This is an optimization exercise on Yosys and OpenROAD, whose aim is small area and a short achievable clock period, not a production implementation.
RTL that was checked went through simulation tests only; none was proved equivalent to the original.
Some runs may be left out. An edit can pass the tests and still lose a function that they never use.
Function not checked in runs 2, 3, 5 and 6: the RTL went through the layout flow alone.

$ cat flow/run.sh
#!/bin/bash
# synth_recipe.tcl (not shown) runs the flow's synth.tcl, then flattens the netlist and writes it again
# the make line also repeats each setting of config.mk as NAME=value (left out here)
make -C /OpenROAD-flow-scripts/flow DESIGN_CONFIG=/design/flow/config.mk WORK_HOME=/design/flow/orfs CLKGATE_MAP_FILE= SYNTH_SCRIPT=/design/flow/synth_recipe.tcl finish
$ cat flow/config.mk
export PLATFORM = sky130hd
export DESIGN_NAME = top_CPU_Design
export DESIGN_NICKNAME = top_CPU_Design
export VERILOG_FILES = /design/flow/design.v
export SDC_FILE = /design/flow/constraint.sdc
export NUM_CORES = 8
export LEC_CHECK = 0
export CAP_MARGIN = 20
export CORE_MARGIN = 2
export CORE_UTILIZATION = 40
export SETUP_SLACK_MARGIN = 5
export SLEW_MARGIN = 20
$ cat flow/design.v
`timescale 1ns / 1ps
module half_adder(
    output logic sum,
    output logic carry,
    input logic inp1,
    input logic inp2
    );
    assign sum = inp1^inp2;
    assign carry = inp1 & inp2;
endmodule
`timescale 1ns / 1ps
module full_adder_one_bit(
    output logic sum,
    output logic carry,
    input logic inp0,
    input logic inp1,
    input logic cin
    );
    logic sumToSecond, carryToXor0,carryToXor1;
    half_adder u0(.sum(sumToSecond), .carry(carryToXor0),.inp1(inp0), .inp2(inp1));
    half_adder u1(.sum(sum), .carry(carryToXor1), .inp1(sumToSecond), .inp2(cin));
    assign carry = carryToXor0 | carryToXor1;
endmodule
`timescale 1ns / 1ps
module full_adder_four_bit(
    output logic [3:0] sum,
    output logic carry,
    input logic [3:0] inp0,
    input logic [3:0] inp1,
    input logic cin
    );
    logic carry0, carry1, carry2;
    full_adder_one_bit u0(.sum(sum[0]), .carry(carry0), .inp0(inp0[0]), .inp1(inp1[0]), .cin(cin));
    full_adder_one_bit u1(.sum(sum[1]), .carry(carry1), .inp0(inp0[1]), .inp1(inp1[1]), .cin(carry0));
    full_adder_one_bit u2(.sum(sum[2]), .carry(carry2), .inp0(inp0[2]), .inp1(inp1[2]), .cin(carry1));
    full_adder_one_bit u3(.sum(sum[3]), .carry(carry), .inp0(inp0[3]), .inp1(inp1[3]), .cin(carry2));
endmodule
`timescale 1ns / 1ps
module full_adder_sixteen_bit(
    output logic [15:0] sum,
    output logic carry,
    input logic [15:0] inp0,
    input logic [15:0] inp1,
    input logic cin
    );
    logic carry0, carry1, carry2;
    full_adder_four_bit u0(.sum(sum[3:0]), .carry(carry0), .inp0(inp0[3:0]), .inp1(inp1[3:0]), .cin(cin));
    full_adder_four_bit u1(.sum(sum[7:4]), .carry(carry1), .inp0(inp0[7:4]), .inp1(inp1[7:4]), .cin(carry0));
    full_adder_four_bit u2(.sum(sum[11:8]), .carry(carry2), .inp0(inp0[11:8]), .inp1(inp1[11:8]), .cin(carry1));
    full_adder_four_bit u3(.sum(sum[15:12]), .carry(carry), .inp0(inp0[15:12]), .inp1(inp1[15:12]), .cin(carry2));
endmodule
`timescale 1ns / 1ps
module full_adder_thirtytwo_bit(
    output logic [31:0] sum,
    output logic carry,
    input logic [31:0] inp0,
    input logic [31:0] inp1,
    input logic sign,
    input logic cin
    );
    logic carry0;
    full_adder_sixteen_bit u0(.sum(sum[15:0]), .carry(carry0), .inp0(inp0[15:0]), .inp1(inp1[15:0]), .cin(cin));
    full_adder_sixteen_bit u1(.sum(sum[31:16]), .carry(carry), .inp0(inp0[31:16]), .inp1(inp1[31:16]), .cin(carry0));
endmodule
`timescale 1ns / 1ps
module and_thirtytwo_bit(
    output logic [31:0] result,
    input logic [31:0] inpA,
    input logic [31:0] inpB
    );
    always @* begin
        for(integer i=0; i<32; i++) begin
            if(inpA[i]==1 && inpB[i]==1) result[i]=1;
            else result[i]=0;
        end
    end
endmodule
`timescale 1ns / 1ps
module or_thirtytwo_bit(
    output logic [31:0] result,
    input logic [31:0] inpA,
    input logic [31:0] inpB
    );
    always @* begin
        for(integer i=0; i<32; i++) begin
            if(inpA[i]==1 || inpB[i]==1) result[i] = 1;
            else result[i] = 0;
        end    
    end
endmodule
`timescale 1ns / 1ps
module xor_thirtytwo_bit(
    output logic [31:0] result,
    input logic [31:0] inpA,
    input logic [31:0] inpB
    );
    always @* begin
        for(integer i=0; i<32; i++) begin
            if(inpA[i]==inpB[i]) result[i]=0;
            else result[i]=1;
        end
    end
endmodule
`timescale 1ns / 1ps
module multiplier(
    output logic [31:0] outMult,
    input logic [31:0] inpMultA,
    input logic [31:0] inpMultB
    );
    logic [63:0] product; 
    logic [5:0] count;
    always @* begin
        product = {32'd0, inpMultB};
        for(count = 6'd0; count < 6'd32; count++) begin
            if(product[0] == 1'b1) begin
                product[63:32] = product[63:32] + inpMultA;
            end
            product = product >>> 1;
        end
        outMult = product[31:0];   
    end 
endmodule
`timescale 1ns / 1ps
module divider(
    output logic [31:0] result,
    input logic [31:0] divisorIn,
    input logic [31:0] dividendIn
    );
    logic [31:0] divisor, dividend;
    logic signDivisor,signDividend;
    logic [63:0] remainder;
    logic [5:0] count;
    always @* begin
        divisor = divisorIn;
        dividend = dividendIn;
        signDivisor = divisor[31];
        signDividend = dividend[31];
        if(signDivisor == 1'b1) divisor[31:0] = ~divisor[31:0] + 1'b1;
        if(signDividend == 1'b1) dividend[31:0] = ~dividend[31:0] + 1'b1;
        remainder = {32'b0, dividend};
        remainder = remainder <<< 1;
        for(count = 6'd0; count < 6'd32; count++) begin
            remainder[63:32] = remainder[63:32] - divisor;
            if(remainder[63] == 1'b0) begin
                remainder = remainder <<< 1;
                remainder[0] = 1'b1;
            end
            else if(remainder[63] == 1'b1) begin
                remainder[63:32] = remainder[63:32] + divisor;
                remainder = remainder <<< 1'b1;
                remainder[0] = 1'b0;
            end
        end
        remainder[63:32] = remainder[63:32] >>> 1;
        if(signDivisor == signDividend) result = remainder[31:0];
        else result = ~remainder[31:0] +1'b1;
    end
endmodule
`timescale 1ns / 1ps
module arithmetic_logic_unit(
    output logic [31:0] aluResult,
    output logic outZero,
    input logic [31:0] inpReadData1,
    input logic [31:0] inpData2,
    input logic [2:0] aluControl
    );
    logic [31:0] outDivide, outAdd, outSub, outMult, outOr, outXor, outAnd, inpData3;
    logic overflow, overflowSub;
    assign inpData3 = ~inpData2 + 1'b1;
    full_adder_thirtytwo_bit u0( .sum(outAdd), .carry(overflow), .inp0(inpReadData1), .inp1(inpData2), .cin(1'b0));
    divider u1(.result(outDivide), .divisorIn(inpData2), .dividendIn(inpReadData1));    
    multiplier u2(.outMult(outMult), .inpMultA(inpReadData1), .inpMultB(inpData2));
    or_thirtytwo_bit u3(.result(outOr), .inpA(inpReadData1), .inpB(inpData2));
    xor_thirtytwo_bit u4(.result(outXor), .inpA(inpReadData1), .inpB(inpData2));
    and_thirtytwo_bit u5(.result(outAnd), .inpA(inpReadData1), .inpB(inpData2));
    full_adder_thirtytwo_bit u6( .sum(outSub), .carry(overflowSub), .inp0(inpReadData1), .inp1(inpData3), .cin(1'b0));
    always @* begin
        outZero <= 1'b0;
        case(aluControl[2:0])
            3'b000: aluResult <= outAdd;
            3'b001: begin
                aluResult <= outSub;
                if(outSub==32'd0)outZero <= 1'b1;                
            end
            3'b010: aluResult <= outMult;
            3'b011: aluResult <= outDivide;
            3'b100: aluResult <= outAnd;
            3'b101: aluResult <= outOr;
            3'b110: aluResult <= outXor;
            default: aluResult <= inpReadData1;  
        endcase    
    end
endmodule
`timescale 1ns / 1ps
module ALU_control(
    output logic [2:0] alu_control_out,
    input logic [5:0] func,
    input logic [1:0] alu_op
    );
    assign alu_control_out[0] = ((alu_op==2'b00 && func===6'b100010)||(alu_op==2'b00 && func===6'b011010)||(alu_op==2'b00 && func===6'b100101)||(alu_op===2'b01)) ? 1'b1:1'b0;
    assign alu_control_out[1] = ((alu_op==2'b00 && func===6'b010010)||(alu_op==2'b00 && func===6'b011010)||(alu_op==2'b00 && func===6'b100110)) ? 1'b1:1'b0;
    assign alu_control_out[2] = ((alu_op==2'b00 && func===6'b101000)||(alu_op===2'b00 && func===6'b100101)||(alu_op===2'b00 && func===6'b100110)||(alu_op===2'b10)) ? 1'b1:1'b0;
endmodule
`timescale 1ns / 1ps
module control(
    output logic regDst,
    output logic aluSrc,
    output logic memToReg,
    output logic regWrite,
    output logic memRead,
    output logic memWrite,
    output logic branch, 
    output logic jump,
    output logic [1:0] aluOp,
    input logic [5:0] instruction
    );
    assign regDst = (instruction == 6'b000000) ? 1:0;
    assign jump = (instruction == 6'b000010)? 1:0;
    assign branch = (instruction == 6'b000100) ? 1:0;
    assign memRead = (instruction == 6'b100011) ? 1:0;
    assign memToReg = (instruction == 6'b100011) ? 1:0;
    assign memWrite = (instruction == 6'b101011) ? 1:0;
    assign aluSrc = ((instruction == 6'b100011)||(instruction==6'b101011)|| instruction==6'b001000) ? 1:0;
    assign regWrite = ((instruction == 6'b000000 ) || (instruction==6'b100011)|| instruction==6'b001000) ? 1:0;
    assign aluOp[0] = ((instruction==6'b100011)||(instruction==6'b101011)||(instruction==6'b000100)|| instruction==6'b001000) ? 1:0;
    assign aluOp[1] = ((instruction==6'b100011)||(instruction==6'b101011)|| instruction==6'b001000 || instruction==6'b000010) ? 1:0;
endmodule
`timescale 1ns / 1ps
module program_counter(
    output logic [31:0] outPC,
    input logic [31:0] inpPC,
    input logic rst,
    input logic clk
    );
    always @(posedge clk or posedge rst) begin
        if(rst) outPC <= 32'b000000;
        else outPC <= inpPC;
    end    
endmodule
`timescale 1ns / 1ps
module register_files(
    output [31:0] read_Data_One,
    output [31:0] read_Data_Two,
    input [31:0] write_Data,
    input [4:0] read_Reg_One_Addr,
    input [4:0] read_Reg_Two_Addr,
    input [4:0] write_Addr,
    input write_Ena,
    input rst,  
    input clk
    );
    logic [31:0] q_regfile [0:31];
    always @(posedge clk or posedge rst) begin
        if(rst) begin
           for(integer i=0; i<32; i++) begin
                q_regfile[i] = 32'd0;
            end 
        end
        else if(write_Ena == 1 && write_Addr!=5'd0) q_regfile[write_Addr] = write_Data;
    end
    assign read_Data_One = q_regfile[read_Reg_One_Addr];
    assign read_Data_Two = q_regfile[read_Reg_Two_Addr];
endmodule
`timescale 1ns / 1ps
module sign_extension(
    output [31:0] sign_Extended_Out,
    input [15:0] inp_Instruction
    );
    assign sign_Extended_Out = (inp_Instruction[15]) ? {16'hFFFF , inp_Instruction} : {16'h0000 , inp_Instruction};
endmodule
`timescale 1ns / 1ps
module shift_register_from_sign_extension(
    output logic [31:0] shiftData,
    input logic [31:0] inpData
    );
    assign shiftData = {inpData[29:0], 2'b00};
endmodule
`timescale 1ns / 1ps
module shift_register_from_instruction_memory(
    output logic [27:0] shiftedOutput,
    input logic [25:0] inpData
    );
    assign shiftedOutput = {inpData[25:0], 2'b00}; 
endmodule
`timescale 1ns / 1ps
module mux_2x1 #(parameter BIT_SIZE=32)(
    output logic [BIT_SIZE-1:0] dataOut,
    input logic [BIT_SIZE-1:0] dataA,
    input logic [BIT_SIZE-1:0] dataB,
    input logic dataSel
    );
    assign dataOut = (dataSel) ? dataB : dataA;
endmodule
`timescale 1ns / 1ps
module and_gate(
    output logic andOut,
    input logic inpBranch,
    input logic inpZero
    );
    assign andOut = (inpBranch * inpZero);
endmodule
`timescale 1ns / 1ps
module top_CPU_Design(
    output logic [31:0] topPCOut, 
    input logic clk, 
    input logic rst,
    input logic [31:0] instr,
    output logic [31:0] dmem_addr,
    output logic [31:0] dmem_wdata,
    output logic dmem_we,
    output logic dmem_re,
    input logic [31:0] dmem_rdata
    );
    logic regDst, jump, branch, memRead, memToReg, memWrite, aluSrc, regWrite, zero, andOut;
    logic [1:0] aluOp;
    logic [2:0] aluCtrlToAlu;
    logic [4:0] muxLRegOut;
    logic [31:0] pcOut; 
    logic [27:0] upperLShift2Out;
    logic [31:0] instrMemOut, regData1Out, regData2Out, signExtendOut, lowerRShift2Out, dataMemReadOut;
    logic [31:0] muxTopR1Out, muxTopR2Out, muxLAluOut, muxRDataMem;
    logic [31:0] aluResultOut, pcAdderOut, jbrAdderOut;
    logic pcAdderCarry, jbrAdderCarry;
    assign instrMemOut = instr;
    assign dataMemReadOut = memRead ? dmem_rdata : 32'b0;
    assign dmem_addr = aluResultOut;
    assign dmem_wdata = regData2Out;
    assign dmem_we = memWrite;
    assign dmem_re = memRead;
    program_counter u0(.outPC(pcOut), .inpPC(muxTopR2Out), .rst(rst), .clk(clk));
    register_files u2(.read_Data_One(regData1Out), .read_Data_Two(regData2Out), .write_Data(muxRDataMem), .read_Reg_One_Addr(instrMemOut[25:21]), .read_Reg_Two_Addr(instrMemOut[20:16]), .write_Addr(muxLRegOut), .write_Ena(regWrite), .rst(rst), .clk(clk));
    control u4(.regDst(regDst), .aluSrc(aluSrc), .memToReg(memToReg), .regWrite(regWrite), .memRead(memRead), .memWrite(memWrite), .branch(branch), .jump(jump), .aluOp(aluOp), .instruction(instrMemOut[31:26]));
    ALU_control u5(.alu_control_out(aluCtrlToAlu), .func(instrMemOut[5:0]), .alu_op(aluOp));
    sign_extension u6(.sign_Extended_Out(signExtendOut), .inp_Instruction(instrMemOut[15:0]));
    shift_register_from_sign_extension u7(.shiftData(lowerRShift2Out), .inpData(signExtendOut));
    shift_register_from_instruction_memory u8(.shiftedOutput(upperLShift2Out), .inpData(instrMemOut[25:0]));  
    mux_2x1 #(.BIT_SIZE(5))u9(.dataOut(muxLRegOut), .dataA(instrMemOut[20:16]), .dataB(instrMemOut[15:11]), .dataSel(regDst));         
    mux_2x1 #(.BIT_SIZE(32)) u10(.dataOut(muxLAluOut), .dataA(regData2Out), .dataB(signExtendOut), .dataSel(aluSrc));     
    mux_2x1 #(.BIT_SIZE(32)) u11(.dataOut(muxRDataMem), .dataA(aluResultOut), .dataB(dataMemReadOut), .dataSel(memToReg));                                                                     
    mux_2x1 #(.BIT_SIZE(32)) u12(.dataOut(muxTopR1Out), .dataA(pcAdderOut), .dataB(jbrAdderOut), .dataSel(andOut));                                                                                           
    mux_2x1 #(.BIT_SIZE(32)) u13(.dataOut(muxTopR2Out), .dataA(muxTopR1Out), .dataB({pcAdderOut[31:28],upperLShift2Out}), .dataSel(jump));
    arithmetic_logic_unit u14(.aluResult(aluResultOut), .outZero(zero), .inpReadData1(regData1Out), .inpData2(muxLAluOut), .aluControl(aluCtrlToAlu));
    full_adder_thirtytwo_bit u15(.sum(pcAdderOut), .carry(pcAdderCarry), .inp0(pcOut), .inp1(32'd4), .sign(1'b0), .cin(1'b0));
    full_adder_thirtytwo_bit u16(.sum(jbrAdderOut), .carry(jbrAdderCarry), .inp0(pcAdderOut), .inp1(lowerRShift2Out), .sign(1'b0), .cin(1'b0));
    and_gate u17(.andOut(andOut), .inpBranch(branch), .inpZero(zero));                                                                                           
 always @* begin
    topPCOut = pcOut;
 end
endmodule
$ cat flow/constraint.sdc
create_clock -name core_clock -period 360.0 [get_ports {clk}]
set_input_delay 72.0000 -clock core_clock [delete_from_list [all_inputs] [get_ports {clk}]]
set_output_delay 72.0000 -clock core_clock [all_outputs]
set_load 0.01 [all_outputs]
run_1/layer_met1.png
Supply wires on this layer in gray. Cells faint in the background.
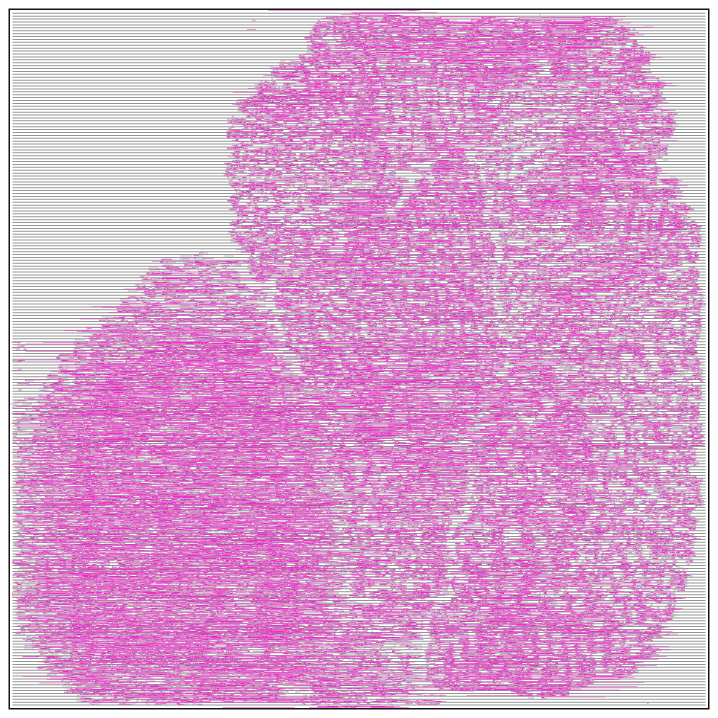
wire length on this layer: 303 mm
longest straight run: 248 um
share of all routed wire: 38%
nets with wire on the layer: 24023
main direction: horizontal
met1 usage: 42.31%
via count: 173700

run_1/clk_routes.png
Bar = 200 um.
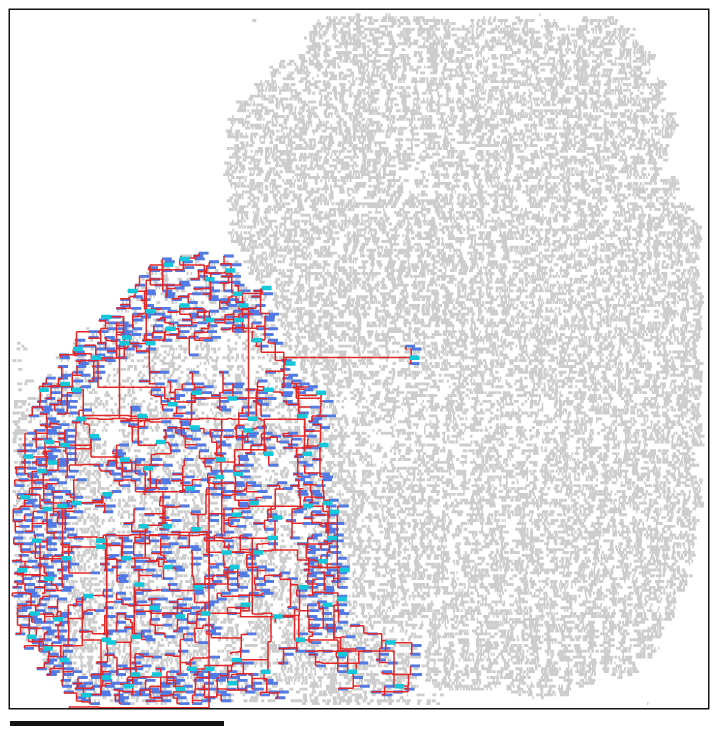
legend:
  clock wires:
    color: red
    length: 15200 um
  clock drivers:
    color: cyan
    count: 116
  flip-flops:
    color: blue
    count: 1054
routed clock nets: 117
Worst Skew: 0.07114 ns
Clk Latency, worst-skew pair: 0.82 ns

run_1/layout.png
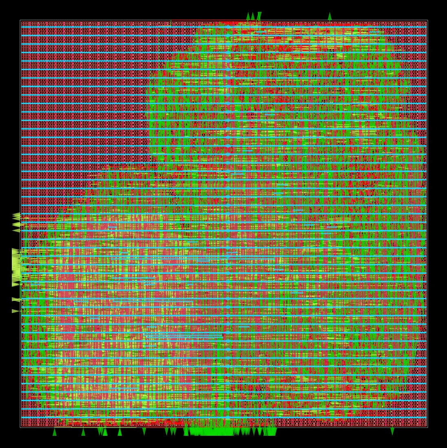
Die Y: 653.2 um
finished layout cell area: 0.1854 mm^2

run_1/flops_by_reg.png
Bar = 200 um.
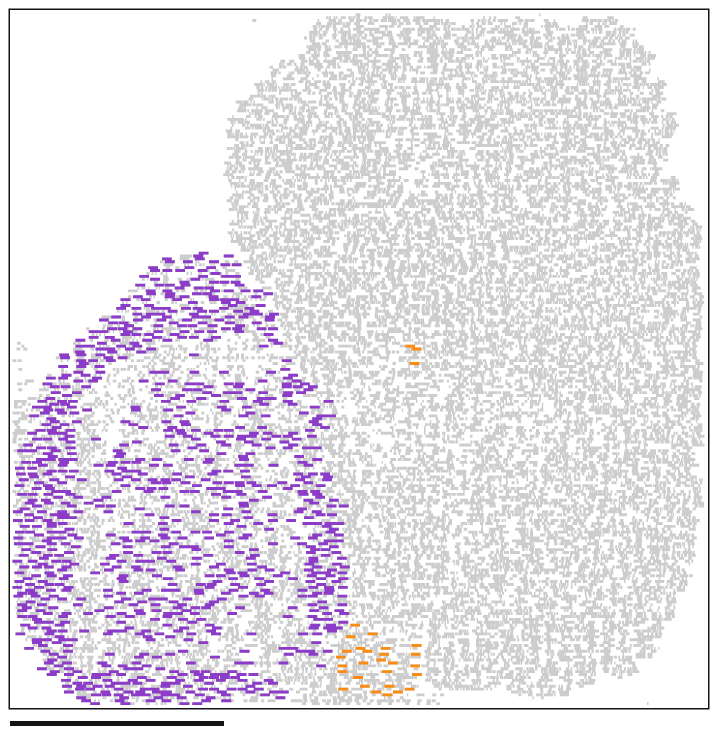
legend:
  u0.outPC:
    color: orange
    sequential_cells: 30
    where: south
  u2.q_regfile:
    color: purple
    sequential_cells: 1024
Final Util: 44.16%
FF/Latch Area: 0.02638 mm^2
Seq/total area: 14.22%

==> impl_metrics.py, run 1 <==
metrics = {
    "worst_setup_path": {
        "crit_top_cell": "o21ai_0",
        "r2r_start": "u2.q_regfile[21][5]$_DFFE_PP0P_",
        "cp-endpoint": "dmem_addr[18]",
        "end_kind": "primary output",
        "required_ns": 288.00,
    },
    "detailed_routing": {
        "drc_errors": 0,
        "ant_nets": 0,
    },
    "global_routing": {
        "first_global_vias": 162400,
        "grt_pass1_wl_mm": 1118,
    },
    "synth": {
        "synth_compound_area_share_pct": 27.33,
        "syn_inst": 22380,
        "synth_cell_types": 124,
        "synth-simple-area-share_pct": 16.30,
        "synth_top_area_share_pct": 18.49,
        "synth-edff-count": 0,
    },
    "cells_and_area": {
        "nNetsFinal": 25030,
        "final_cells": 27930,
    },
    "min_path": {
        "worstHoldPathCells": 0,
        "hp-class": "reg2reg",
    },
    "run": {
        "maxCapViolations": 0,
    },
    "clocking": {
        "cts_tree": "built",
        "cts.path.max_buffers": 3,
    },
    "die": {
        "ios": 164,
    },
    "timing": {
        "drv_slew": 0,
        "min_period_ns": 335.81,
    },
    "status": {
        "status": "complete, no violations",
    },
}
run 1: cell usage in the layout, fill, tap and decap left out, types with 52 or more instances in the layout:
cell,count
a21o_1,476
o21a_1,148
nand4_1,221
buf_4,562
nor2b_1,198
a22oi_1,376
or3_1,79
xnor2_1,1534
a22o_1,203
a221oi_1,201
clkdlybuf4s50_1,150
mux2i_1,75
a21boi_0,212
nand2_1,2013
o31ai_1,389
dfrtp_1,1054
xor2_1,411
o21bai_1,623
nor3_1,162
and3_1,173
nand3_1,534
nor2_1,1888
clkbuf_16,124
nor4_1,52
inv_1,1574
a31oi_1,57
ha_1,2489
o21ai_1,108
xnor2_2,52
mux2_2,413
a21oi_1,2275
o21ai_0,1821
nand2b_1,275
and2_1,148
fa_1,187
run 1: cells by family (layout without fill, tap and decap cells):
| group | after synthesis | in the layout |
|---|---|---|
| adder cells (fa/ha/maj) | 2678 | 2678 |
| flip-flops | 1054 | 1054 |
| AND/OR/NAND/NOR | 6087 | 6093 |
| buffers and inverters | 2625 | 2617 |
| other | 1 | 29 |
| XOR/XNOR | 2045 | 2045 |
| multiplexers | 505 | 505 |
| AO/OA/AOI/OAI | 7386 | 7386 |
run 1: final cells by class:
class / instances / area [um^2]
clock inverter: 62 / 973.4
multi-input combinational: 18710 / 134900
sequential: 1054 / 26380
timing repair buffer: 785 / 6888
inverter: 1621 / 6092
clock buffer: 149 / 3257
tap: 5520 / 6907
antenna: 27 / 67.56
fill: 42490 / 234500
run 1: metal layers:
metal  vias to the layer above  share of wire (%)  global-route usage (%)
li1                      79530                  -                       -
met1                     81890                 38                   42.31
met2                      9204                 42                   54.76
met3                      2993                 11                   10.30
met4                        65                8.6                   24.01
met5                         -               0.14                  0.6112
run 1: what timing repair did:
item | 4_1_cts | 5_1_grt
setup endpoints to repair | 32 | 32
pin swaps | 1 | 63
gates cloned | 0 | 14
setup buffers | 2 | 85
gates resized for setup | 31 | 405
run 1: flip-flops by register name, summed over array words and instances, names as in the netlist:
signal,flops
u2.q_regfile,1024
u0.outPC,30
run_1/by_instance.png
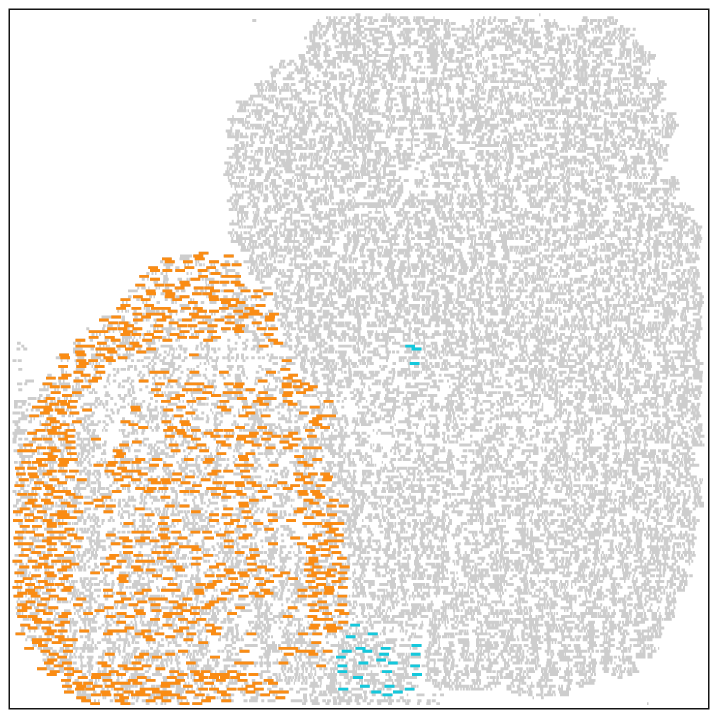

--- run 2: outline of the changes from run 1 ---
flow/design.v: 349 -> 4266 lines; modules unchanged: 16
  multiplier: edited, 18 -> 7 lines
  multiplier_core: new, 1734 lines
  divider: edited, 35 -> 36 lines
  div_stage1: new, 980 lines
  div_stage2: new, 1159 lines
  arithmetic_logic_unit: edited, 34 -> 26 lines
  register_files: edited, 23 -> 66 lines
  top_CPU_Design: edited, 47 -> 68 lines
==> module arithmetic_logic_unit as of run 2 <==
module arithmetic_logic_unit(
    output logic [31:0] aluResult,
    output logic [31:0] sumOut,
    output logic [31:0] divResult,
    input logic clk,
    input logic [31:0] opA,
    input logic [31:0] opB,
    input logic [31:0] regB,
    input logic sub,
    input logic selMul,
    input logic selAnd,
    input logic selOr,
    input logic selXor
    );
    logic [31:0] outMult;
    assign sumOut = opA + (opB ^ {32{sub}}) + {31'd0, sub};
    divider u1(.result(divResult), .clk(clk), .divisorIn(regB), .dividendIn(opA));
    multiplier u2(.outMult(outMult), .inpMultA(opA), .inpMultB(regB));
    always_comb begin
        if (selMul) aluResult = outMult;
        else if (selAnd) aluResult = opA & regB;
        else if (selOr) aluResult = opA | regB;
        else if (selXor) aluResult = opA ^ regB;
        else aluResult = sumOut;
    end
endmodule
==> module top_CPU_Design as of run 2 <==
module top_CPU_Design(
    output logic [31:0] topPCOut,
    input logic clk,
    input logic rst,
    input logic [31:0] instr,
    output logic [31:0] dmem_addr,
    output logic [31:0] dmem_wdata,
    output logic dmem_we,
    output logic dmem_re,
    input logic [31:0] dmem_rdata
    );
    logic [5:0] op, funct;
    logic isR, isAddi, isLw, isSw, isBeq, isJ, regWrite;
    logic sub, selMul, selDiv, selAnd, selOr, selXor;
    logic [4:0] wAddr;
    logic [31:0] simm, regA, regB, opB, aluResult, sumOut, wData, divResult;
    logic [31:2] pc, pc4, brTarget, pcNext;
    assign op = instr[31:26];
    assign funct = instr[5:0];
    assign isR = (op == 6'b000000);
    assign isAddi = (op == 6'b001000);
    assign isLw = (op == 6'b100011);
    assign isSw = (op == 6'b101011);
    assign isBeq = (op == 6'b000100);
    assign isJ = (op == 6'b000010);
    assign regWrite = isR | isLw | isAddi;
    assign wAddr = isR ? instr[15:11] : instr[20:16];
    assign sub = isR & (funct == 6'b100010);
    assign selMul = isR & (funct == 6'b010010);
    assign selDiv = isR & (funct == 6'b011010);
    assign selAnd = isR & (funct == 6'b101000);
    assign selOr = isR & (funct == 6'b100101);
    assign selXor = isR & (funct == 6'b100110);
    assign simm = {{16{instr[15]}}, instr[15:0]};
    assign opB = (isAddi | isLw | isSw) ? simm : regB;
    register_files u2(.read_Data_One(regA), .read_Data_Two(regB), .write_Data(wData),
        .read_Reg_One_Addr(instr[25:21]), .read_Reg_Two_Addr(instr[20:16]),
        .write_Addr(wAddr), .write_Ena(regWrite), .write_Div(selDiv),
        .div_Result(divResult), .rst(rst), .clk(clk));
    arithmetic_logic_unit u14(.aluResult(aluResult), .sumOut(sumOut), .divResult(divResult),
        .clk(clk), .opA(regA), .opB(opB),
        .regB(regB), .sub(sub), .selMul(selMul), .selAnd(selAnd),
        .selOr(selOr), .selXor(selXor));
    assign wData = isLw ? dmem_rdata : aluResult;
    assign dmem_addr = sumOut;
    assign dmem_wdata = regB;
    assign dmem_we = isSw;
    assign dmem_re = isLw;
    logic [30:0] incCarry, brCarry;
    assign incCarry[0] = 1'b1;
    assign brCarry[0] = 1'b0;
    for (genvar i = 0; i < 30; i++) begin : g_pcadd
        assign pc4[i+2] = pc[i+2] ^ incCarry[i];
        assign incCarry[i+1] = pc[i+2] & incCarry[i];
        assign brTarget[i+2] = pc4[i+2] ^ simm[i] ^ brCarry[i];
        assign brCarry[i+1] = (pc4[i+2] & simm[i]) | (brCarry[i] & (pc4[i+2] ^ simm[i]));
    end
    always_comb begin
        if (isJ) pcNext = {pc4[31:28], instr[25:0]};
        else if (isBeq && regA == regB) pcNext = brTarget;
        else pcNext = pc4;
    end
    always_ff @(posedge clk or posedge rst) begin
        if (rst) pc <= 30'd0;
        else pc <= pcNext;
    end
    assign topPCOut = {pc, 2'b00};
endmodule
==> module divider as of run 2 <==
module divider(
    output logic [31:0] result,
    input  logic clk,
    input  logic [31:0] divisorIn,
    input  logic [31:0] dividendIn
    );
    logic sx, sd, neg, fix;
    logic [31:0] a, b, nb;
    assign sx = dividendIn[31];
    assign sd = divisorIn[31];
    assign a = sx ? -dividendIn : dividendIn;
    assign b = sd ? -divisorIn : divisorIn;
    assign nb = ~b;
    assign neg = sx ^ sd;
    assign fix = (divisorIn == 32'd0) && a[31];
    logic [20:0] R1, q1;
    div_stage1 u_s1(.R(R1), .q(q1), .a(a), .nb(nb));
    logic [31:0] s_nb;
    logic [10:0] s_a;
    logic [20:0] s_R, s_q;
    logic s_neg, s_fix;
    always_ff @(posedge clk) begin
        s_nb <= nb;
        s_a <= a[10:0];
        s_R <= R1;
        s_q <= q1;
        s_neg <= neg;
        s_fix <= fix;
    end
    logic [10:0] q2;
    div_stage2 u_s2(.q(q2), .s_a(s_a), .s_R(s_R), .s_nb(s_nb));
    logic [31:0] q, qf;
    assign q = {s_q, q2};
    assign qf = {q[31:1], q[0] & ~s_fix};
    assign result = s_neg ? -qf : qf;
endmodule
==> module multiplier as of run 2 <==
module multiplier(
    output logic [31:0] outMult,
    input  logic [31:0] inpMultA,
    input  logic [31:0] inpMultB
    );
    multiplier_core u_core(.p(outMult), .x(inpMultA), .y(inpMultB));
endmodule
==> module register_files as of run 2 <==
module register_files(
    output logic [31:0] read_Data_One,
    output logic [31:0] read_Data_Two,
    input [31:0] write_Data,
    input [4:0] read_Reg_One_Addr,
    input [4:0] read_Reg_Two_Addr,
    input [4:0] write_Addr,
    input write_Ena,
    input write_Div,
    input [31:0] div_Result,
    input rst,
    input clk
    );
    logic [31:0] rf [0:31];
    logic [31:0] valid, readable;
    logic pend_v, pend_div;
    logic [4:0] pend_tag;
    logic [31:0] pend_data, pend_value;
    always_ff @(posedge clk or posedge rst) begin
        if (rst) pend_v <= 1'b0;
        else pend_v <= write_Ena && (write_Addr != 5'd0);
    end
    always_ff @(posedge clk) begin
        pend_tag <= write_Addr;
        pend_div <= write_Div;
        pend_data <= write_Data;
    end
    assign pend_value = pend_div ? div_Result : pend_data;
    assign rf[0] = 32'd0;
    assign valid[0] = 1'b0;
    assign readable[0] = 1'b0;
    genvar i;
    for (i = 1; i < 32; i++) begin : g_reg
        logic [31:0] data;
        logic v, we;
        assign we = pend_v && (pend_tag == i);
        always_ff @(posedge clk) begin
            if (we) data <= pend_value;
        end
        always_ff @(posedge clk or posedge rst) begin
            if (rst) v <= 1'b0;
            else if (we) v <= 1'b1;
        end
        assign rf[i] = data;
        assign valid[i] = v;
        assign readable[i] = v && !we;
    end
    logic byp1, byp2;
    assign byp1 = pend_v && (pend_tag == read_Reg_One_Addr);
    assign byp2 = pend_v && (pend_tag == read_Reg_Two_Addr);
    logic [31:0] sel1, sel2;
    assign sel1[0] = 1'b0;
    assign sel2[0] = 1'b0;
    for (i = 1; i < 32; i++) begin : g_sel
        assign sel1[i] = (read_Reg_One_Addr == i) && readable[i];
        assign sel2[i] = (read_Reg_Two_Addr == i) && readable[i];
    end
    always_comb begin
        read_Data_One = pend_value & {32{byp1}};
        read_Data_Two = pend_value & {32{byp2}};
        for (int k = 1; k < 32; k++) begin
            read_Data_One = read_Data_One | (rf[k] & {32{sel1[k]}});
            read_Data_Two = read_Data_Two | (rf[k] & {32{sel2[k]}});
        end
    end
endmodule
==> flow/flow/run.sh (new file) <==
#!/bin/bash
# The standard layout (standard.sh) with these changes:
# - synthesis: flow/synth.tcl, the standard synthesis with the divider row
#   blocks and the multiplier mapped by ABC area scripts (see synth.tcl);
# - the ports are buffered by buf_2 cells instead of the default delay
#   buffers;
# - clock tree synthesis clusters up to 22 flip-flops per clkbuf_16 leaf
#   buffer, without dummy loads.
# ORFS writes each tool's log under orfs/logs; make's output is in
# standard.log.
set -euo pipefail
F=$(pwd)/flow
export SYNTH_KEEP_MODULES="div_stage1 div_stage2 multiplier"
export MY_ABC_MAP="div_stage1=$F/area_a.script div_stage2=$F/area_a.script multiplier=$F/area_a.script"
export BUFFER_PORTS_ARGS="-buffer_cell sky130_fd_sc_hd__buf_2"
export CTS_ARGS="-sink_clustering_enable -repair_clock_nets -sink_clustering_size 22 -sink_clustering_max_diameter 70 -buf_list sky130_fd_sc_hd__clkbuf_16 -dont_use_dummy_load"
bash standard.sh SYNTH_SCRIPT=$F/synth.tcl finish > standard.log 2>&1
==> flow/flow/area_a.script (new file) <==
strash
dch
map -a
topo
stime -c
==> flow/flow/area_b.script (new file) <==
strash
&get -n
&st
&dch
&nf -a
&put
topo
stime -c
==> flow/flow/synth.tcl (new file) <==
# The standard synthesis (synth_recipe.tcl: ORFS synth.tcl without the fsm
# and share passes, then flattened and renamed), with one change: the
# divider's two row blocks and the multiplier are kept as separate modules
# through technology mapping (SYNTH_KEEP_MODULES) and mapped by ABC with the
# area scripts named in MY_ABC_MAP; the rest of the design is mapped with
# ORFS's standard script as before. Flip-flops are mapped before ABC and are
# the same cells, with the same names, as in the standard synthesis.
proc synth {args} { yosys synth -nofsm -noshare {*}$args }
proc abc {args} {
  set i [lsearch -exact $args -script]
  set d [lsearch -exact $args -D]
  set base $args
  if {$d >= 0} { set base [lreplace $base $d [expr {$d+1}]] }
  foreach item $::env(MY_ABC_MAP) {
    lassign [split $item =] m scr
    yosys abc {*}[lreplace $base $i [expr {$i+1}] -script $scr] $m
  }
  yosys abc {*}$args $::env(DESIGN_NAME)
}
source $::env(SCRIPTS_DIR)/synth.tcl
# left out here: clear keep_hierarchy, flatten, clean up, hide names made inside functions, write 1_2_yosys.v
==> flow/standard.sh (new file) <==
#!/bin/bash
# synth_recipe.tcl (not shown) runs the flow's synth.tcl, then flattens the netlist and writes it again
# the make line also repeats each setting of config.mk as NAME=value (left out here)
make -C /OpenROAD-flow-scripts/flow DESIGN_CONFIG=/design/flow/config.mk WORK_HOME=/design/flow/orfs CLKGATE_MAP_FILE= SYNTH_SCRIPT=/design/flow/synth_recipe.tcl "${@:-finish}"
removed: flow/run.sh
run_2/by_instance.png
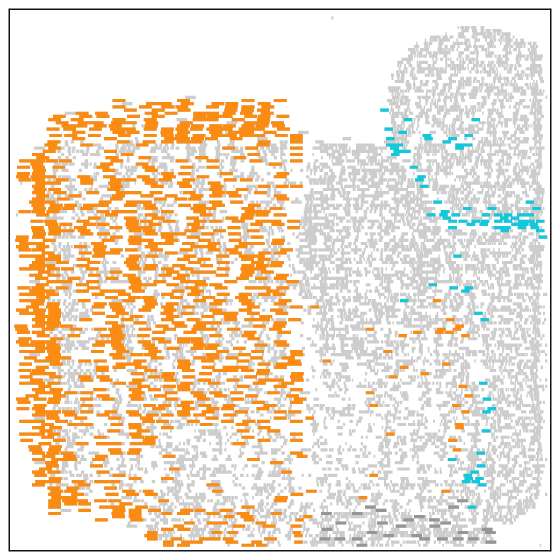
legend:
  u2:
    color: orange
    sequential_cells: 1062
  u14:
    color: cyan
    sequential_cells: 87
final cell count without fillers: 11770
die area: 0.2138 mm^2
Final Util: 44.03%

run_2/flops_by_reg.png
Bar = 100 um.
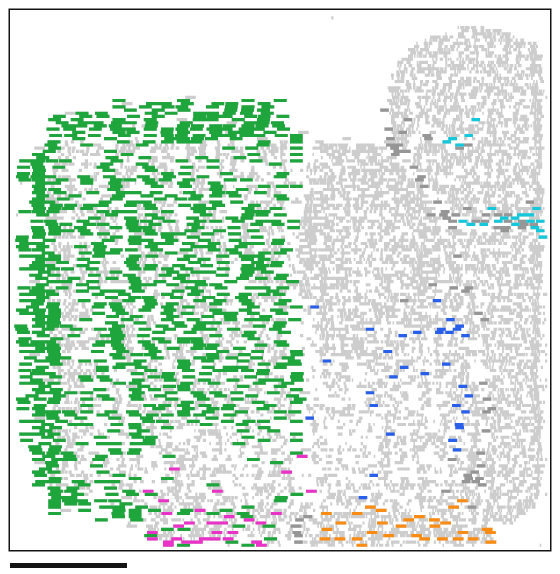
legend:
  u14.u1.s_R:
    color: cyan
    sequential_cells: 21
    where: east
  u2.g_reg.v:
    color: magenta
    sequential_cells: 31
  u2.pend_data:
    color: blue
    sequential_cells: 32
  pc:
    color: orange
    sequential_cells: 30
    where: south-east
  u2.g_reg.data:
    color: green
    sequential_cells: 992
not colored: 73
Seq/total area: 36.75%

run_2/clk_routes.png
Bar = 100 um.
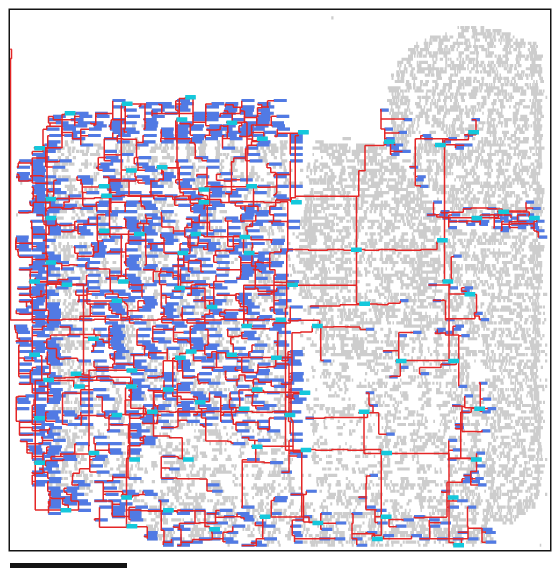
Worst Skew: 0.1181 ns
Clk Latency, worst-skew pair: 0.80 ns

run_2/layout.png
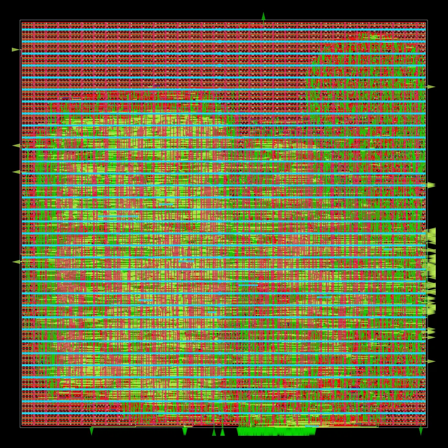
finished layout cell area: 0.09208 mm^2
Die Y: 462.4 um
# IOs: 164

==> impl_metrics.py, run 2 <==
metrics = {
    "timing": {
        "finalHoldViolations": 0,
        "relSlewSlack_pct": 9.135,
        "worst_slew_pin_slew_ns": 1.353,
        "min_period_ns": 152.55,
        "drv_slew": 0,
    },
    "worst_setup_path": {
        "r2r-end": "u14.u1.s_R[16]$_DFF_P_",
        "cp-endpoint": "dmem_addr[23]",
        "r2r_start": "u14.u1.s_nb[0]$_DFF_P_",
        "crit_top_cell": "o21ai_0",
        "cp_num_cells": 553,
        "required_ns": 288.00,
        "path_class": "reg2out",
        "end_kind": "primary output",
        "path_buf_inv": 27,
    },
    "synth": {
        "synth_area_mm2": 0.08405,
        "synth_cell_types": 87,
        "syn_inst": 8766,
        "synth_area_per_cell_um2": 9.588,
        "synth_area_leader_cell": "edfxtp_1",
        "synth_seq_cells": 1179,
        "synth_top_area_share_pct": 35.44,
        "synthTopCellsByArea": "edfxtp_1 (35%), xor2_1 (9.2%), nand2_1 (5.9%)",
        "synth-edff-count": 992,
    },
    "clocking": {
        "cts.path.max_buffers": 3,
        "post_cts_buffers": 0,
        "cts_resized": 0,
        "clk_pin_slew_worst_paths_ns": 0.05,
        "cts_sinks": 1179,
        "cts_tree": "built",
    },
    "run": {
        "maxCapViolations": 0,
    },
    "cells_and_area": {
        "largest_reg_flops": 992,
        "num-fill-cells": 19970,
        "layout-drive-gt1-share_pct": 8.749,
        "nNetsFinal": 9409,
        "layout_commonest_cell": "nand2_1",
        "final_cell_mix": "nand2_1 (1327), edfxtp_1 (992), xor2_1 (884)",
    },
    "global_routing": {
        "first_global_vias": 73640,
        "grt_pass1_wl_mm": 568.1,
    },
    "min_path": {
        "worstHoldPathCells": 1,
        "hp-class": "reg2reg",
    },
    "status": {
        "status": "complete, no violations",
    },
    "detailed_routing": {
        "first_iter_violations": 14020,
        "ant_nets": 0,
        "drc_errors": 0,
        "vias": 78870,
        "drt-total-wl_mm": 413.7,
    },
    "placement": {
        "placed_cell_area_mm2": 0.08976,
        "dp_slack_ns": 209.01,
        "port-buffer-count": 161,
        "place_congestion": 1.032,
    },
    "die": {
        "die_x_um": 462.4,
    },
}
==> run 2: cell count changes after synthesis, sizes merged, moves of 1192 or more <==
cell   delta
inv    -1440
xnor2  -1192
a21oi  -2039
nor2   -1522
ha     -2334
o21ai  -1314
==> run 2: final cells by class <==
| type | instances | area [um^2] | share of cell area [%] |
|---|---|---|---|
| sequential | 1179 | 33840 | 36.75 |
| clock buffer | 89 | 2227 | 2.419 |
| inverter | 632 | 2379 | 2.583 |
| antenna | 25 | 62.56 | 0.06794 |
| timing repair buffer | 479 | 3193 | 3.468 |
| multi-input combinational | 6559 | 46870 | 50.90 |
| tap | 2805 | 3510 | 3.811 |
==> run 2: metrics by stage <==
step	cells	util, %
after global routing	11750	44.00
after floorplan	8767	-
after detailed placement	11650	42.92
after CTS	11740	43.98
final	11770	44.03
after global placement	11650	42.91
==> run 2: metal layers <==
layer	vias up	part of all wire, %	global-route usage [%]	wire (um)
met1	38080	35	43.61	144100
met2	6499	42	55.44	173700
li1	32320	-	-	-
met3	1953	14	14.79	59260
met5	-	0.036	0.6684	149
met4	18	8.8	25.55	36510
==> run 2: logic make-up (layout without fill, tap and decap cells) <==
logic type	after synthesis	after routing	share of synthesized area, %
DFF	1179	1179	40.26
and+or+nand+nor	2351	2351	12.22
other	1	27	0.004462
xor gates and xnor gates	1294	1294	13.48
AOI/OAI and AO/OA	2453	2453	20.08
adders and majority gates	431	431	8.530
buffers and inverters	1029	1200	5.070
muxes	28	28	0.3543
==> run 2: worst min-delay path by stage <==
| stage | to | slack [ns] | depth (start not counted) |
|---|---|---|---|
| 2_1_floorplan | u2.g_reg[10].v$_DFFE_PP0P_ | 0.44 | 2 |
| 3_3_place_gp | u2.g_reg[3].v$_DFFE_PP0P_ | 0.49 | 1 |
==> run 2: modules after synthesis (local to each module, per instance) <==
module | cell area [um^2] | cells inside | flops+latches | times used
multiplier | 10470 | 1155 | 0 | 1
top_CPU_Design | 56060 | 4454 | 1179 | 1
div_stage1 | 7980 | 1441 | 0 | 1
div_stage2 | 9543 | 1716 | 0 | 1
run_2/layer_met1.png
Supply wires on this layer in gray. Cells faint in the background.
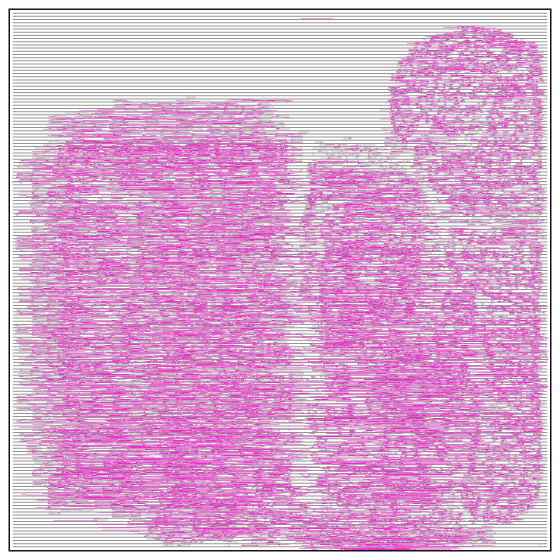

==> run 2 -> run 3 <==
--- a/flow/design.v
+++ b/flow/design.v
@@ -1886,8 +1886,186 @@
     );
     logic [31:0] z1;
+    logic z1_l0_1;
+    assign z1_l0_1 = nb[30] & nb[31];
+    logic z1_l0_3;
+    assign z1_l0_3 = nb[28] & nb[29];
+    logic z1_l0_5;
+    assign z1_l0_5 = nb[26] & nb[27];
+    logic z1_l0_7;
+    assign z1_l0_7 = nb[24] & nb[25];
+    logic z1_l0_9;
+    assign z1_l0_9 = nb[22] & nb[23];
+    logic z1_l0_11;
+    assign z1_l0_11 = nb[20] & nb[21];
+    logic z1_l0_13;
+    assign z1_l0_13 = nb[18] & nb[19];
+    logic z1_l0_15;
+    assign z1_l0_15 = nb[16] & nb[17];
+    logic z1_l0_17;
+    assign z1_l0_17 = nb[14] & nb[15];
+    logic z1_l0_19;
+    assign z1_l0_19 = nb[12] & nb[13];
+    logic z1_l0_21;
+    assign z1_l0_21 = nb[10] & nb[11];
+    logic z1_l0_23;
+    assign z1_l0_23 = nb[8] & nb[9];
+    logic z1_l0_25;
+    assign z1_l0_25 = nb[6] & nb[7];
+    logic z1_l0_27;
+    assign z1_l0_27 = nb[4] & nb[5];
+    logic z1_l0_29;
+    assign z1_l0_29 = nb[2] & nb[3];
+    logic z1_l1_2;
+    assign z1_l1_2 = nb[29] & z1_l0_1;
+    logic z1_l1_3;
+    assign z1_l1_3 = z1_l0_3 & z1_l0_1;
+    logic z1_l1_6;
+    assign z1_l1_6 = nb[25] & z1_l0_5;
+    logic z1_l1_7;
+    assign z1_l1_7 = z1_l0_7 & z1_l0_5;
+    logic z1_l1_10;
+    assign z1_l1_10 = nb[21] & z1_l0_9;
+    logic z1_l1_11;
+    assign z1_l1_11 = z1_l0_11 & z1_l0_9;
+    logic z1_l1_14;
+    assign z1_l1_14 = nb[17] & z1_l0_13;
+    logic z1_l1_15;
+    assign z1_l1_15 = z1_l0_15 & z1_l0_13;
+    logic z1_l1_18;
+    assign z1_l1_18 = nb[13] & z1_l0_17;
+    logic z1_l1_19;
+    assign z1_l1_19 = z1_l0_19 & z1_l0_17;
+    logic z1_l1_22;
+    assign z1_l1_22 = nb[9] & z1_l0_21;
+    logic z1_l1_23;
+    assign z1_l1_23 = z1_l0_23 & z1_l0_21;
+    logic z1_l1_26;
+    assign z1_l1_26 = nb[5] & z1_l0_25;
+    logic z1_l1_27;
+    assign z1_l1_27 = z1_l0_27 & z1_l0_25;
+    logic z1_l1_30;
+    assign z1_l1_30 = nb[1] & z1_l0_29;
+    logic z1_l2_4;
+    assign z1_l2_4 = nb[27] & z1_l1_3;
+    logic z1_l2_5;
+    assign z1_l2_5 = z1_l0_5 & z1_l1_3;
+    logic z1_l2_6;
+    assign z1_l2_6 = z1_l1_6 & z1_l1_3;
+    logic z1_l2_7;
+    assign z1_l2_7 = z1_l1_7 & z1_l1_3;
+    logic z1_l2_12;
+    assign z1_l2_12 = nb[19] & z1_l1_11;
+    logic z1_l2_13;
+    assign z1_l2_13 = z1_l0_13 & z1_l1_11;
+    logic z1_l2_14;
+    assign z1_l2_14 = z1_l1_14 & z1_l1_11;
+    logic z1_l2_15;
+    assign z1_l2_15 = z1_l1_15 & z1_l1_11;
+    logic z1_l2_20;
+    assign z1_l2_20 = nb[11] & z1_l1_19;
+    logic z1_l2_21;
+    assign z1_l2_21 = z1_l0_21 & z1_l1_19;
+    logic z1_l2_22;
+    assign z1_l2_22 = z1_l1_22 & z1_l1_19;
+    logic z1_l2_23;
+    assign z1_l2_23 = z1_l1_23 & z1_l1_19;
+    logic z1_l2_28;
+    assign z1_l2_28 = nb[3] & z1_l1_27;
+    logic z1_l2_29;
+    assign z1_l2_29 = z1_l0_29 & z1_l1_27;
+    logic z1_l2_30;
+    assign z1_l2_30 = z1_l1_30 & z1_l1_27;
+    logic z1_l3_8;
+    assign z1_l3_8 = nb[23] & z1_l2_7;
+    logic z1_l3_9;
+    assign z1_l3_9 = z1_l0_9 & z1_l2_7;
+    logic z1_l3_10;
+    assign z1_l3_10 = z1_l1_10 & z1_l2_7;
+    logic z1_l3_11;
+    assign z1_l3_11 = z1_l1_11 & z1_l2_7;
+    logic z1_l3_12;
+    assign z1_l3_12 = z1_l2_12 & z1_l2_7;
+    logic z1_l3_13;
+    assign z1_l3_13 = z1_l2_13 & z1_l2_7;
+    logic z1_l3_14;
+    assign z1_l3_14 = z1_l2_14 & z1_l2_7;
+    logic z1_l3_15;
+    assign z1_l3_15 = z1_l2_15 & z1_l2_7;
+    logic z1_l3_24;
+    assign z1_l3_24 = nb[7] & z1_l2_23;
+    logic z1_l3_25;
+    assign z1_l3_25 = z1_l0_25 & z1_l2_23;
+    logic z1_l3_26;
+    assign z1_l3_26 = z1_l1_26 & z1_l2_23;
+    logic z1_l3_27;
+    assign z1_l3_27 = z1_l1_27 & z1_l2_23;
+    logic z1_l3_28;
+    assign z1_l3_28 = z1_l2_28 & z1_l2_23;
+    logic z1_l3_29;
+    assign z1_l3_29 = z1_l2_29 & z1_l2_23;
+    logic z1_l3_30;
+    assign z1_l3_30 = z1_l2_30 & z1_l2_23;
+    logic z1_l4_16;
+    assign z1_l4_16 = nb[15] & z1_l3_15;
+    logic z1_l4_17;
+    assign z1_l4_17 = z1_l0_17 & z1_l3_15;
+    logic z1_l4_18;
+    assign z1_l4_18 = z1_l1_18 & z1_l3_15;
+    logic z1_l4_19;
+    assign z1_l4_19 = z1_l1_19 & z1_l3_15;
+    logic z1_l4_20;
+    assign z1_l4_20 = z1_l2_20 & z1_l3_15;
+    logic z1_l4_21;
+    assign z1_l4_21 = z1_l2_21 & z1_l3_15;
+    logic z1_l4_22;
+    assign z1_l4_22 = z1_l2_22 & z1_l3_15;
+    logic z1_l4_23;
+    assign z1_l4_23 = z1_l2_23 & z1_l3_15;
+    logic z1_l4_24;
+    assign z1_l4_24 = z1_l3_24 & z1_l3_15;
+    logic z1_l4_25;
+    assign z1_l4_25 = z1_l3_25 & z1_l3_15;
+    logic z1_l4_26;
+    assign z1_l4_26 = z1_l3_26 & z1_l3_15;
+    logic z1_l4_27;
+    assign z1_l4_27 = z1_l3_27 & z1_l3_15;
+    logic z1_l4_28;
+    assign z1_l4_28 = z1_l3_28 & z1_l3_15;
+    logic z1_l4_29;
+    assign z1_l4_29 = z1_l3_29 & z1_l3_15;
+    logic z1_l4_30;
+    assign z1_l4_30 = z1_l3_30 & z1_l3_15;
     assign z1[31] = 1'b1;
-    for (genvar i = 30; i >= 0; i--) begin : g_z
-        assign z1[i] = z1[i+1] & nb[i+1];
-    end
+    assign z1[30] = nb[31];
+    assign z1[29] = z1_l0_1;
+    assign z1[28] = z1_l1_2;
+    assign z1[27] = z1_l1_3;
+    assign z1[26] = z1_l2_4;
+    assign z1[25] = z1_l2_5;
+    assign z1[24] = z1_l2_6;
+    assign z1[23] = z1_l2_7;
+    assign z1[22] = z1_l3_8;
+    assign z1[21] = z1_l3_9;
+    assign z1[20] = z1_l3_10;
+    assign z1[19] = z1_l3_11;
+    assign z1[18] = z1_l3_12;
+    assign z1[17] = z1_l3_13;
+    assign z1[16] = z1_l3_14;
+    assign z1[15] = z1_l3_15;
+    assign z1[14] = z1_l4_16;
+    assign z1[13] = z1_l4_17;
+    assign z1[12] = z1_l4_18;
+    assign z1[11] = z1_l4_19;
+    assign z1[10] = z1_l4_20;
+    assign z1[9] = z1_l4_21;
+    assign z1[8] = z1_l4_22;
+    assign z1[7] = z1_l4_23;
+    assign z1[6] = z1_l4_24;
+    assign z1[5] = z1_l4_25;
+    assign z1[4] = z1_l4_26;
+    assign z1[3] = z1_l4_27;
+    assign z1[2] = z1_l4_28;
+    assign z1[1] = z1_l4_29;
+    assign z1[0] = z1_l4_30;
     logic r0c_1;
     logic r0q_2;
@@ -2866,8 +3044,186 @@
     );
     logic [31:0] z2;
+    logic z2_l0_1;
+    assign z2_l0_1 = s_nb[30] & s_nb[31];
+    logic z2_l0_3;
+    assign z2_l0_3 = s_nb[28] & s_nb[29];
+    logic z2_l0_5;
+    assign z2_l0_5 = s_nb[26] & s_nb[27];
+    logic z2_l0_7;
+    assign z2_l0_7 = s_nb[24] & s_nb[25];
+    logic z2_l0_9;
+    assign z2_l0_9 = s_nb[22] & s_nb[23];
+    logic z2_l0_11;
+    assign z2_l0_11 = s_nb[20] & s_nb[21];
+    logic z2_l0_13;
+    assign z2_l0_13 = s_nb[18] & s_nb[19];
+    logic z2_l0_15;
+    assign z2_l0_15 = s_nb[16] & s_nb[17];
+    logic z2_l0_17;
+    assign z2_l0_17 = s_nb[14] & s_nb[15];
+    logic z2_l0_19;
+    assign z2_l0_19 = s_nb[12] & s_nb[13];
+    logic z2_l0_21;
+    assign z2_l0_21 = s_nb[10] & s_nb[11];
+    logic z2_l0_23;
+    assign z2_l0_23 = s_nb[8] & s_nb[9];
+    logic z2_l0_25;
+    assign z2_l0_25 = s_nb[6] & s_nb[7];
+    logic z2_l0_27;
+    assign z2_l0_27 = s_nb[4] & s_nb[5];
+    logic z2_l0_29;
+    assign z2_l0_29 = s_nb[2] & s_nb[3];
+    logic z2_l1_2;
+    assign z2_l1_2 = s_nb[29] & z2_l0_1;
+    logic z2_l1_3;
+    assign z2_l1_3 = z2_l0_3 & z2_l0_1;
+    logic z2_l1_6;
+    assign z2_l1_6 = s_nb[25] & z2_l0_5;
+    logic z2_l1_7;
+    assign z2_l1_7 = z2_l0_7 & z2_l0_5;
+    logic z2_l1_10;
+    assign z2_l1_10 = s_nb[21] & z2_l0_9;
+    logic z2_l1_11;
+    assign z2_l1_11 = z2_l0_11 & z2_l0_9;
+    logic z2_l1_14;
+    assign z2_l1_14 = s_nb[17] & z2_l0_13;
+    logic z2_l1_15;
+    assign z2_l1_15 = z2_l0_15 & z2_l0_13;
+    logic z2_l1_18;
+    assign z2_l1_18 = s_nb[13] & z2_l0_17;
+    logic z2_l1_19;
+    assign z2_l1_19 = z2_l0_19 & z2_l0_17;
+    logic z2_l1_22;
+    assign z2_l1_22 = s_nb[9] & z2_l0_21;
+    logic z2_l1_23;
+    assign z2_l1_23 = z2_l0_23 & z2_l0_21;
+    logic z2_l1_26;
+    assign z2_l1_26 = s_nb[5] & z2_l0_25;
+    logic z2_l1_27;
+    assign z2_l1_27 = z2_l0_27 & z2_l0_25;
+    logic z2_l1_30;
+    assign z2_l1_30 = s_nb[1] & z2_l0_29;
+    logic z2_l2_4;
+    assign z2_l2_4 = s_nb[27] & z2_l1_3;
+    logic z2_l2_5;
+    assign z2_l2_5 = z2_l0_5 & z2_l1_3;
+    logic z2_l2_6;
+    assign z2_l2_6 = z2_l1_6 & z2_l1_3;
+    logic z2_l2_7;
+    assign z2_l2_7 = z2_l1_7 & z2_l1_3;
+    logic z2_l2_12;
+    assign z2_l2_12 = s_nb[19] & z2_l1_11;
+    logic z2_l2_13;
+    assign z2_l2_13 = z2_l0_13 & z2_l1_11;
+    logic z2_l2_14;
+    assign z2_l2_14 = z2_l1_14 & z2_l1_11;
+    logic z2_l2_15;
+    assign z2_l2_15 = z2_l1_15 & z2_l1_11;
+    logic z2_l2_20;
+    assign z2_l2_20 = s_nb[11] & z2_l1_19;
+    logic z2_l2_21;
+    assign z2_l2_21 = z2_l0_21 & z2_l1_19;
+    logic z2_l2_22;
+    assign z2_l2_22 = z2_l1_22 & z2_l1_19;
+    logic z2_l2_23;
+    assign z2_l2_23 = z2_l1_23 & z2_l1_19;
+    logic z2_l2_28;
+    assign z2_l2_28 = s_nb[3] & z2_l1_27;
+    logic z2_l2_29;
+    assign z2_l2_29 = z2_l0_29 & z2_l1_27;
+    logic z2_l2_30;
+    assign z2_l2_30 = z2_l1_30 & z2_l1_27;
+    logic z2_l3_8;
+    assign z2_l3_8 = s_nb[23] & z2_l2_7;
+    logic z2_l3_9;
+    assign z2_l3_9 = z2_l0_9 & z2_l2_7;
+    logic z2_l3_10;
+    assign z2_l3_10 = z2_l1_10 & z2_l2_7;
+    logic z2_l3_11;
+    assign z2_l3_11 = z2_l1_11 & z2_l2_7;
+    logic z2_l3_12;
+    assign z2_l3_12 = z2_l2_12 & z2_l2_7;
+    logic z2_l3_13;
+    assign z2_l3_13 = z2_l2_13 & z2_l2_7;
+    logic z2_l3_14;
+    assign z2_l3_14 = z2_l2_14 & z2_l2_7;
+    logic z2_l3_15;
+    assign z2_l3_15 = z2_l2_15 & z2_l2_7;
+    logic z2_l3_24;
+    assign z2_l3_24 = s_nb[7] & z2_l2_23;
+    logic z2_l3_25;
+    assign z2_l3_25 = z2_l0_25 & z2_l2_23;
+    logic z2_l3_26;
+    assign z2_l3_26 = z2_l1_26 & z2_l2_23;
+    logic z2_l3_27;
+    assign z2_l3_27 = z2_l1_27 & z2_l2_23;
+    logic z2_l3_28;
+    assign z2_l3_28 = z2_l2_28 & z2_l2_23;
+    logic z2_l3_29;
+    assign z2_l3_29 = z2_l2_29 & z2_l2_23;
+    logic z2_l3_30;
+    assign z2_l3_30 = z2_l2_30 & z2_l2_23;
+    logic z2_l4_16;
+    assign z2_l4_16 = s_nb[15] & z2_l3_15;
+    logic z2_l4_17;
+    assign z2_l4_17 = z2_l0_17 & z2_l3_15;
+    logic z2_l4_18;
+    assign z2_l4_18 = z2_l1_18 & z2_l3_15;
+    logic z2_l4_19;
+    assign z2_l4_19 = z2_l1_19 & z2_l3_15;
+    logic z2_l4_20;
+    assign z2_l4_20 = z2_l2_20 & z2_l3_15;
+    logic z2_l4_21;
+    assign z2_l4_21 = z2_l2_21 & z2_l3_15;
+    logic z2_l4_22;
+    assign z2_l4_22 = z2_l2_22 & z2_l3_15;
+    logic z2_l4_23;
+    assign z2_l4_23 = z2_l2_23 & z2_l3_15;
+    logic z2_l4_24;
+    assign z2_l4_24 = z2_l3_24 & z2_l3_15;
+    logic z2_l4_25;
+    assign z2_l4_25 = z2_l3_25 & z2_l3_15;
+    logic z2_l4_26;
+    assign z2_l4_26 = z2_l3_26 & z2_l3_15;
+    logic z2_l4_27;
+    assign z2_l4_27 = z2_l3_27 & z2_l3_15;
+    logic z2_l4_28;
+    assign z2_l4_28 = z2_l3_28 & z2_l3_15;
+    logic z2_l4_29;
+    assign z2_l4_29 = z2_l3_29 & z2_l3_15;
+    logic z2_l4_30;
+    assign z2_l4_30 = z2_l3_30 & z2_l3_15;
     assign z2[31] = 1'b1;
-    for (genvar i = 30; i >= 0; i--) begin : g_z
-        assign z2[i] = z2[i+1] & s_nb[i+1];
-    end
+    assign z2[30] = s_nb[31];
+    assign z2[29] = z2_l0_1;
+    assign z2[28] = z2_l1_2;
+    assign z2[27] = z2_l1_3;
+    assign z2[26] = z2_l2_4;
+    assign z2[25] = z2_l2_5;
+    assign z2[24] = z2_l2_6;
+    assign z2[23] = z2_l2_7;
+    assign z2[22] = z2_l3_8;
+    assign z2[21] = z2_l3_9;
+    assign z2[20] = z2_l3_10;
+    assign z2[19] = z2_l3_11;
+    assign z2[18] = z2_l3_12;
+    assign z2[17] = z2_l3_13;
+    assign z2[16] = z2_l3_14;
+    assign z2[15] = z2_l3_15;
+    assign z2[14] = z2_l4_16;
+    assign z2[13] = z2_l4_17;
+    assign z2[12] = z2_l4_18;
+    assign z2[11] = z2_l4_19;
+    assign z2[10] = z2_l4_20;
+    assign z2[9] = z2_l4_21;
+    assign z2[8] = z2_l4_22;
+    assign z2[7] = z2_l4_23;
+    assign z2[6] = z2_l4_24;
+    assign z2[5] = z2_l4_25;
+    assign z2[4] = z2_l4_26;
+    assign z2[3] = z2_l4_27;
+    assign z2[2] = z2_l4_28;
+    assign z2[1] = z2_l4_29;
+    assign z2[0] = z2_l4_30;
     logic r21c_1;
     logic r21c_2;
@@ -4143,17 +4499,24 @@
     assign byp2 = pend_v && (pend_tag == read_Reg_Two_Addr);
     logic [31:0] sel1, sel2;
-    assign sel1[0] = 1'b0;
-    assign sel2[0] = 1'b0;
-    for (i = 1; i < 32; i++) begin : g_sel
-        assign sel1[i] = (read_Reg_One_Addr == i) && readable[i];
-        assign sel2[i] = (read_Reg_Two_Addr == i) && readable[i];
+    logic [1023:0] rdata;
+    for (i = 0; i < 31; i++) begin : g_sel
+        assign sel1[i] = (read_Reg_One_Addr == i + 1) && readable[i+1];
+        assign sel2[i] = (read_Reg_Two_Addr == i + 1) && readable[i+1];
+        assign rdata[32*i +: 32] = rf[i+1];
     end
+    assign sel1[31] = byp1;
+    assign sel2[31] = byp2;
+    assign rdata[1023:992] = pend_value;
+    rf_read u_r1(.rd(read_Data_One), .sel(sel1), .data(rdata));
+    rf_read u_r2(.rd(read_Data_Two), .sel(sel2), .data(rdata));
+endmodule
+module rf_read(
+    output logic [31:0] rd,
+    input logic [31:0] sel,
+    input logic [1023:0] data
+    );
     always_comb begin
-        read_Data_One = pend_value & {32{byp1}};
-        read_Data_Two = pend_value & {32{byp2}};
-        for (int k = 1; k < 32; k++) begin
-            read_Data_One = read_Data_One | (rf[k] & {32{sel1[k]}});
-            read_Data_Two = read_Data_Two | (rf[k] & {32{sel2[k]}});
-        end
+        rd = 32'd0;
+        for (int k = 0; k < 32; k++) rd = rd | (data[32*k +: 32] & {32{sel[k]}});
     end
 endmodule
--- a/flow/flow/run.sh
+++ b/flow/flow/run.sh
@@ -11,6 +11,6 @@
 set -euo pipefail
 F=$(pwd)/flow
-export SYNTH_KEEP_MODULES="div_stage1 div_stage2 multiplier"
-export MY_ABC_MAP="div_stage1=$F/area_a.script div_stage2=$F/area_a.script multiplier=$F/area_a.script"
+export SYNTH_KEEP_MODULES="div_stage1 div_stage2 multiplier rf_read"
+export MY_ABC_MAP="div_stage1=$F/area_a.script div_stage2=$F/area_a.script multiplier=$F/area_a.script rf_read=$F/area_b.script"
 export BUFFER_PORTS_ARGS="-buffer_cell sky130_fd_sc_hd__buf_2"
 export CTS_ARGS="-sink_clustering_enable -repair_clock_nets -sink_clustering_size 22 -sink_clustering_max_diameter 70 -buf_list sky130_fd_sc_hd__clkbuf_16 -dont_use_dummy_load"
run_3/layer_met1.png
Supply wires on this layer in gray. Cells faint in the background.
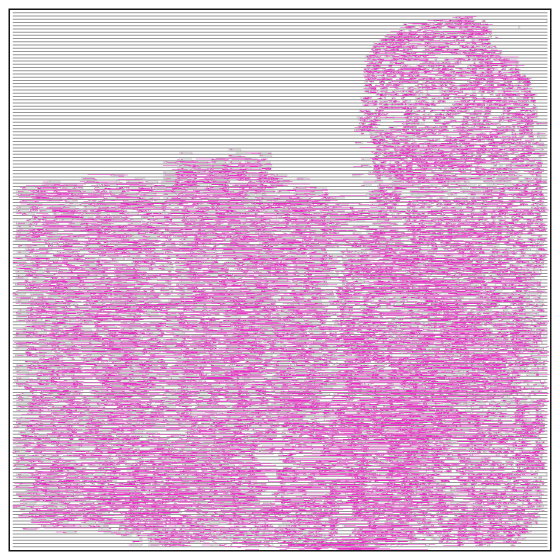
main direction: horizontal
share of all routed wire: 37%
longest straight run: 138 um
nets with wire on the layer: 8601
met1 usage: 38.85%
via count: 72470
Routed WL: 338.7 mm

run_3/flops_by_reg.png
Bar = 100 um.
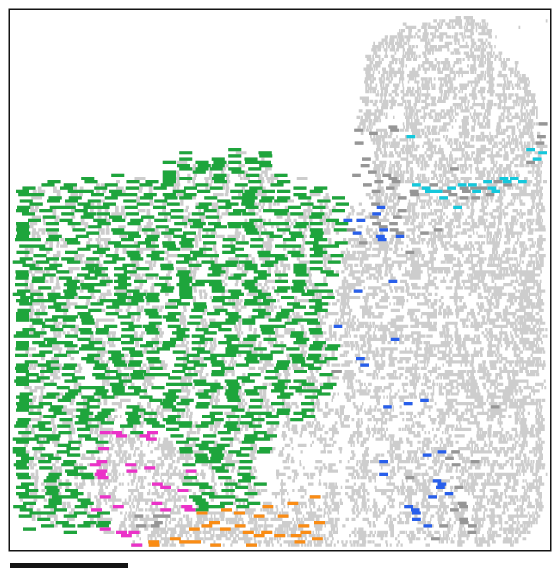
legend:
  u2.g_reg.data:
    color: green
    sequential_cells: 992
  u2.g_reg.v:
    color: magenta
    sequential_cells: 31
    where: south-west
  pc:
    color: orange
    sequential_cells: 30
    where: south
  u14.u1.s_R:
    color: cyan
    sequential_cells: 21
  u2.pend_data:
    color: blue
    sequential_cells: 32
Seq/total area: 37.53%
FF/Latch Area: 0.03385 mm^2
Final Util: 44.17%

run_3/by_instance.png
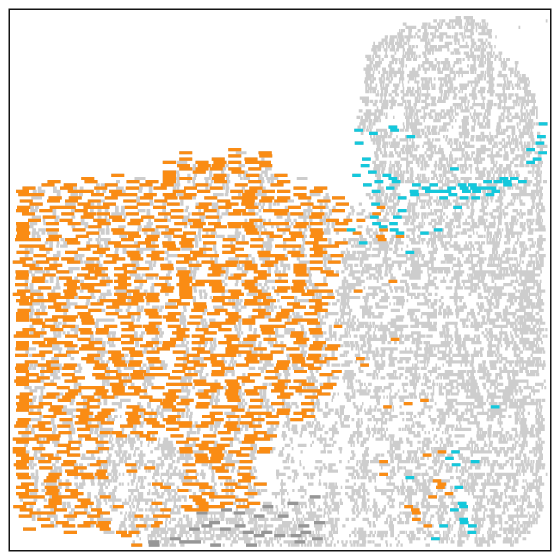
legend:
  u14:
    color: cyan
    sequential_cells: 87
  u2:
    color: orange
    sequential_cells: 1062
not colored: 30
die area: 0.2085 mm^2
final cell count without fillers: 11410

run_3/clk_routes.png
Bar = 100 um.
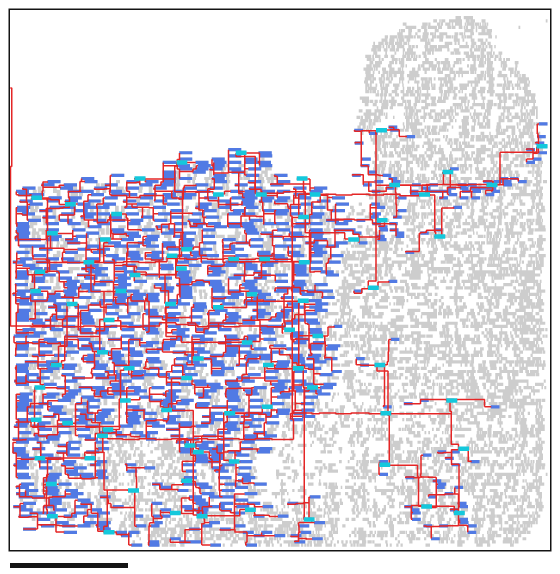
legend:
  flip-flops:
    color: blue
    count: 1179
  clock wires:
    color: red
    length: 14000 um
  clock drivers:
    color: cyan
    count: 81
routed clock nets: 82
Worst Skew: 0.1140 ns

==> impl_metrics.py, run 3 <==
metrics = {
    "min_path": {
        "worstHoldPathCells": 1,
        "hp-class": "reg2reg",
    },
    "worst_setup_path": {
        "cp_num_cells": 548,
        "end_kind": "primary output",
        "path_buf_inv": 16,
        "cp-endpoint": "dmem_addr[31]",
        "required_ns": 288.00,
        "path_class": "reg2out",
    },
    "synth": {
        "synthMuxAreaShare_pct": 0.3191,
        "synth-xor-area-share_pct": 13.87,
        "synthAdderAreaFrac_pct": 8.748,
        "synth_top_area_share_pct": 36.35,
        "synth_top_family_by_area": "compound AO/OA/AOI/OAI gates",
        "synth_cell_types": 77,
        "synth_compound_area_share_pct": 19.49,
        "synth_area_mm2": 0.08196,
        "synth_seq_cells": 1179,
        "synthTopCellsByArea": "edfxtp_1 (36%), xor2_1 (9.6%), fa_1 (6.0%)",
        "synth_area_leader_cell": "edfxtp_1",
    },
    "placement": {
        "placed_cell_area_mm2": 0.08809,
        "place_congestion": 1.039,
    },
    "clocking": {
        "clock_latency_ns": 0.74,
        "post_cts_buffers": 0,
        "cts_sinks": 1179,
        "cts.path.max_buffers": 3,
    },
    "cells_and_area": {
        "largest_reg_flops": 992,
        "nNetsFinal": 9177,
        "final_cell_mix": "nand2_1 (1287), edfxtp_1 (992), xor2_1 (896)",
    },
    "die": {
        "ios": 164,
        "die_x_um": 456.7,
    },
    "detailed_routing": {
        "drc_errors": 0,
        "first_iter_violations": 9621,
    },
    "status": {
        "status": "complete, no violations",
    },
    "run": {
        "maxCapViolations": 0,
    },
    "timing": {
        "finalHoldViolations": 0,
    },
}
==> run 3: Yosys stat by module, one instance, submodules excluded <==
module / copies in the design / cells / cell area (um^2)
multiplier: 1 / 1154 / 10470
div_stage2: 1 / 1700 / 9482
div_stage1: 1 / 1466 / 8066
top_CPU_Design: 1 / 2748 / 44010
rf_read: 2 / 640 / 4965
==> run 3: kinds of logic (layout without fill, tap and decap cells) <==
kind of cell    count (synthesis)  after routing
buf+inv                       750           1107
mux                            25             25
compound gates               2351           2351
simple gates                 2313           2313
flops                        1179           1179
other cells                     1             14
xor+xnor                     1298           1298
fa+ha+maj                     431            431
==> run 3: layout make-up <==
class	instances	area (um^2)	area share (%)
clock buffer	81	2027	2.248
tap	2688	3363	3.729
inverter	578	2172	2.408
sequential	1179	33850	37.53
antenna	12	30.03	0.03330
timing repair buffer	448	2980	3.305
multi-input combinational	6420	45770	50.75
==> run 3: worst max path at each step <==
stage,from,endpoint,slack [ns],cells after the start
after floorplan,instr[17],dmem_addr[30],209.18,18
after global placement,instr[17],dmem_addr[16],209.55,23
after detailed placement,instr[17],dmem_addr[16],209.62,23
==> run 3: metrics by stage <==
| step | hold WS (ns) | cells | setup slack [ns] |
|---|---|---|---|
| 5_1_grt | 0.4747 | 11400 | 197.16 |
| 6_report | 0.4637 | 11410 | 208.69 |
| 2_1_floorplan | 0.4324 | 8349 | 209.18 |
| 3_3_place_gp | 0.4451 | 11310 | 209.55 |
| 3_5_place_dp | 0.4482 | 11310 | 209.62 |
| 4_1_cts | 0.4627 | 11390 | 209.27 |
==> run 3: routing by layer <==
metal	GRT usage (%)	share of wire, %
met5	0	0.053
met4	19.89	7.7
met3	8.265	11
met2	48.82	44
met1	38.85	37
run_3/layout.png
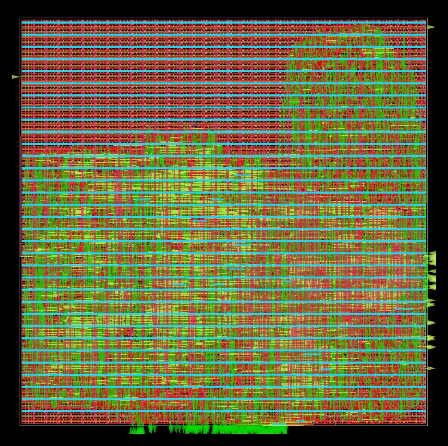

==> run 4: too many edits to list; what changed since run 3 <==
flow/design.v: 4629 -> 4629 lines; modules unchanged: 22
  divider: edited, 36 -> 36 lines
  div_stage1: edited, 1158 -> 1248 lines
  div_stage2: edited, 1337 -> 1247 lines
==> module divider as of run 4 <==
module divider(
    output logic [31:0] result,
    input  logic clk,
    input  logic [31:0] divisorIn,
    input  logic [31:0] dividendIn
    );
    logic sx, sd, neg, fix;
    logic [31:0] a, b, nb;
    assign sx = dividendIn[31];
    assign sd = divisorIn[31];
    assign a = sx ? -dividendIn : dividendIn;
    assign b = sd ? -divisorIn : divisorIn;
    assign nb = ~b;
    assign neg = sx ^ sd;
    assign fix = (divisorIn == 32'd0) && a[31];
    logic [21:0] R1, q1;
    div_stage1 u_s1(.R(R1), .q(q1), .a(a), .nb(nb));
    logic [31:0] s_nb;
    logic [9:0] s_a;
    logic [21:0] s_R, s_q;
    logic s_neg, s_fix;
    always_ff @(posedge clk) begin
        s_nb <= nb;
        s_a <= a[9:0];
        s_R <= R1;
        s_q <= q1;
        s_neg <= neg;
        s_fix <= fix;
    end
    logic [9:0] q2;
    div_stage2 u_s2(.q(q2), .s_a(s_a), .s_R(s_R), .s_nb(s_nb));
    logic [31:0] q, qf;
    assign q = {s_q, q2};
    assign qf = {q[31:1], q[0] & ~s_fix};
    assign result = s_neg ? -qf : qf;
endmodule
run_4/layout.png
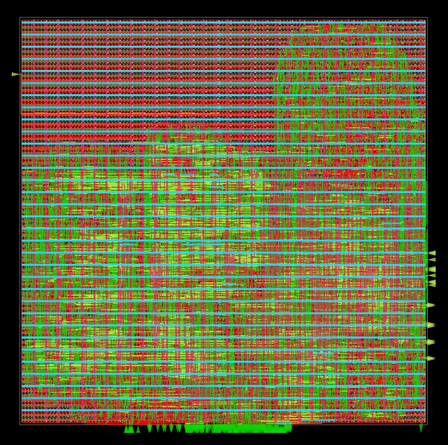
final cell count without fillers: 11450
die area: 0.2091 mm^2
finished layout cell area: 0.09044 mm^2
Die Y: 457.3 um
Site Rows: 166

run_4/flops_by_reg.png
Bar = 100 um.
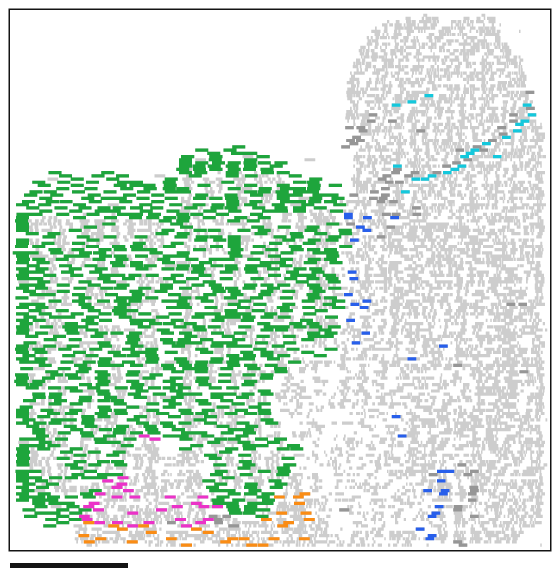
legend:
  u14.u1.s_R:
    color: cyan
    sequential_cells: 22
    where: north-east
  u2.pend_data:
    color: blue
    sequential_cells: 32
  u2.g_reg.data:
    color: green
    sequential_cells: 992
  pc:
    color: orange
    sequential_cells: 30
  u2.g_reg.v:
    color: magenta
    sequential_cells: 31
    where: south-west
not colored: 73
Final Util: 44.25%
Seq/total area: 37.44%

==> impl_metrics.py, run 4 <==
metrics = {
    "synth": {
        "synth_top_area_share_pct": 36.24,
        "synthTopCellsByArea": "edfxtp_1 (36%), xor2_1 (9.4%), fa_1 (6.0%)",
        "synth_seq_cells": 1180,
        "synth_area_leader_cell": "edfxtp_1",
        "synth_area_mm2": 0.08220,
        "synth_cell_types": 75,
    },
    "timing": {
        "setup_slack_ns": 210.13,
        "setup_viol": 0,
        "hold_slack_ns": 0.4603,
        "finalHoldViolations": 0,
    },
    "min_path": {
        "min_to": "u2.g_reg[20].v$_DFFE_PP0P_",
        "worstHoldPathCells": 1,
        "hp-class": "reg2reg",
    },
    "detailed_routing": {
        "drc_errors": 0,
        "first_iter_violations": 8869,
        "vias": 72680,
    },
    "clocking": {
        "cts_resized": 0,
        "post_cts_buffers": 0,
        "cts_sinks": 1180,
        "cts.path.max_buffers": 3,
    },
    "worst_setup_path": {
        "end_kind": "primary output",
        "r2r_slack_ns": 215.63,
        "path_class": "in2out",
    },
    "die": {
        "die_x_um": 457.3,
        "ios": 164,
    },
    "status": {
        "status": "complete, no violations",
    },
    "cells_and_area": {
        "final_cell_mix": "nand2_1 (1291), edfxtp_1 (992), xor2_1 (880)",
        "nNetsFinal": 9217,
        "largest_reg_flops": 992,
    },
    "placement": {
        "placed_cell_area_mm2": 0.08828,
        "place_congestion": 1.036,
    },
}
run_4/layer_met1.png
Supply wires on this layer in gray. Cells faint in the background.
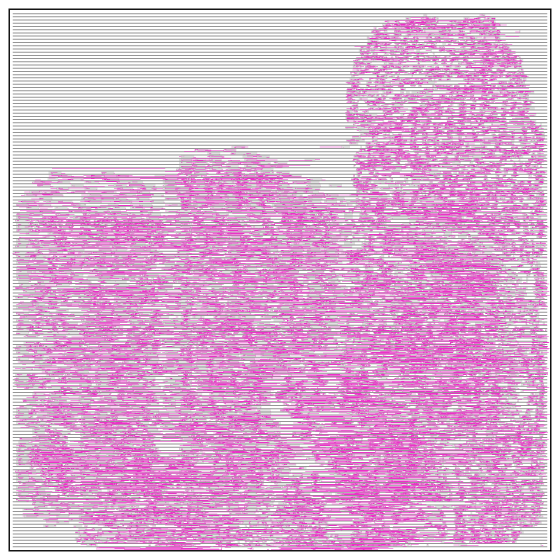
wire length on this layer: 127 mm
nets with wire on the layer: 8619
main direction: horizontal
share of all routed wire: 37%
met1 usage: 38.35%
Routed WL: 341.4 mm

run_4/clk_routes.png
Bar = 100 um.
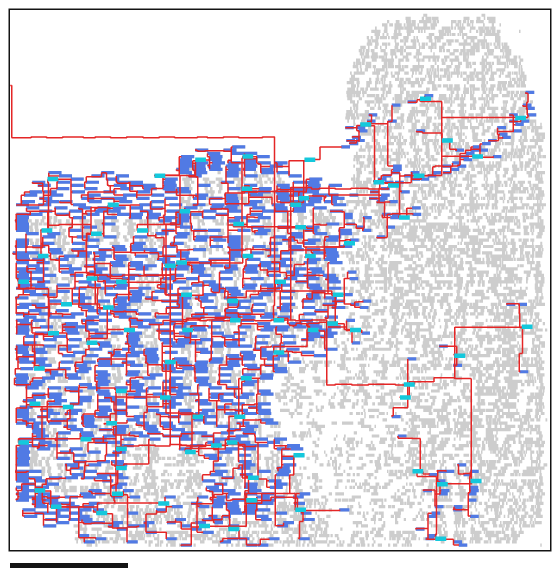
legend:
  clock wires:
    color: red
    length: 14100 um
  flip-flops:
    color: blue
    count: 1180
  clock drivers:
    color: cyan
    count: 85
routed clock nets: 86
Clk Latency, worst-skew pair: 0.75 ns
Worst Skew: 0.1325 ns

run 4: changes by cell type in the layout (fill, tap and decap cells not counted), sizes merged, moves of 12 or more:
cell   change
o21ai     +37
xor2      -16
nor2      -15
nor4      -14
inv       +13
or2       +13
a21oi     -12
run 4: metal layers:
metal	part of all wire [%]	track usage (%)
met4	7.9	21.09
met3	10	7.796
met1	37	38.35
met5	0.056	0.1148
met2	45	49.85
run 4: kinds of logic (layout without fill, tap and decap cells):
family	count (synthesis)	after routing	synth area share [%]
AOI/OAI and AO/OA	2389	2389	19.72
xor gates and xnor gates	1280	1280	13.64
adders and majority gates	433	433	8.746
buffers and inverters	766	1120	3.918
DFF	1180	1180	41.20
muxes	26	26	0.3303
other	1	15	0.004562
and+or+nand+nor	2316	2316	12.44
run 4: how the worst max path moves through the flow:
| stage | start | end | slack, ns | cells after the start |
|---|---|---|---|---|
| floorplan | instr[16] | dmem_addr[24] | 209.96 | 18 |
| global placement | instr[18] | dmem_addr[30] | 210.21 | 21 |
| detailed placement | instr[18] | dmem_addr[30] | 210.23 | 21 |
| CTS | instr[18] | dmem_addr[30] | 210.21 | 21 |
| finish | instr[16] | dmem_addr[31] | 210.13 | 21 |
run 4: through the flow:
| stage | cells |
|---|---|
| detailed placement | 11350 |
| global placement | 11350 |
| CTS | 11430 |
| finish | 11450 |
| global route | 11440 |
| floorplan | 8392 |
run 4: critical path: stages:
cell and delay (ns):
buf_2 0.25, or3b_2 0.57, nor3_2 0.19, buf_4 0.55, a22o_1 0.25, a221oi_1 0.06
nand4_1 0.27, or3_1 0.33, buf_4 0.37, a21oi_1 0.13, xor2_1 0.18, ha_1 0.46
nand2_1 0.11, o21bai_1 0.26, a21oi_1 0.10, o21ai_0 0.38, nor2b_1 0.19, a211o_1 0.25
a21oi_1 0.12, xnor2_1 0.52, buf_2 0.24
run 4: cell type report:
| cell class | instances | area [um^2] |
|---|---|---|
| fillers | 19470 | 113900 |
| multi-input cells | 6446 | 45900 |
| flip-flops and latches | 1180 | 33870 |
| well taps | 2688 | 3363 |
| repair buffers | 446 | 2945 |
| inverters | 589 | 2211 |
| clock buffers | 85 | 2127 |
| diodes | 13 | 32.53 |
run 4: per-module statistics from Yosys, one instance, submodules excluded:
module	copies in the design	area, um^2
top_CPU_Design	1	44200
multiplier	1	10450
div_stage1	1	8856
div_stage2	1	8753
rf_read	2	4965
run_4/by_instance.png
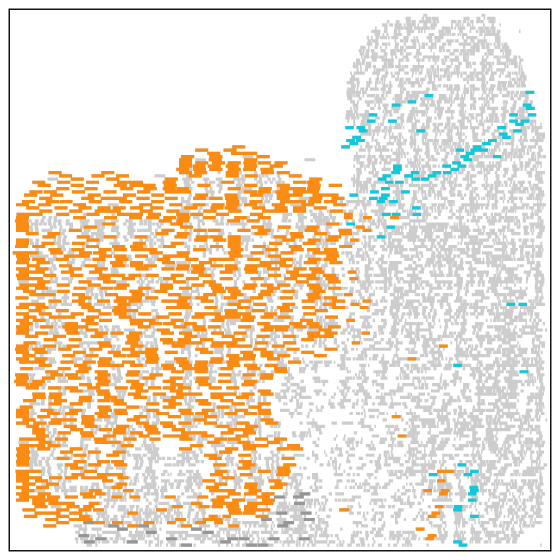

==> run 4 -> run 5 <==
--- a/flow/design.v
+++ b/flow/design.v
@@ -4516,8 +4516,14 @@
     input logic [1023:0] data
     );
-    always_comb begin
-        rd = 32'd0;
-        for (int k = 0; k < 32; k++) rd = rd | (data[32*k +: 32] & {32{sel[k]}});
+    logic [31:0] t [0:10];
+    logic [1055:0] dx;
+    logic [32:0] sx;
+    assign dx = {32'd0, data};
+    assign sx = {1'b0, sel};
+    for (genvar g = 0; g < 11; g++) begin : g_grp
+        assign t[g] = ~((dx[96*g +: 32] & {32{sx[3*g]}}) | (dx[96*g+32 +: 32] & {32{sx[3*g+1]}})
+                      | (dx[96*g+64 +: 32] & {32{sx[3*g+2]}}));
     end
+    assign rd = ~(t[0] & t[1] & t[2] & t[3] & t[4] & t[5] & t[6] & t[7] & t[8] & t[9] & t[10]);
 endmodule
 `timescale 1ns / 1ps
--- a/flow/flow/run.sh
+++ b/flow/flow/run.sh
@@ -12,5 +12,5 @@
 F=$(pwd)/flow
 export SYNTH_KEEP_MODULES="div_stage1 div_stage2 multiplier rf_read"
-export MY_ABC_MAP="div_stage1=$F/area_a.script div_stage2=$F/area_a.script multiplier=$F/area_a.script rf_read=$F/area_b.script"
+export MY_ABC_MAP="div_stage1=$F/area_a.script div_stage2=$F/area_a.script multiplier=$F/area_a.script rf_read=$F/area_c.script"
 export BUFFER_PORTS_ARGS="-buffer_cell sky130_fd_sc_hd__buf_2"
 export CTS_ARGS="-sink_clustering_enable -repair_clock_nets -sink_clustering_size 22 -sink_clustering_max_diameter 70 -buf_list sky130_fd_sc_hd__clkbuf_16 -dont_use_dummy_load"
==> flow/flow/area_c.script (new file) <==
strash
dch
amap
topo
stime -c
run_5/by_instance.png
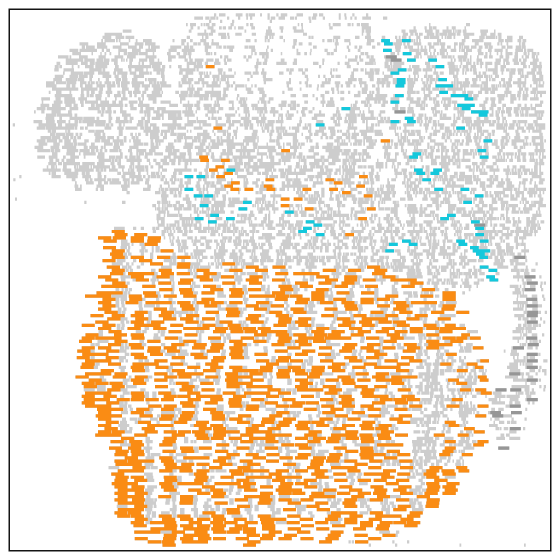
legend:
  u2:
    color: orange
    sequential_cells: 1062
  u14:
    color: cyan
    sequential_cells: 88
final cell count without fillers: 11170
die area: 0.2063 mm^2
Final Util: 44.25%

run_5/layout.png
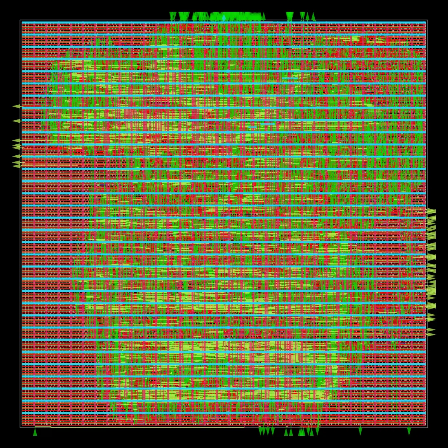
Die Y: 454.2 um
Die X: 454.2 um
Routed WL: 302.7 mm
finished layout cell area: 0.08934 mm^2
Site Rows: 165

==> impl_metrics.py, run 5 <==
metrics = {
    "clocking": {
        "clock_latency_ns": 0.78,
        "post_cts_buffers": 0,
        "htreeDepth": 3,
        "cts_resized": 0,
        "cts.path.max_buffers": 3,
    },
    "timing": {
        "setup_viol": 0,
        "min_period_ns": 150.22,
        "fin_skew_ns": 0.1451,
        "finalHoldViolations": 0,
        "hold_slack_ns": 0.4623,
        "setup_slack_ns": 209.78,
    },
    "synth": {
        "synth_top_area_share_pct": 36.74,
        "synth_cell_types": 75,
        "synth_area_leader_cell": "edfxtp_1",
        "synthTopCellsByArea": "edfxtp_1 (37%), xor2_1 (9.5%), a222oi_1 (6.5%)",
        "synth_area_mm2": 0.08108,
    },
    "placement": {
        "place_congestion": 0.9806,
        "dpl.cell_count": 11060,
    },
    "die": {
        "ios": 164,
    },
    "cells_and_area": {
        "final_cell_mix": "nand2_1 (1291), edfxtp_1 (992), xor2_1 (880)",
        "nNetsFinal": 8946,
        "multi_input_area_mm2": 0.04479,
        "areaGrowthSynthToFinish_pct": 10.18,
        "largest_reg_flops": 992,
        "num-fill-cells": 19100,
    },
    "worst_setup_path": {
        "r2r_start": "u14.u1.s_nb[0]$_DFF_P_",
        "r2r_slack_ns": 216.72,
        "required_ns": 288.00,
        "end_kind": "primary output",
        "path_class": "in2out",
        "arrival_ns": 78.22,
    },
    "min_path": {
        "min_to": "u2.g_reg[21].v$_DFFE_PP0P_",
        "worstHoldPathCells": 1,
        "hp-class": "reg2reg",
    },
    "detailed_routing": {
        "first_iter_violations": 11530,
        "drc_errors": 0,
    },
    "status": {
        "status": "complete, no violations",
    },
}
run_5/flops_by_reg.png
Bar = 100 um.
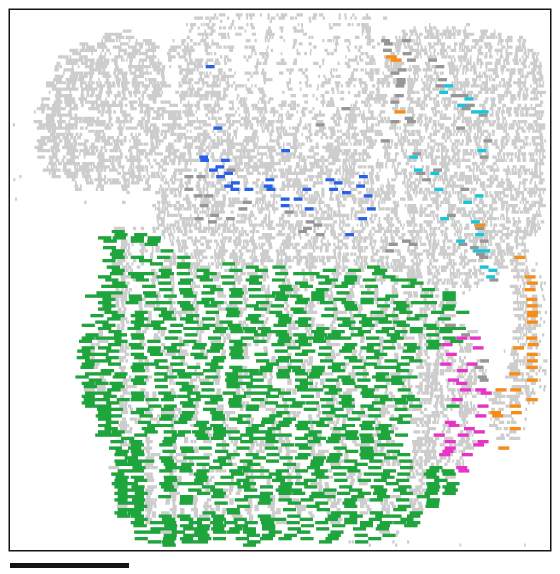
FF/Latch Area: 0.03386 mm^2
Seq/total area: 37.90%

run_5/layer_met1.png
Supply wires on this layer in gray. Cells faint in the background.
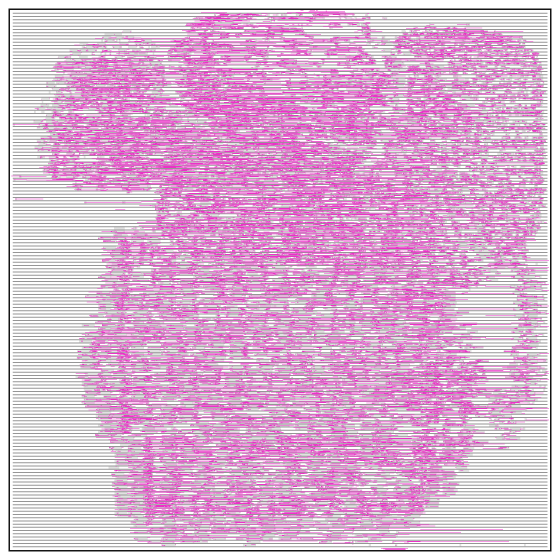
longest straight run: 106 um
share of all routed wire: 39%
nets with wire on the layer: 8292
main direction: horizontal
wire length on this layer: 118 mm
via count: 70290
met1 usage: 37.84%

==> run 5: cells by family (layout without fill, tap and decap cells) <==
kind of cell	after synthesis	after routing	share of synthesized area [%]
adder cells (fa/ha/maj)	433	433	8.867
AND/OR/NAND/NOR	2254	2254	12.03
flip-flops	1180	1180	41.76
AO/OA/AOI/OAI	2196	2196	19.20
multiplexers	26	26	0.3349
buffers and inverters	767	1104	3.977
XOR/XNOR	1280	1280	13.83
other	1	21	0.004625
==> run 5: modules after synthesis (local to each module, per instance) <==
module	flops+latches	cell area, um^2	cells inside	times used
multiplier	0	10460	1152	1
div_stage2	0	8753	1570	1
top_CPU_Design	1180	44200	2780	1
rf_read	0	4404	512	2
div_stage1	0	8856	1611	1
==> run 5: worst max-delay path by stage <==
stage,startpoint,end,slack (ns),cells past startpoint
2_1_floorplan,instr[16],dmem_addr[24],209.70,20
3_5_place_dp,instr[18],dmem_addr[29],209.93,22
4_1_cts,instr[18],dmem_addr[29],209.90,22
3_3_place_gp,instr[18],dmem_addr[24],209.91,22
6_report,instr[18],dmem_addr[24],209.78,22
==> run 5: area by class of cell <==
class | instances | area share (%)
tap | 2672 | 3.742
multi-input combinational | 6191 | 50.13
timing repair buffer | 425 | 3.199
antenna | 19 | 0.05322
clock buffer | 89 | 2.493
sequential | 1180 | 37.90
inverter | 590 | 2.480
==> run 5: routing by layer <==
metal | part of all wire (%) | track usage [%] | up-vias | routed length, um
li1 | - | - | 30970 | -
met1 | 39 | 37.84 | 34230 | 118000
met2 | 44 | 44.69 | 4345 | 134600
met3 | 11 | 6.115 | 738 | 34520
met4 | 5.1 | 13.00 | 6 | 15480
met5 | 0.012 | 0 | - | 36
==> run 5: per-stage QoR <==
stage                     instance area, um^2  util, %
after CTS                               89230    44.19
final                                   89340    44.25
after floorplan                         81090        -
after detailed placement                87000    43.09
after global placement                  86950    43.06
after global routing                    89330    44.24
==> run 5: worst max-delay path: stages <==
cell and delay, ns:
buf_2 0.19, nand2b_1 0.49, nor3_2 0.09, buf_4 0.32, a222oi_1 0.41, nand4_1 0.17
a211oi_1 0.41, nand4_1 0.17, a211oi_1 0.36, nand3_1 0.55, nand2_1 0.18, o21ai_0 0.12
xnor2_1 0.17, ha_1 0.41, and3_1 0.23, a221o_1 0.29, a221o_1 0.29, a21o_1 0.23
a221oi_1 0.44, o21ai_0 0.28, xor2_1 0.20, buf_2 0.16
run_5/clk_routes.png
Bar = 100 um.
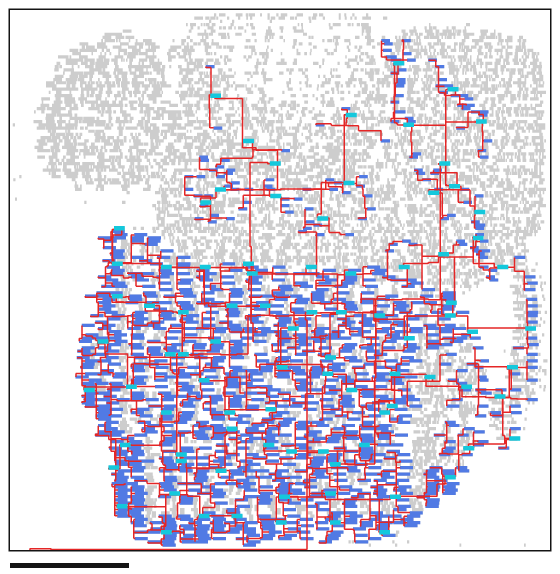

==> run 5 -> run 6 <==
--- a/flow/design.v
+++ b/flow/design.v
@@ -1849,13 +1849,8 @@
     input  logic [31:0] dividendIn
     );
-    logic sx, sd, neg, fix;
-    logic [31:0] a, b, nb;
-    assign sx = dividendIn[31];
-    assign sd = divisorIn[31];
-    assign a = sx ? -dividendIn : dividendIn;
-    assign b = sd ? -divisorIn : divisorIn;
-    assign nb = ~b;
-    assign neg = sx ^ sd;
-    assign fix = (divisorIn == 32'd0) && a[31];
+    logic neg, fix;
+    logic [31:0] a, nb;
+    div_abs u_abs(.a(a), .nb(nb), .neg(neg), .fix(fix), .divisorIn(divisorIn),
+        .dividendIn(dividendIn));
     logic [21:0] R1, q1;
     div_stage1 u_s1(.R(R1), .q(q1), .a(a), .nb(nb));
@@ -1877,5 +1872,30 @@
     assign q = {s_q, q2};
     assign qf = {q[31:1], q[0] & ~s_fix};
-    assign result = s_neg ? -qf : qf;
+    div_negate u_neg(.result(result), .qf(qf), .neg(s_neg));
+endmodule
+module div_abs(
+    output logic [31:0] a,
+    output logic [31:0] nb,
+    output logic neg,
+    output logic fix,
+    input  logic [31:0] divisorIn,
+    input  logic [31:0] dividendIn
+    );
+    logic sx, sd;
+    logic [31:0] b;
+    assign sx = dividendIn[31];
+    assign sd = divisorIn[31];
+    assign a = sx ? -dividendIn : dividendIn;
+    assign b = sd ? -divisorIn : divisorIn;
+    assign nb = ~b;
+    assign neg = sx ^ sd;
+    assign fix = (divisorIn == 32'd0) && a[31];
+endmodule
+module div_negate(
+    output logic [31:0] result,
+    input  logic [31:0] qf,
+    input  logic neg
+    );
+    assign result = neg ? -qf : qf;
 endmodule
 module div_stage1(
@@ -4516,14 +4536,8 @@
     input logic [1023:0] data
     );
-    logic [31:0] t [0:10];
-    logic [1055:0] dx;
-    logic [32:0] sx;
-    assign dx = {32'd0, data};
-    assign sx = {1'b0, sel};
-    for (genvar g = 0; g < 11; g++) begin : g_grp
-        assign t[g] = ~((dx[96*g +: 32] & {32{sx[3*g]}}) | (dx[96*g+32 +: 32] & {32{sx[3*g+1]}})
-                      | (dx[96*g+64 +: 32] & {32{sx[3*g+2]}}));
+    always_comb begin
+        rd = 32'd0;
+        for (int k = 0; k < 32; k++) rd = rd | (data[32*k +: 32] & {32{sel[k]}});
     end
-    assign rd = ~(t[0] & t[1] & t[2] & t[3] & t[4] & t[5] & t[6] & t[7] & t[8] & t[9] & t[10]);
 endmodule
 `timescale 1ns / 1ps
--- a/flow/flow/run.sh
+++ b/flow/flow/run.sh
@@ -11,6 +11,6 @@
 set -euo pipefail
 F=$(pwd)/flow
-export SYNTH_KEEP_MODULES="div_stage1 div_stage2 multiplier rf_read"
-export MY_ABC_MAP="div_stage1=$F/area_a.script div_stage2=$F/area_a.script multiplier=$F/area_a.script rf_read=$F/area_c.script"
+export SYNTH_KEEP_MODULES="div_stage1 div_stage2 multiplier rf_read div_abs div_negate"
+export MY_ABC_MAP="div_stage1=$F/area_a.script div_stage2=$F/area_a.script multiplier=$F/area_a.script rf_read=$F/area_b.script div_abs=speed div_negate=speed"
 export BUFFER_PORTS_ARGS="-buffer_cell sky130_fd_sc_hd__buf_2"
 export CTS_ARGS="-sink_clustering_enable -repair_clock_nets -sink_clustering_size 22 -sink_clustering_max_diameter 70 -buf_list sky130_fd_sc_hd__clkbuf_16 -dont_use_dummy_load"
--- a/flow/flow/synth.tcl
+++ b/flow/flow/synth.tcl
@@ -3,6 +3,6 @@
 # divider's two row blocks and the multiplier are kept as separate modules
 # through technology mapping (SYNTH_KEEP_MODULES) and mapped by ABC with the
-# area scripts named in MY_ABC_MAP; the rest of the design is mapped with
-# ORFS's standard script as before. Flip-flops are mapped before ABC and are
+# scripts named in MY_ABC_MAP ("speed": ORFS's standard script); the rest
+# of the design is mapped with ORFS's standard script as before. Flip-flops are mapped before ABC and are
 # the same cells, with the same names, as in the standard synthesis.
 proc synth {args} { yosys synth -nofsm -noshare {*}$args }
@@ -14,5 +14,9 @@
   foreach item $::env(MY_ABC_MAP) {
     lassign [split $item =] m scr
-    yosys abc {*}[lreplace $base $i [expr {$i+1}] -script $scr] $m
+    if {$scr eq "speed"} {
+      yosys abc {*}$args $m
+    } else {
+      yosys abc {*}[lreplace $base $i [expr {$i+1}] -script $scr] $m
+    }
   }
   yosys abc {*}$args $::env(DESIGN_NAME)
removed: flow/flow/area_c.script
run_6/clk_routes.png
Bar = 100 um.
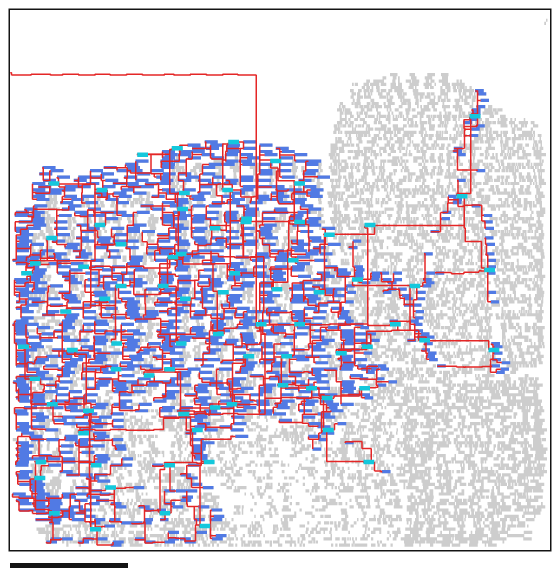
legend:
  clock drivers:
    color: cyan
    count: 80
  flip-flops:
    color: blue
    count: 1180
  clock wires:
    color: red
    length: 13600 um
routed clock nets: 81
Worst Skew: 0.1138 ns

run_6/layer_met1.png
Supply wires on this layer in gray. Cells faint in the background.
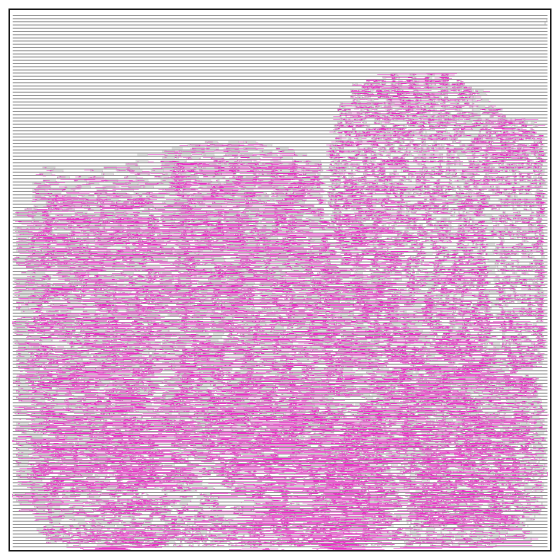
main direction: horizontal
nets with wire on the layer: 8530
via count: 71970
Routed WL: 319.3 mm
met1 usage: 36.67%

==> impl_metrics.py, run 6 <==
metrics = {
    "timing": {
        "finalHoldViolations": 0,
        "setup_slack_ns": 209.82,
        "setup_viol": 0,
        "min_period_ns": 150.18,
    },
    "cells_and_area": {
        "num-fill-cells": 19620,
        "areaGrowthSynthToFinish_pct": 9.480,
        "nNetsFinal": 9217,
        "final_cells": 11450,
    },
    "die": {
        "die_y_um": 458.9,
    },
    "clocking": {
        "cts_resized": 0,
        "clock_latency_ns": 0.75,
        "htreeDepth": 3,
        "post_cts_buffers": 0,
    },
    "placement": {
        "place_congestion": 1.024,
        "placed_cell_area_mm2": 0.08857,
    },
    "synth": {
        "synth_area_mm2": 0.08277,
        "synth_cell_types": 86,
        "synth_area_leader_cell": "edfxtp_1",
        "synthTopCellsByArea": "edfxtp_1 (36%), xor2_1 (9.3%), fa_1 (5.9%)",
    },
    "worst_setup_path": {
        "arrival_ns": 78.18,
        "cp_slowest_stage_delay_ns": 0.61,
        "cp_cell_sequence": "buf_2 > nand2b_1 > or2_2 > nor3_2 > buf_4 > a22o_1 > a221oi_1 > nand4_1 > or3_1 > buf_4 > a21oi_1 > xor2_1 > ha_1 > nand4_1 > nor2_1 > a211o_1 > o31ai_1 > o21ai_1 > a21o_1 > a21oi_1 > xnor2_1 > buf_2",
    },
    "status": {
        "status": "complete, no violations",
    },
    "detailed_routing": {
        "drc_errors": 0,
    },
}
run_6/flops_by_reg.png
Bar = 100 um.
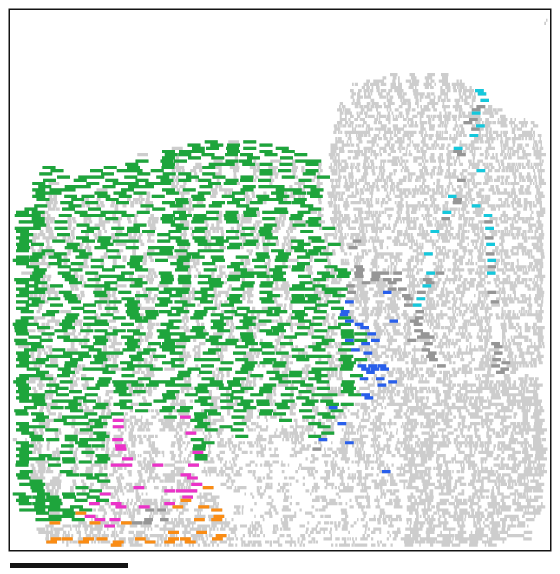
legend:
  u2.g_reg.v:
    color: magenta
    sequential_cells: 31
    where: south-west
  u2.pend_data:
    color: blue
    sequential_cells: 32
  u2.g_reg.data:
    color: green
    sequential_cells: 992
  u14.u1.s_R:
    color: cyan
    sequential_cells: 22
  pc:
    color: orange
    sequential_cells: 30
FF/Latch Area: 0.03386 mm^2
Final Util: 44.16%
Seq/total area: 37.37%

run_6/layout.png
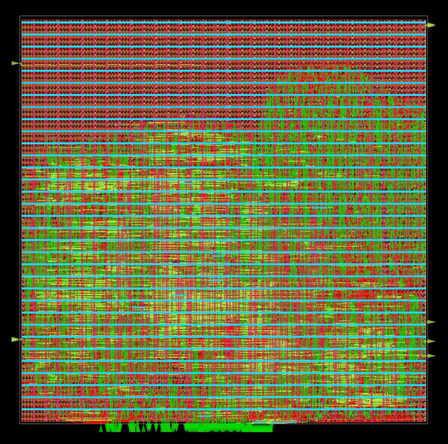
die area: 0.2106 mm^2
finished layout cell area: 0.09062 mm^2
Site Rows: 166

[run 6: final timing paths]
kind | start | endpoint | slack (ns) | cells past startpoint
max reg2reg | u14.u1.s_nb[0]$_DFF_P_ | u14.u1.s_R[16]$_DFF_P_ | 217.17 | 1010
min reg2reg | u2.g_reg[9].v$_DFFE_PP0P_ | u2.g_reg[9].v$_DFFE_PP0P_ | 0.47 | 1
max in group asynchronous | rst | u2.g_reg[9].v$_DFFE_PP0P_ | 287.87 | 3
min | u2.g_reg[9].v$_DFFE_PP0P_ | u2.g_reg[9].v$_DFFE_PP0P_ | 0.47 | 1
min in group asynchronous | rst | pc[28]$_DFF_PP0_ | 71.51 | 3
max | instr[17] | dmem_addr[28] | 209.82 | 22
[run 6: cell families (layout without fill, tap and decap cells)]
kind of cell / count (synthesis) / in the layout / share of synthesized area, %
other: 1 / 18 / 0.004531
AOI/OAI and AO/OA: 2365 / 2365 / 19.60
xor gates and xnor gates: 1281 / 1281 / 13.56
buffers and inverters: 773 / 1104 / 3.914
adders and majority gates: 433 / 433 / 8.686
DFF: 1180 / 1180 / 40.91
muxes: 47 / 47 / 0.6394
and+or+nand+nor: 2334 / 2334 / 12.69
[run 6: layout make-up]
type | count | area, um^2 | area share, %
repair buffers | 434 | 2855 | 3.151
inverters | 590 | 2215 | 2.444
multi-input cells | 6462 | 46280 | 51.07
diodes | 16 | 40.04 | 0.04418
clock buffers | 80 | 2002 | 2.209
flip-flops and latches | 1180 | 33860 | 37.37
well taps | 2688 | 3363 | 3.712
[run 6: modules after synthesis, one instance, submodules excluded]
module | times used | flops+latches
div_stage2 | 1 | 0
rf_read | 2 | 0
multiplier | 1 | 0
div_negate | 1 | 0
div_stage1 | 1 | 0
div_abs | 1 | 0
top_CPU_Design | 1 | 1180
[run 6: critical path, delay by kind of cell]
family                   cells  cell delay [ns]
AO/OA/AOI/OAI                8             2.42
XOR/XNOR                     2             0.31
adder cells (fa/ha/maj)      1             0.40
buffers and inverters        4             0.99
AND/OR/NAND/NOR              7             2.01
[run 6: per-stage QoR]
stage          hold WS [ns]  util [%]
4_1_cts              0.4659     44.14
2_1_floorplan        0.4324         -
3_5_place_dp         0.4492     43.16
3_3_place_gp         0.4453     43.16
5_1_grt              0.4812     44.14
6_report             0.4662     44.16
[run 6: metal layers]
metal | global-route usage (%) | part of all wire [%] | vias to the layer above
met4 | 17.05 | 6.6 | 20
met3 | 6.719 | 10 | 970
met5 | 0 | 0.039 | -
met2 | 46.80 | 45 | 4048
met1 | 36.67 | 38 | 35360
li1 | - | - | 31570
run_6/by_instance.png
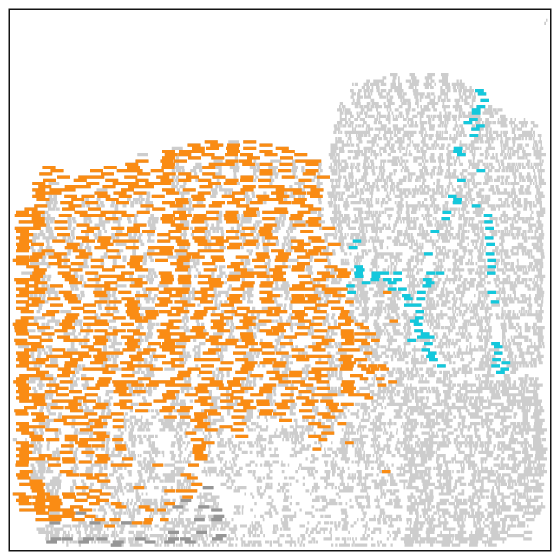

## Run 7: large edit since run 6, in outline
flow/design.v: 4649 -> 5184 lines; modules unchanged: 20
  divider: edited, 31 -> 580 lines
  arithmetic_logic_unit: edited, 26 -> 29 lines
  register_files: edited, 63 -> 65 lines
  rf_read: edited, 10 -> 16 lines
  top_CPU_Design: edited, 68 -> 68 lines
  removed: div_abs, div_negate
==> module top_CPU_Design as of run 7 <==
module top_CPU_Design(
    output logic [31:0] topPCOut,
    input logic clk,
    input logic rst,
    input logic [31:0] instr,
    output logic [31:0] dmem_addr,
    output logic [31:0] dmem_wdata,
    output logic dmem_we,
    output logic dmem_re,
    input logic [31:0] dmem_rdata
    );
    logic [5:0] op, funct;
    logic isR, isAddi, isLw, isSw, isBeq, isJ, regWrite;
    logic sub, selMul, selDiv, selAnd, selOr, selXor;
    logic [4:0] wAddr;
    logic [31:0] simm, regA, regB, opB, aluResult, sumOut, wData, divResult, divNb, pendData;
    logic [31:2] pc, pc4, brTarget, pcNext;
    assign op = instr[31:26];
    assign funct = instr[5:0];
    assign isR = (op == 6'b000000);
    assign isAddi = (op == 6'b001000);
    assign isLw = (op == 6'b100011);
    assign isSw = (op == 6'b101011);
    assign isBeq = (op == 6'b000100);
    assign isJ = (op == 6'b000010);
    assign regWrite = isR | isLw | isAddi;
    assign wAddr = isR ? instr[15:11] : instr[20:16];
    assign sub = isR & (funct == 6'b100010);
    assign selMul = isR & (funct == 6'b010010);
    assign selDiv = isR & (funct == 6'b011010);
    assign selAnd = isR & (funct == 6'b101000);
    assign selOr = isR & (funct == 6'b100101);
    assign selXor = isR & (funct == 6'b100110);
    assign simm = {{16{instr[15]}}, instr[15:0]};
    assign opB = (isAddi | isLw | isSw) ? simm : regB;
    register_files u2(.read_Data_One(regA), .read_Data_Two(regB), .write_Data(wData),
        .read_Reg_One_Addr(instr[25:21]), .read_Reg_Two_Addr(instr[20:16]),
        .write_Addr(wAddr), .write_Ena(regWrite), .write_Div(selDiv),
        .div_Result(divResult), .div_Nb(divNb), .pend_data(pendData), .rst(rst), .clk(clk));
    arithmetic_logic_unit u14(.aluResult(aluResult), .sumOut(sumOut), .divResult(divResult),
        .divNb(divNb), .clk(clk), .divSnb(pendData), .opA(regA), .opB(opB),
        .regB(regB), .sub(sub), .selMul(selMul), .selAnd(selAnd),
        .selOr(selOr), .selXor(selXor));
    assign wData = isLw ? dmem_rdata : aluResult;
    assign dmem_addr = sumOut;
    assign dmem_wdata = regB;
    assign dmem_we = isSw;
    assign dmem_re = isLw;
    logic [30:0] incCarry, brCarry;
    assign incCarry[0] = 1'b1;
    assign brCarry[0] = 1'b0;
    for (genvar i = 0; i < 30; i++) begin : g_pcadd
        assign pc4[i+2] = pc[i+2] ^ incCarry[i];
        assign incCarry[i+1] = pc[i+2] & incCarry[i];
        assign brTarget[i+2] = pc4[i+2] ^ simm[i] ^ brCarry[i];
        assign brCarry[i+1] = (pc4[i+2] & simm[i]) | (brCarry[i] & (pc4[i+2] ^ simm[i]));
    end
    always_comb begin
        if (isJ) pcNext = {pc4[31:28], instr[25:0]};
        else if (isBeq && regA == regB) pcNext = brTarget;
        else pcNext = pc4;
    end
    always_ff @(posedge clk or posedge rst) begin
        if (rst) pc <= 30'd0;
        else pc <= pcNext;
    end
    assign topPCOut = {pc, 2'b00};
endmodule
==> module arithmetic_logic_unit as of run 7 <==
module arithmetic_logic_unit(
    output logic [31:0] aluResult,
    output logic [31:0] sumOut,
    output logic [31:0] divResult,
    output logic [31:0] divNb,
    input logic clk,
    input logic [31:0] divSnb,
    input logic [31:0] opA,
    input logic [31:0] opB,
    input logic [31:0] regB,
    input logic sub,
    input logic selMul,
    input logic selAnd,
    input logic selOr,
    input logic selXor
    );
    logic [31:0] outMult;
    assign sumOut = opA + (opB ^ {32{sub}}) + {31'd0, sub};
    divider u1(.result(divResult), .nbOut(divNb), .clk(clk), .divisorIn(regB), .dividendIn(opA),
        .s_nb(divSnb));
    multiplier u2(.outMult(outMult), .inpMultA(opA), .inpMultB(regB));
    always_comb begin
        if (selMul) aluResult = outMult;
        else if (selAnd) aluResult = opA & regB;
        else if (selOr) aluResult = opA | regB;
        else if (selXor) aluResult = opA ^ regB;
        else aluResult = sumOut;
    end
endmodule
==> module rf_read as of run 7 <==
module rf_read(
    output logic [31:0] rd,
    input logic [31:0] sel,
    input logic [1023:0] data
    );
    logic [31:0] t [0:10];
    logic [1055:0] dx;
    logic [32:0] sx;
    assign dx = {32'd0, data};
    assign sx = {1'b0, sel};
    for (genvar g = 0; g < 11; g++) begin : g_grp
        assign t[g] = ~((dx[96*g +: 32] & {32{sx[3*g]}}) | (dx[96*g+32 +: 32] & {32{sx[3*g+1]}})
                      | (dx[96*g+64 +: 32] & {32{sx[3*g+2]}}));
    end
    assign rd = ~(t[0] & t[1] & t[2] & t[3] & t[4] & t[5] & t[6] & t[7] & t[8] & t[9] & t[10]);
endmodule
--- a/flow/flow/run.sh
+++ b/flow/flow/run.sh
@@ -11,6 +11,6 @@
 set -euo pipefail
 F=$(pwd)/flow
-export SYNTH_KEEP_MODULES="div_stage1 div_stage2 multiplier rf_read div_abs div_negate"
-export MY_ABC_MAP="div_stage1=$F/area_a.script div_stage2=$F/area_a.script multiplier=$F/area_a.script rf_read=$F/area_b.script div_abs=speed div_negate=speed"
+export SYNTH_KEEP_MODULES="div_stage1 div_stage2 multiplier rf_read"
+export MY_ABC_MAP="div_stage1=$F/area_a.script div_stage2=$F/area_a.script multiplier=$F/area_a.script rf_read=$F/area_c.script"
 export BUFFER_PORTS_ARGS="-buffer_cell sky130_fd_sc_hd__buf_2"
 export CTS_ARGS="-sink_clustering_enable -repair_clock_nets -sink_clustering_size 22 -sink_clustering_max_diameter 70 -buf_list sky130_fd_sc_hd__clkbuf_16 -dont_use_dummy_load"
==> flow/flow/area_c.script (new file) <==
strash
dch
amap
topo
stime -c
--- a/flow/flow/synth.tcl
+++ b/flow/flow/synth.tcl
@@ -3,6 +3,6 @@
 # divider's two row blocks and the multiplier are kept as separate modules
 # through technology mapping (SYNTH_KEEP_MODULES) and mapped by ABC with the
-# scripts named in MY_ABC_MAP ("speed": ORFS's standard script); the rest
-# of the design is mapped with ORFS's standard script as before. Flip-flops are mapped before ABC and are
+# area scripts named in MY_ABC_MAP; the rest of the design is mapped with
+# ORFS's standard script as before. Flip-flops are mapped before ABC and are
 # the same cells, with the same names, as in the standard synthesis.
 proc synth {args} { yosys synth -nofsm -noshare {*}$args }
@@ -14,9 +14,5 @@
   foreach item $::env(MY_ABC_MAP) {
     lassign [split $item =] m scr
-    if {$scr eq "speed"} {
-      yosys abc {*}$args $m
-    } else {
-      yosys abc {*}[lreplace $base $i [expr {$i+1}] -script $scr] $m
-    }
+    yosys abc {*}[lreplace $base $i [expr {$i+1}] -script $scr] $m
   }
   yosys abc {*}$args $::env(DESIGN_NAME)
run_7/by_instance.png
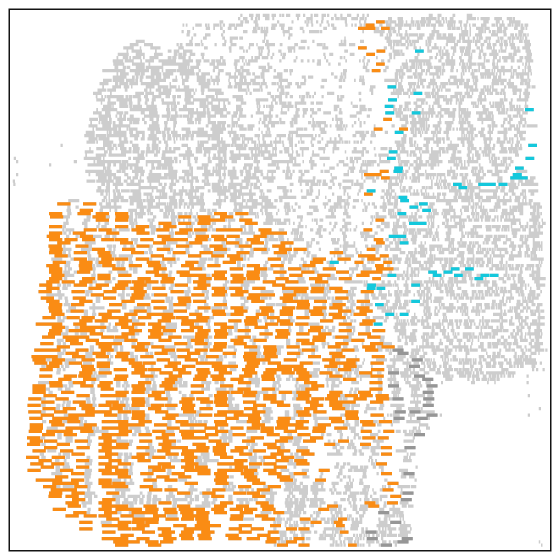
final cell count without fillers: 11130
die area: 0.2043 mm^2
Final Util: 44.26%

run_7/flops_by_reg.png
Bar = 100 um.
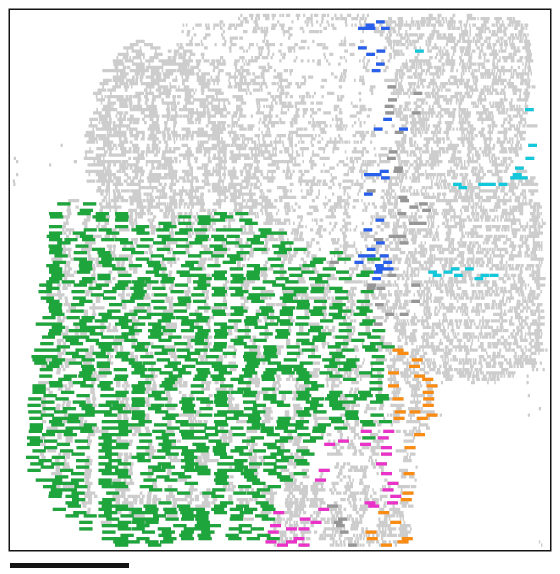
FF/Latch Area: 0.03322 mm^2

run_7/layer_met1.png
Supply wires on this layer in gray. Cells faint in the background.
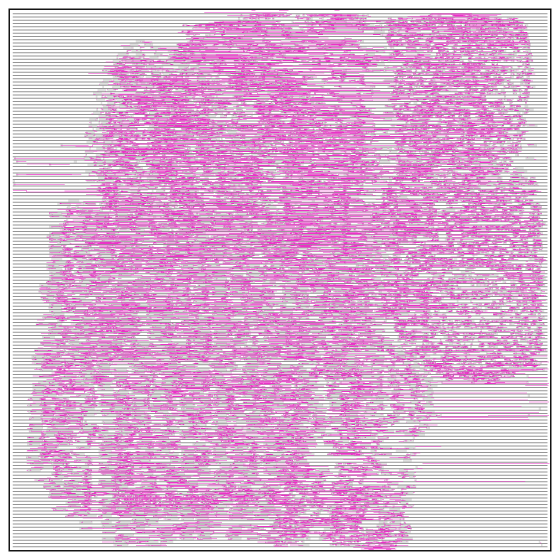
nets with wire on the layer: 8296
main direction: horizontal
wire length on this layer: 121 mm
longest straight run: 106 um
share of all routed wire: 38%
via count: 70300
Routed WL: 320.4 mm
met1 usage: 38.52%

run_7/layout.png
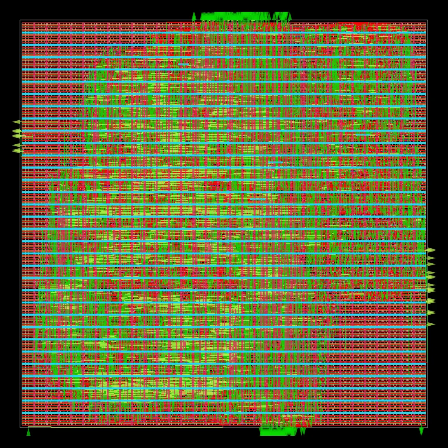
Die Y: 452.0 um
Die X: 452.0 um
Site Rows: 164
finished layout cell area: 0.08838 mm^2

==> impl_metrics.py, run 7 <==
metrics = {
    "synth": {
        "ys_warn_count": 7,
        "synthTopCellsByArea": "edfxtp_1 (37%), xor2_1 (9.3%), a222oi_1 (6.4%)",
        "synth_cell_types": 80,
        "synth_top_area_share_pct": 37.11,
        "synth_commonest_cells": "nand2_1 (1279), edfxtp_1 (992), xor2_1 (855), o21ai_0 (624), a222oi_1 (514)",
        "synth_area_mm2": 0.08027,
        "async_flop_share_pct": 5.401,
        "syn_inst": 8110,
        "yosysMostFrequentCell": "nand2_1",
        "synth_area_leader_cell": "edfxtp_1",
    },
    "worst_setup_path": {
        "r2r_start": "u2.pend_data[0]$_DFF_P_",
        "r2r-end": "u14.u1.s_R[18]$_DFF_P_",
        "cp-endpoint": "dmem_addr[30]",
        "arrival_ns": 78.74,
        "reg2reg_depth": 997,
        "crit_start": "instr[16]",
        "r2r_slack_ns": 214.77,
        "required_ns": 288.00,
    },
    "timing": {
        "fin_skew_ns": 0.1322,
        "min_period_ns": 150.74,
        "setup_viol": 0,
        "relSlewSlack_pct": 21.87,
        "hold_slack_ns": 0.4673,
        "rsz0062_at_grt": "no",
        "fin_crit_sh_pct": 41.87,
        "finalHoldViolations": 0,
    },
    "cells_and_area": {
        "nNetsFinal": 8932,
        "areaGrowthSynthToFinish_pct": 10.10,
        "num-fill-cells": 18880,
    },
    "detailed_routing": {
        "ant_nets": 0,
        "wl_per_cell_um": 28.79,
        "drc_errors": 0,
        "drtPass1Iterations": 14,
    },
    "placement": {
        "dpl.hpwl_mm": 223.9,
        "port-buffer-count": 161,
        "placed_cell_area_mm2": 0.08632,
        "place_congestion": 0.9872,
    },
    "min_path": {
        "hp-class": "reg2reg",
    },
    "clocking": {
        "cts_sinks": 1148,
        "cts_resized": 0,
        "htreeDepth": 3,
        "clock_latency_ns": 0.75,
        "post_cts_buffers": 0,
    },
    "status": {
        "status": "complete, no violations",
    },
    "run": {
        "maxCapViolations": 0,
    },
}
==> run 7: area by class of cell <==
class | instances | area, um^2 | area share [%]
Antenna cell | 10 | 25.02 | 0.02831
Multi-Input combinational cell | 6193 | 44590 | 50.45
Clock buffer | 81 | 2027 | 2.294
Timing Repair Buffer | 449 | 2968 | 3.358
Sequential cell | 1148 | 33220 | 37.59
Inverter | 593 | 2226 | 2.519
Tap cell | 2656 | 3323 | 3.760
==> run 7: kinds of logic after synthesis <==
| logic type | share of synthesized area, % |
|---|---|
| AOI/OAI and AO/OA | 19.29 |
| xor gates and xnor gates | 14.00 |
| adders and majority gates | 8.910 |
| buffers and inverters | 4.021 |
| DFF | 41.39 |
| muxes | 0.07949 |
| other | 0.004672 |
| and+or+nand+nor | 12.31 |
==> run 7: worst min path at each step <==
| stage | startpoint | end | slack (ns) | cells after the start |
|---|---|---|---|---|
| 3_3_place_gp | u2.g_reg[27].v$_DFFE_PP0P_ | u2.g_reg[27].v$_DFFE_PP0P_ | 0.45 | 1 |
| 6_report | u2.g_reg[3].v$_DFFE_PP0P_ | u2.g_reg[3].v$_DFFE_PP0P_ | 0.47 | 1 |
| 3_5_place_dp | u2.g_reg[27].v$_DFFE_PP0P_ | u2.g_reg[27].v$_DFFE_PP0P_ | 0.45 | 1 |
| 2_1_floorplan | u2.g_reg[12].v$_DFFE_PP0P_ | u2.g_reg[12].v$_DFFE_PP0P_ | 0.43 | 1 |
| 4_1_cts | u2.g_reg[3].v$_DFFE_PP0P_ | u2.g_reg[3].v$_DFFE_PP0P_ | 0.47 | 1 |
==> run 7: worst max-delay path, stage by stage <==
cell	delay [ns]
buf_2	0.24
nand2b_1	0.31
or2_2	0.26
nor3_2	0.06
buf_4	0.32
a222oi_1	0.44
nand4_1	0.31
a211oi_1	0.44
nand4_1	0.21
a211oi_1	0.25
nand3_1	0.61
a21oi_1	0.38
xnor2_1	0.12
ha_1	0.42
a21oi_1	0.15
o21ai_0	0.11
a31oi_1	0.28
o21ai_0	0.41
o41ai_1	0.62
o21ai_0	0.21
a31oi_1	0.24
xnor2_1	0.17
buf_2	0.17
==> run 7: modules after synthesis (local to each module, per instance) <==
module          flip-flops and latches  times used  area (um^2)
div_stage1                           0           1         8856
div_stage2                           0           1         8753
multiplier                           0           1        10470
rf_read                              0           2         4404
top_CPU_Design                    1148           1        43380
==> run 7: stage by stage <==
step | util [%] | worst slack [ns]
2_1_floorplan | - | 208.82
3_3_place_gp | 43.23 | 209.37
3_5_place_dp | 43.24 | 209.37
4_1_cts | 44.25 | 209.35
5_1_grt | 44.26 | 194.97
6_report | 44.26 | 209.26
==> run 7: metal layers <==
| metal | part of all wire [%] | GRT usage [%] | vias up |
|---|---|---|---|
| met5 | 0.016 | 0.09328 | - |
| met4 | 6.8 | 18.55 | 8 |
| met3 | 9.9 | 5.472 | 897 |
| met2 | 45 | 48.46 | 4105 |
| met1 | 38 | 38.52 | 34380 |
| li1 | - | - | 30910 |

port drivers added, routing unchanged:
No port has a modelled driver above. Below, the same layouts with a new extraction and two added sets of constraints.
Step 1 assumes that a clkbuf_16 drives the clock port and a buf_2 every other input.
Step 2, shift: input delay + t, output delay - t, t = (earliest + latest rising clock arrival at the registers) / 2. This alone moves slack from input paths to output paths.
Three values: ideal ports, drivers, drivers and shift; two values: the first two.
| run | t, ns | slack for setup (ns) | latest minus earliest clock arrival (ns) | pins driven straight from the clock port |
|---|---|---|---|---|
| run 1 | 0.865 | 24.195 / 24.173 / 24.173 | 0.071 / 0.071 | 1 |
| run 2 | 0.828 | 207.447 / 207.357 / 208.185 | 0.118 / 0.118 | 1 |
| run 3 | 0.776 | 208.694 / 208.603 / 209.345 | 0.114 / 0.114 | 1 |
| run 4 | 0.774 | 210.126 / 210.104 / 210.104 | 0.140 / 0.139 | 1 |
| run 5 | 0.790 | 209.782 / 209.750 / 209.750 | 0.146 / 0.145 | 1 |
| run 6 | 0.779 | 209.819 / 209.798 / 209.798 | 0.115 / 0.115 | 1 |
| run 7 | 0.769 | 209.264 / 209.243 / 209.243 | 0.132 / 0.133 | 1 |
After both steps setup and hold are still met in every run listed. The setup slack of run 5, which loses most, moves by -0.032 ns with the drivers and by -0.032 ns with both steps.
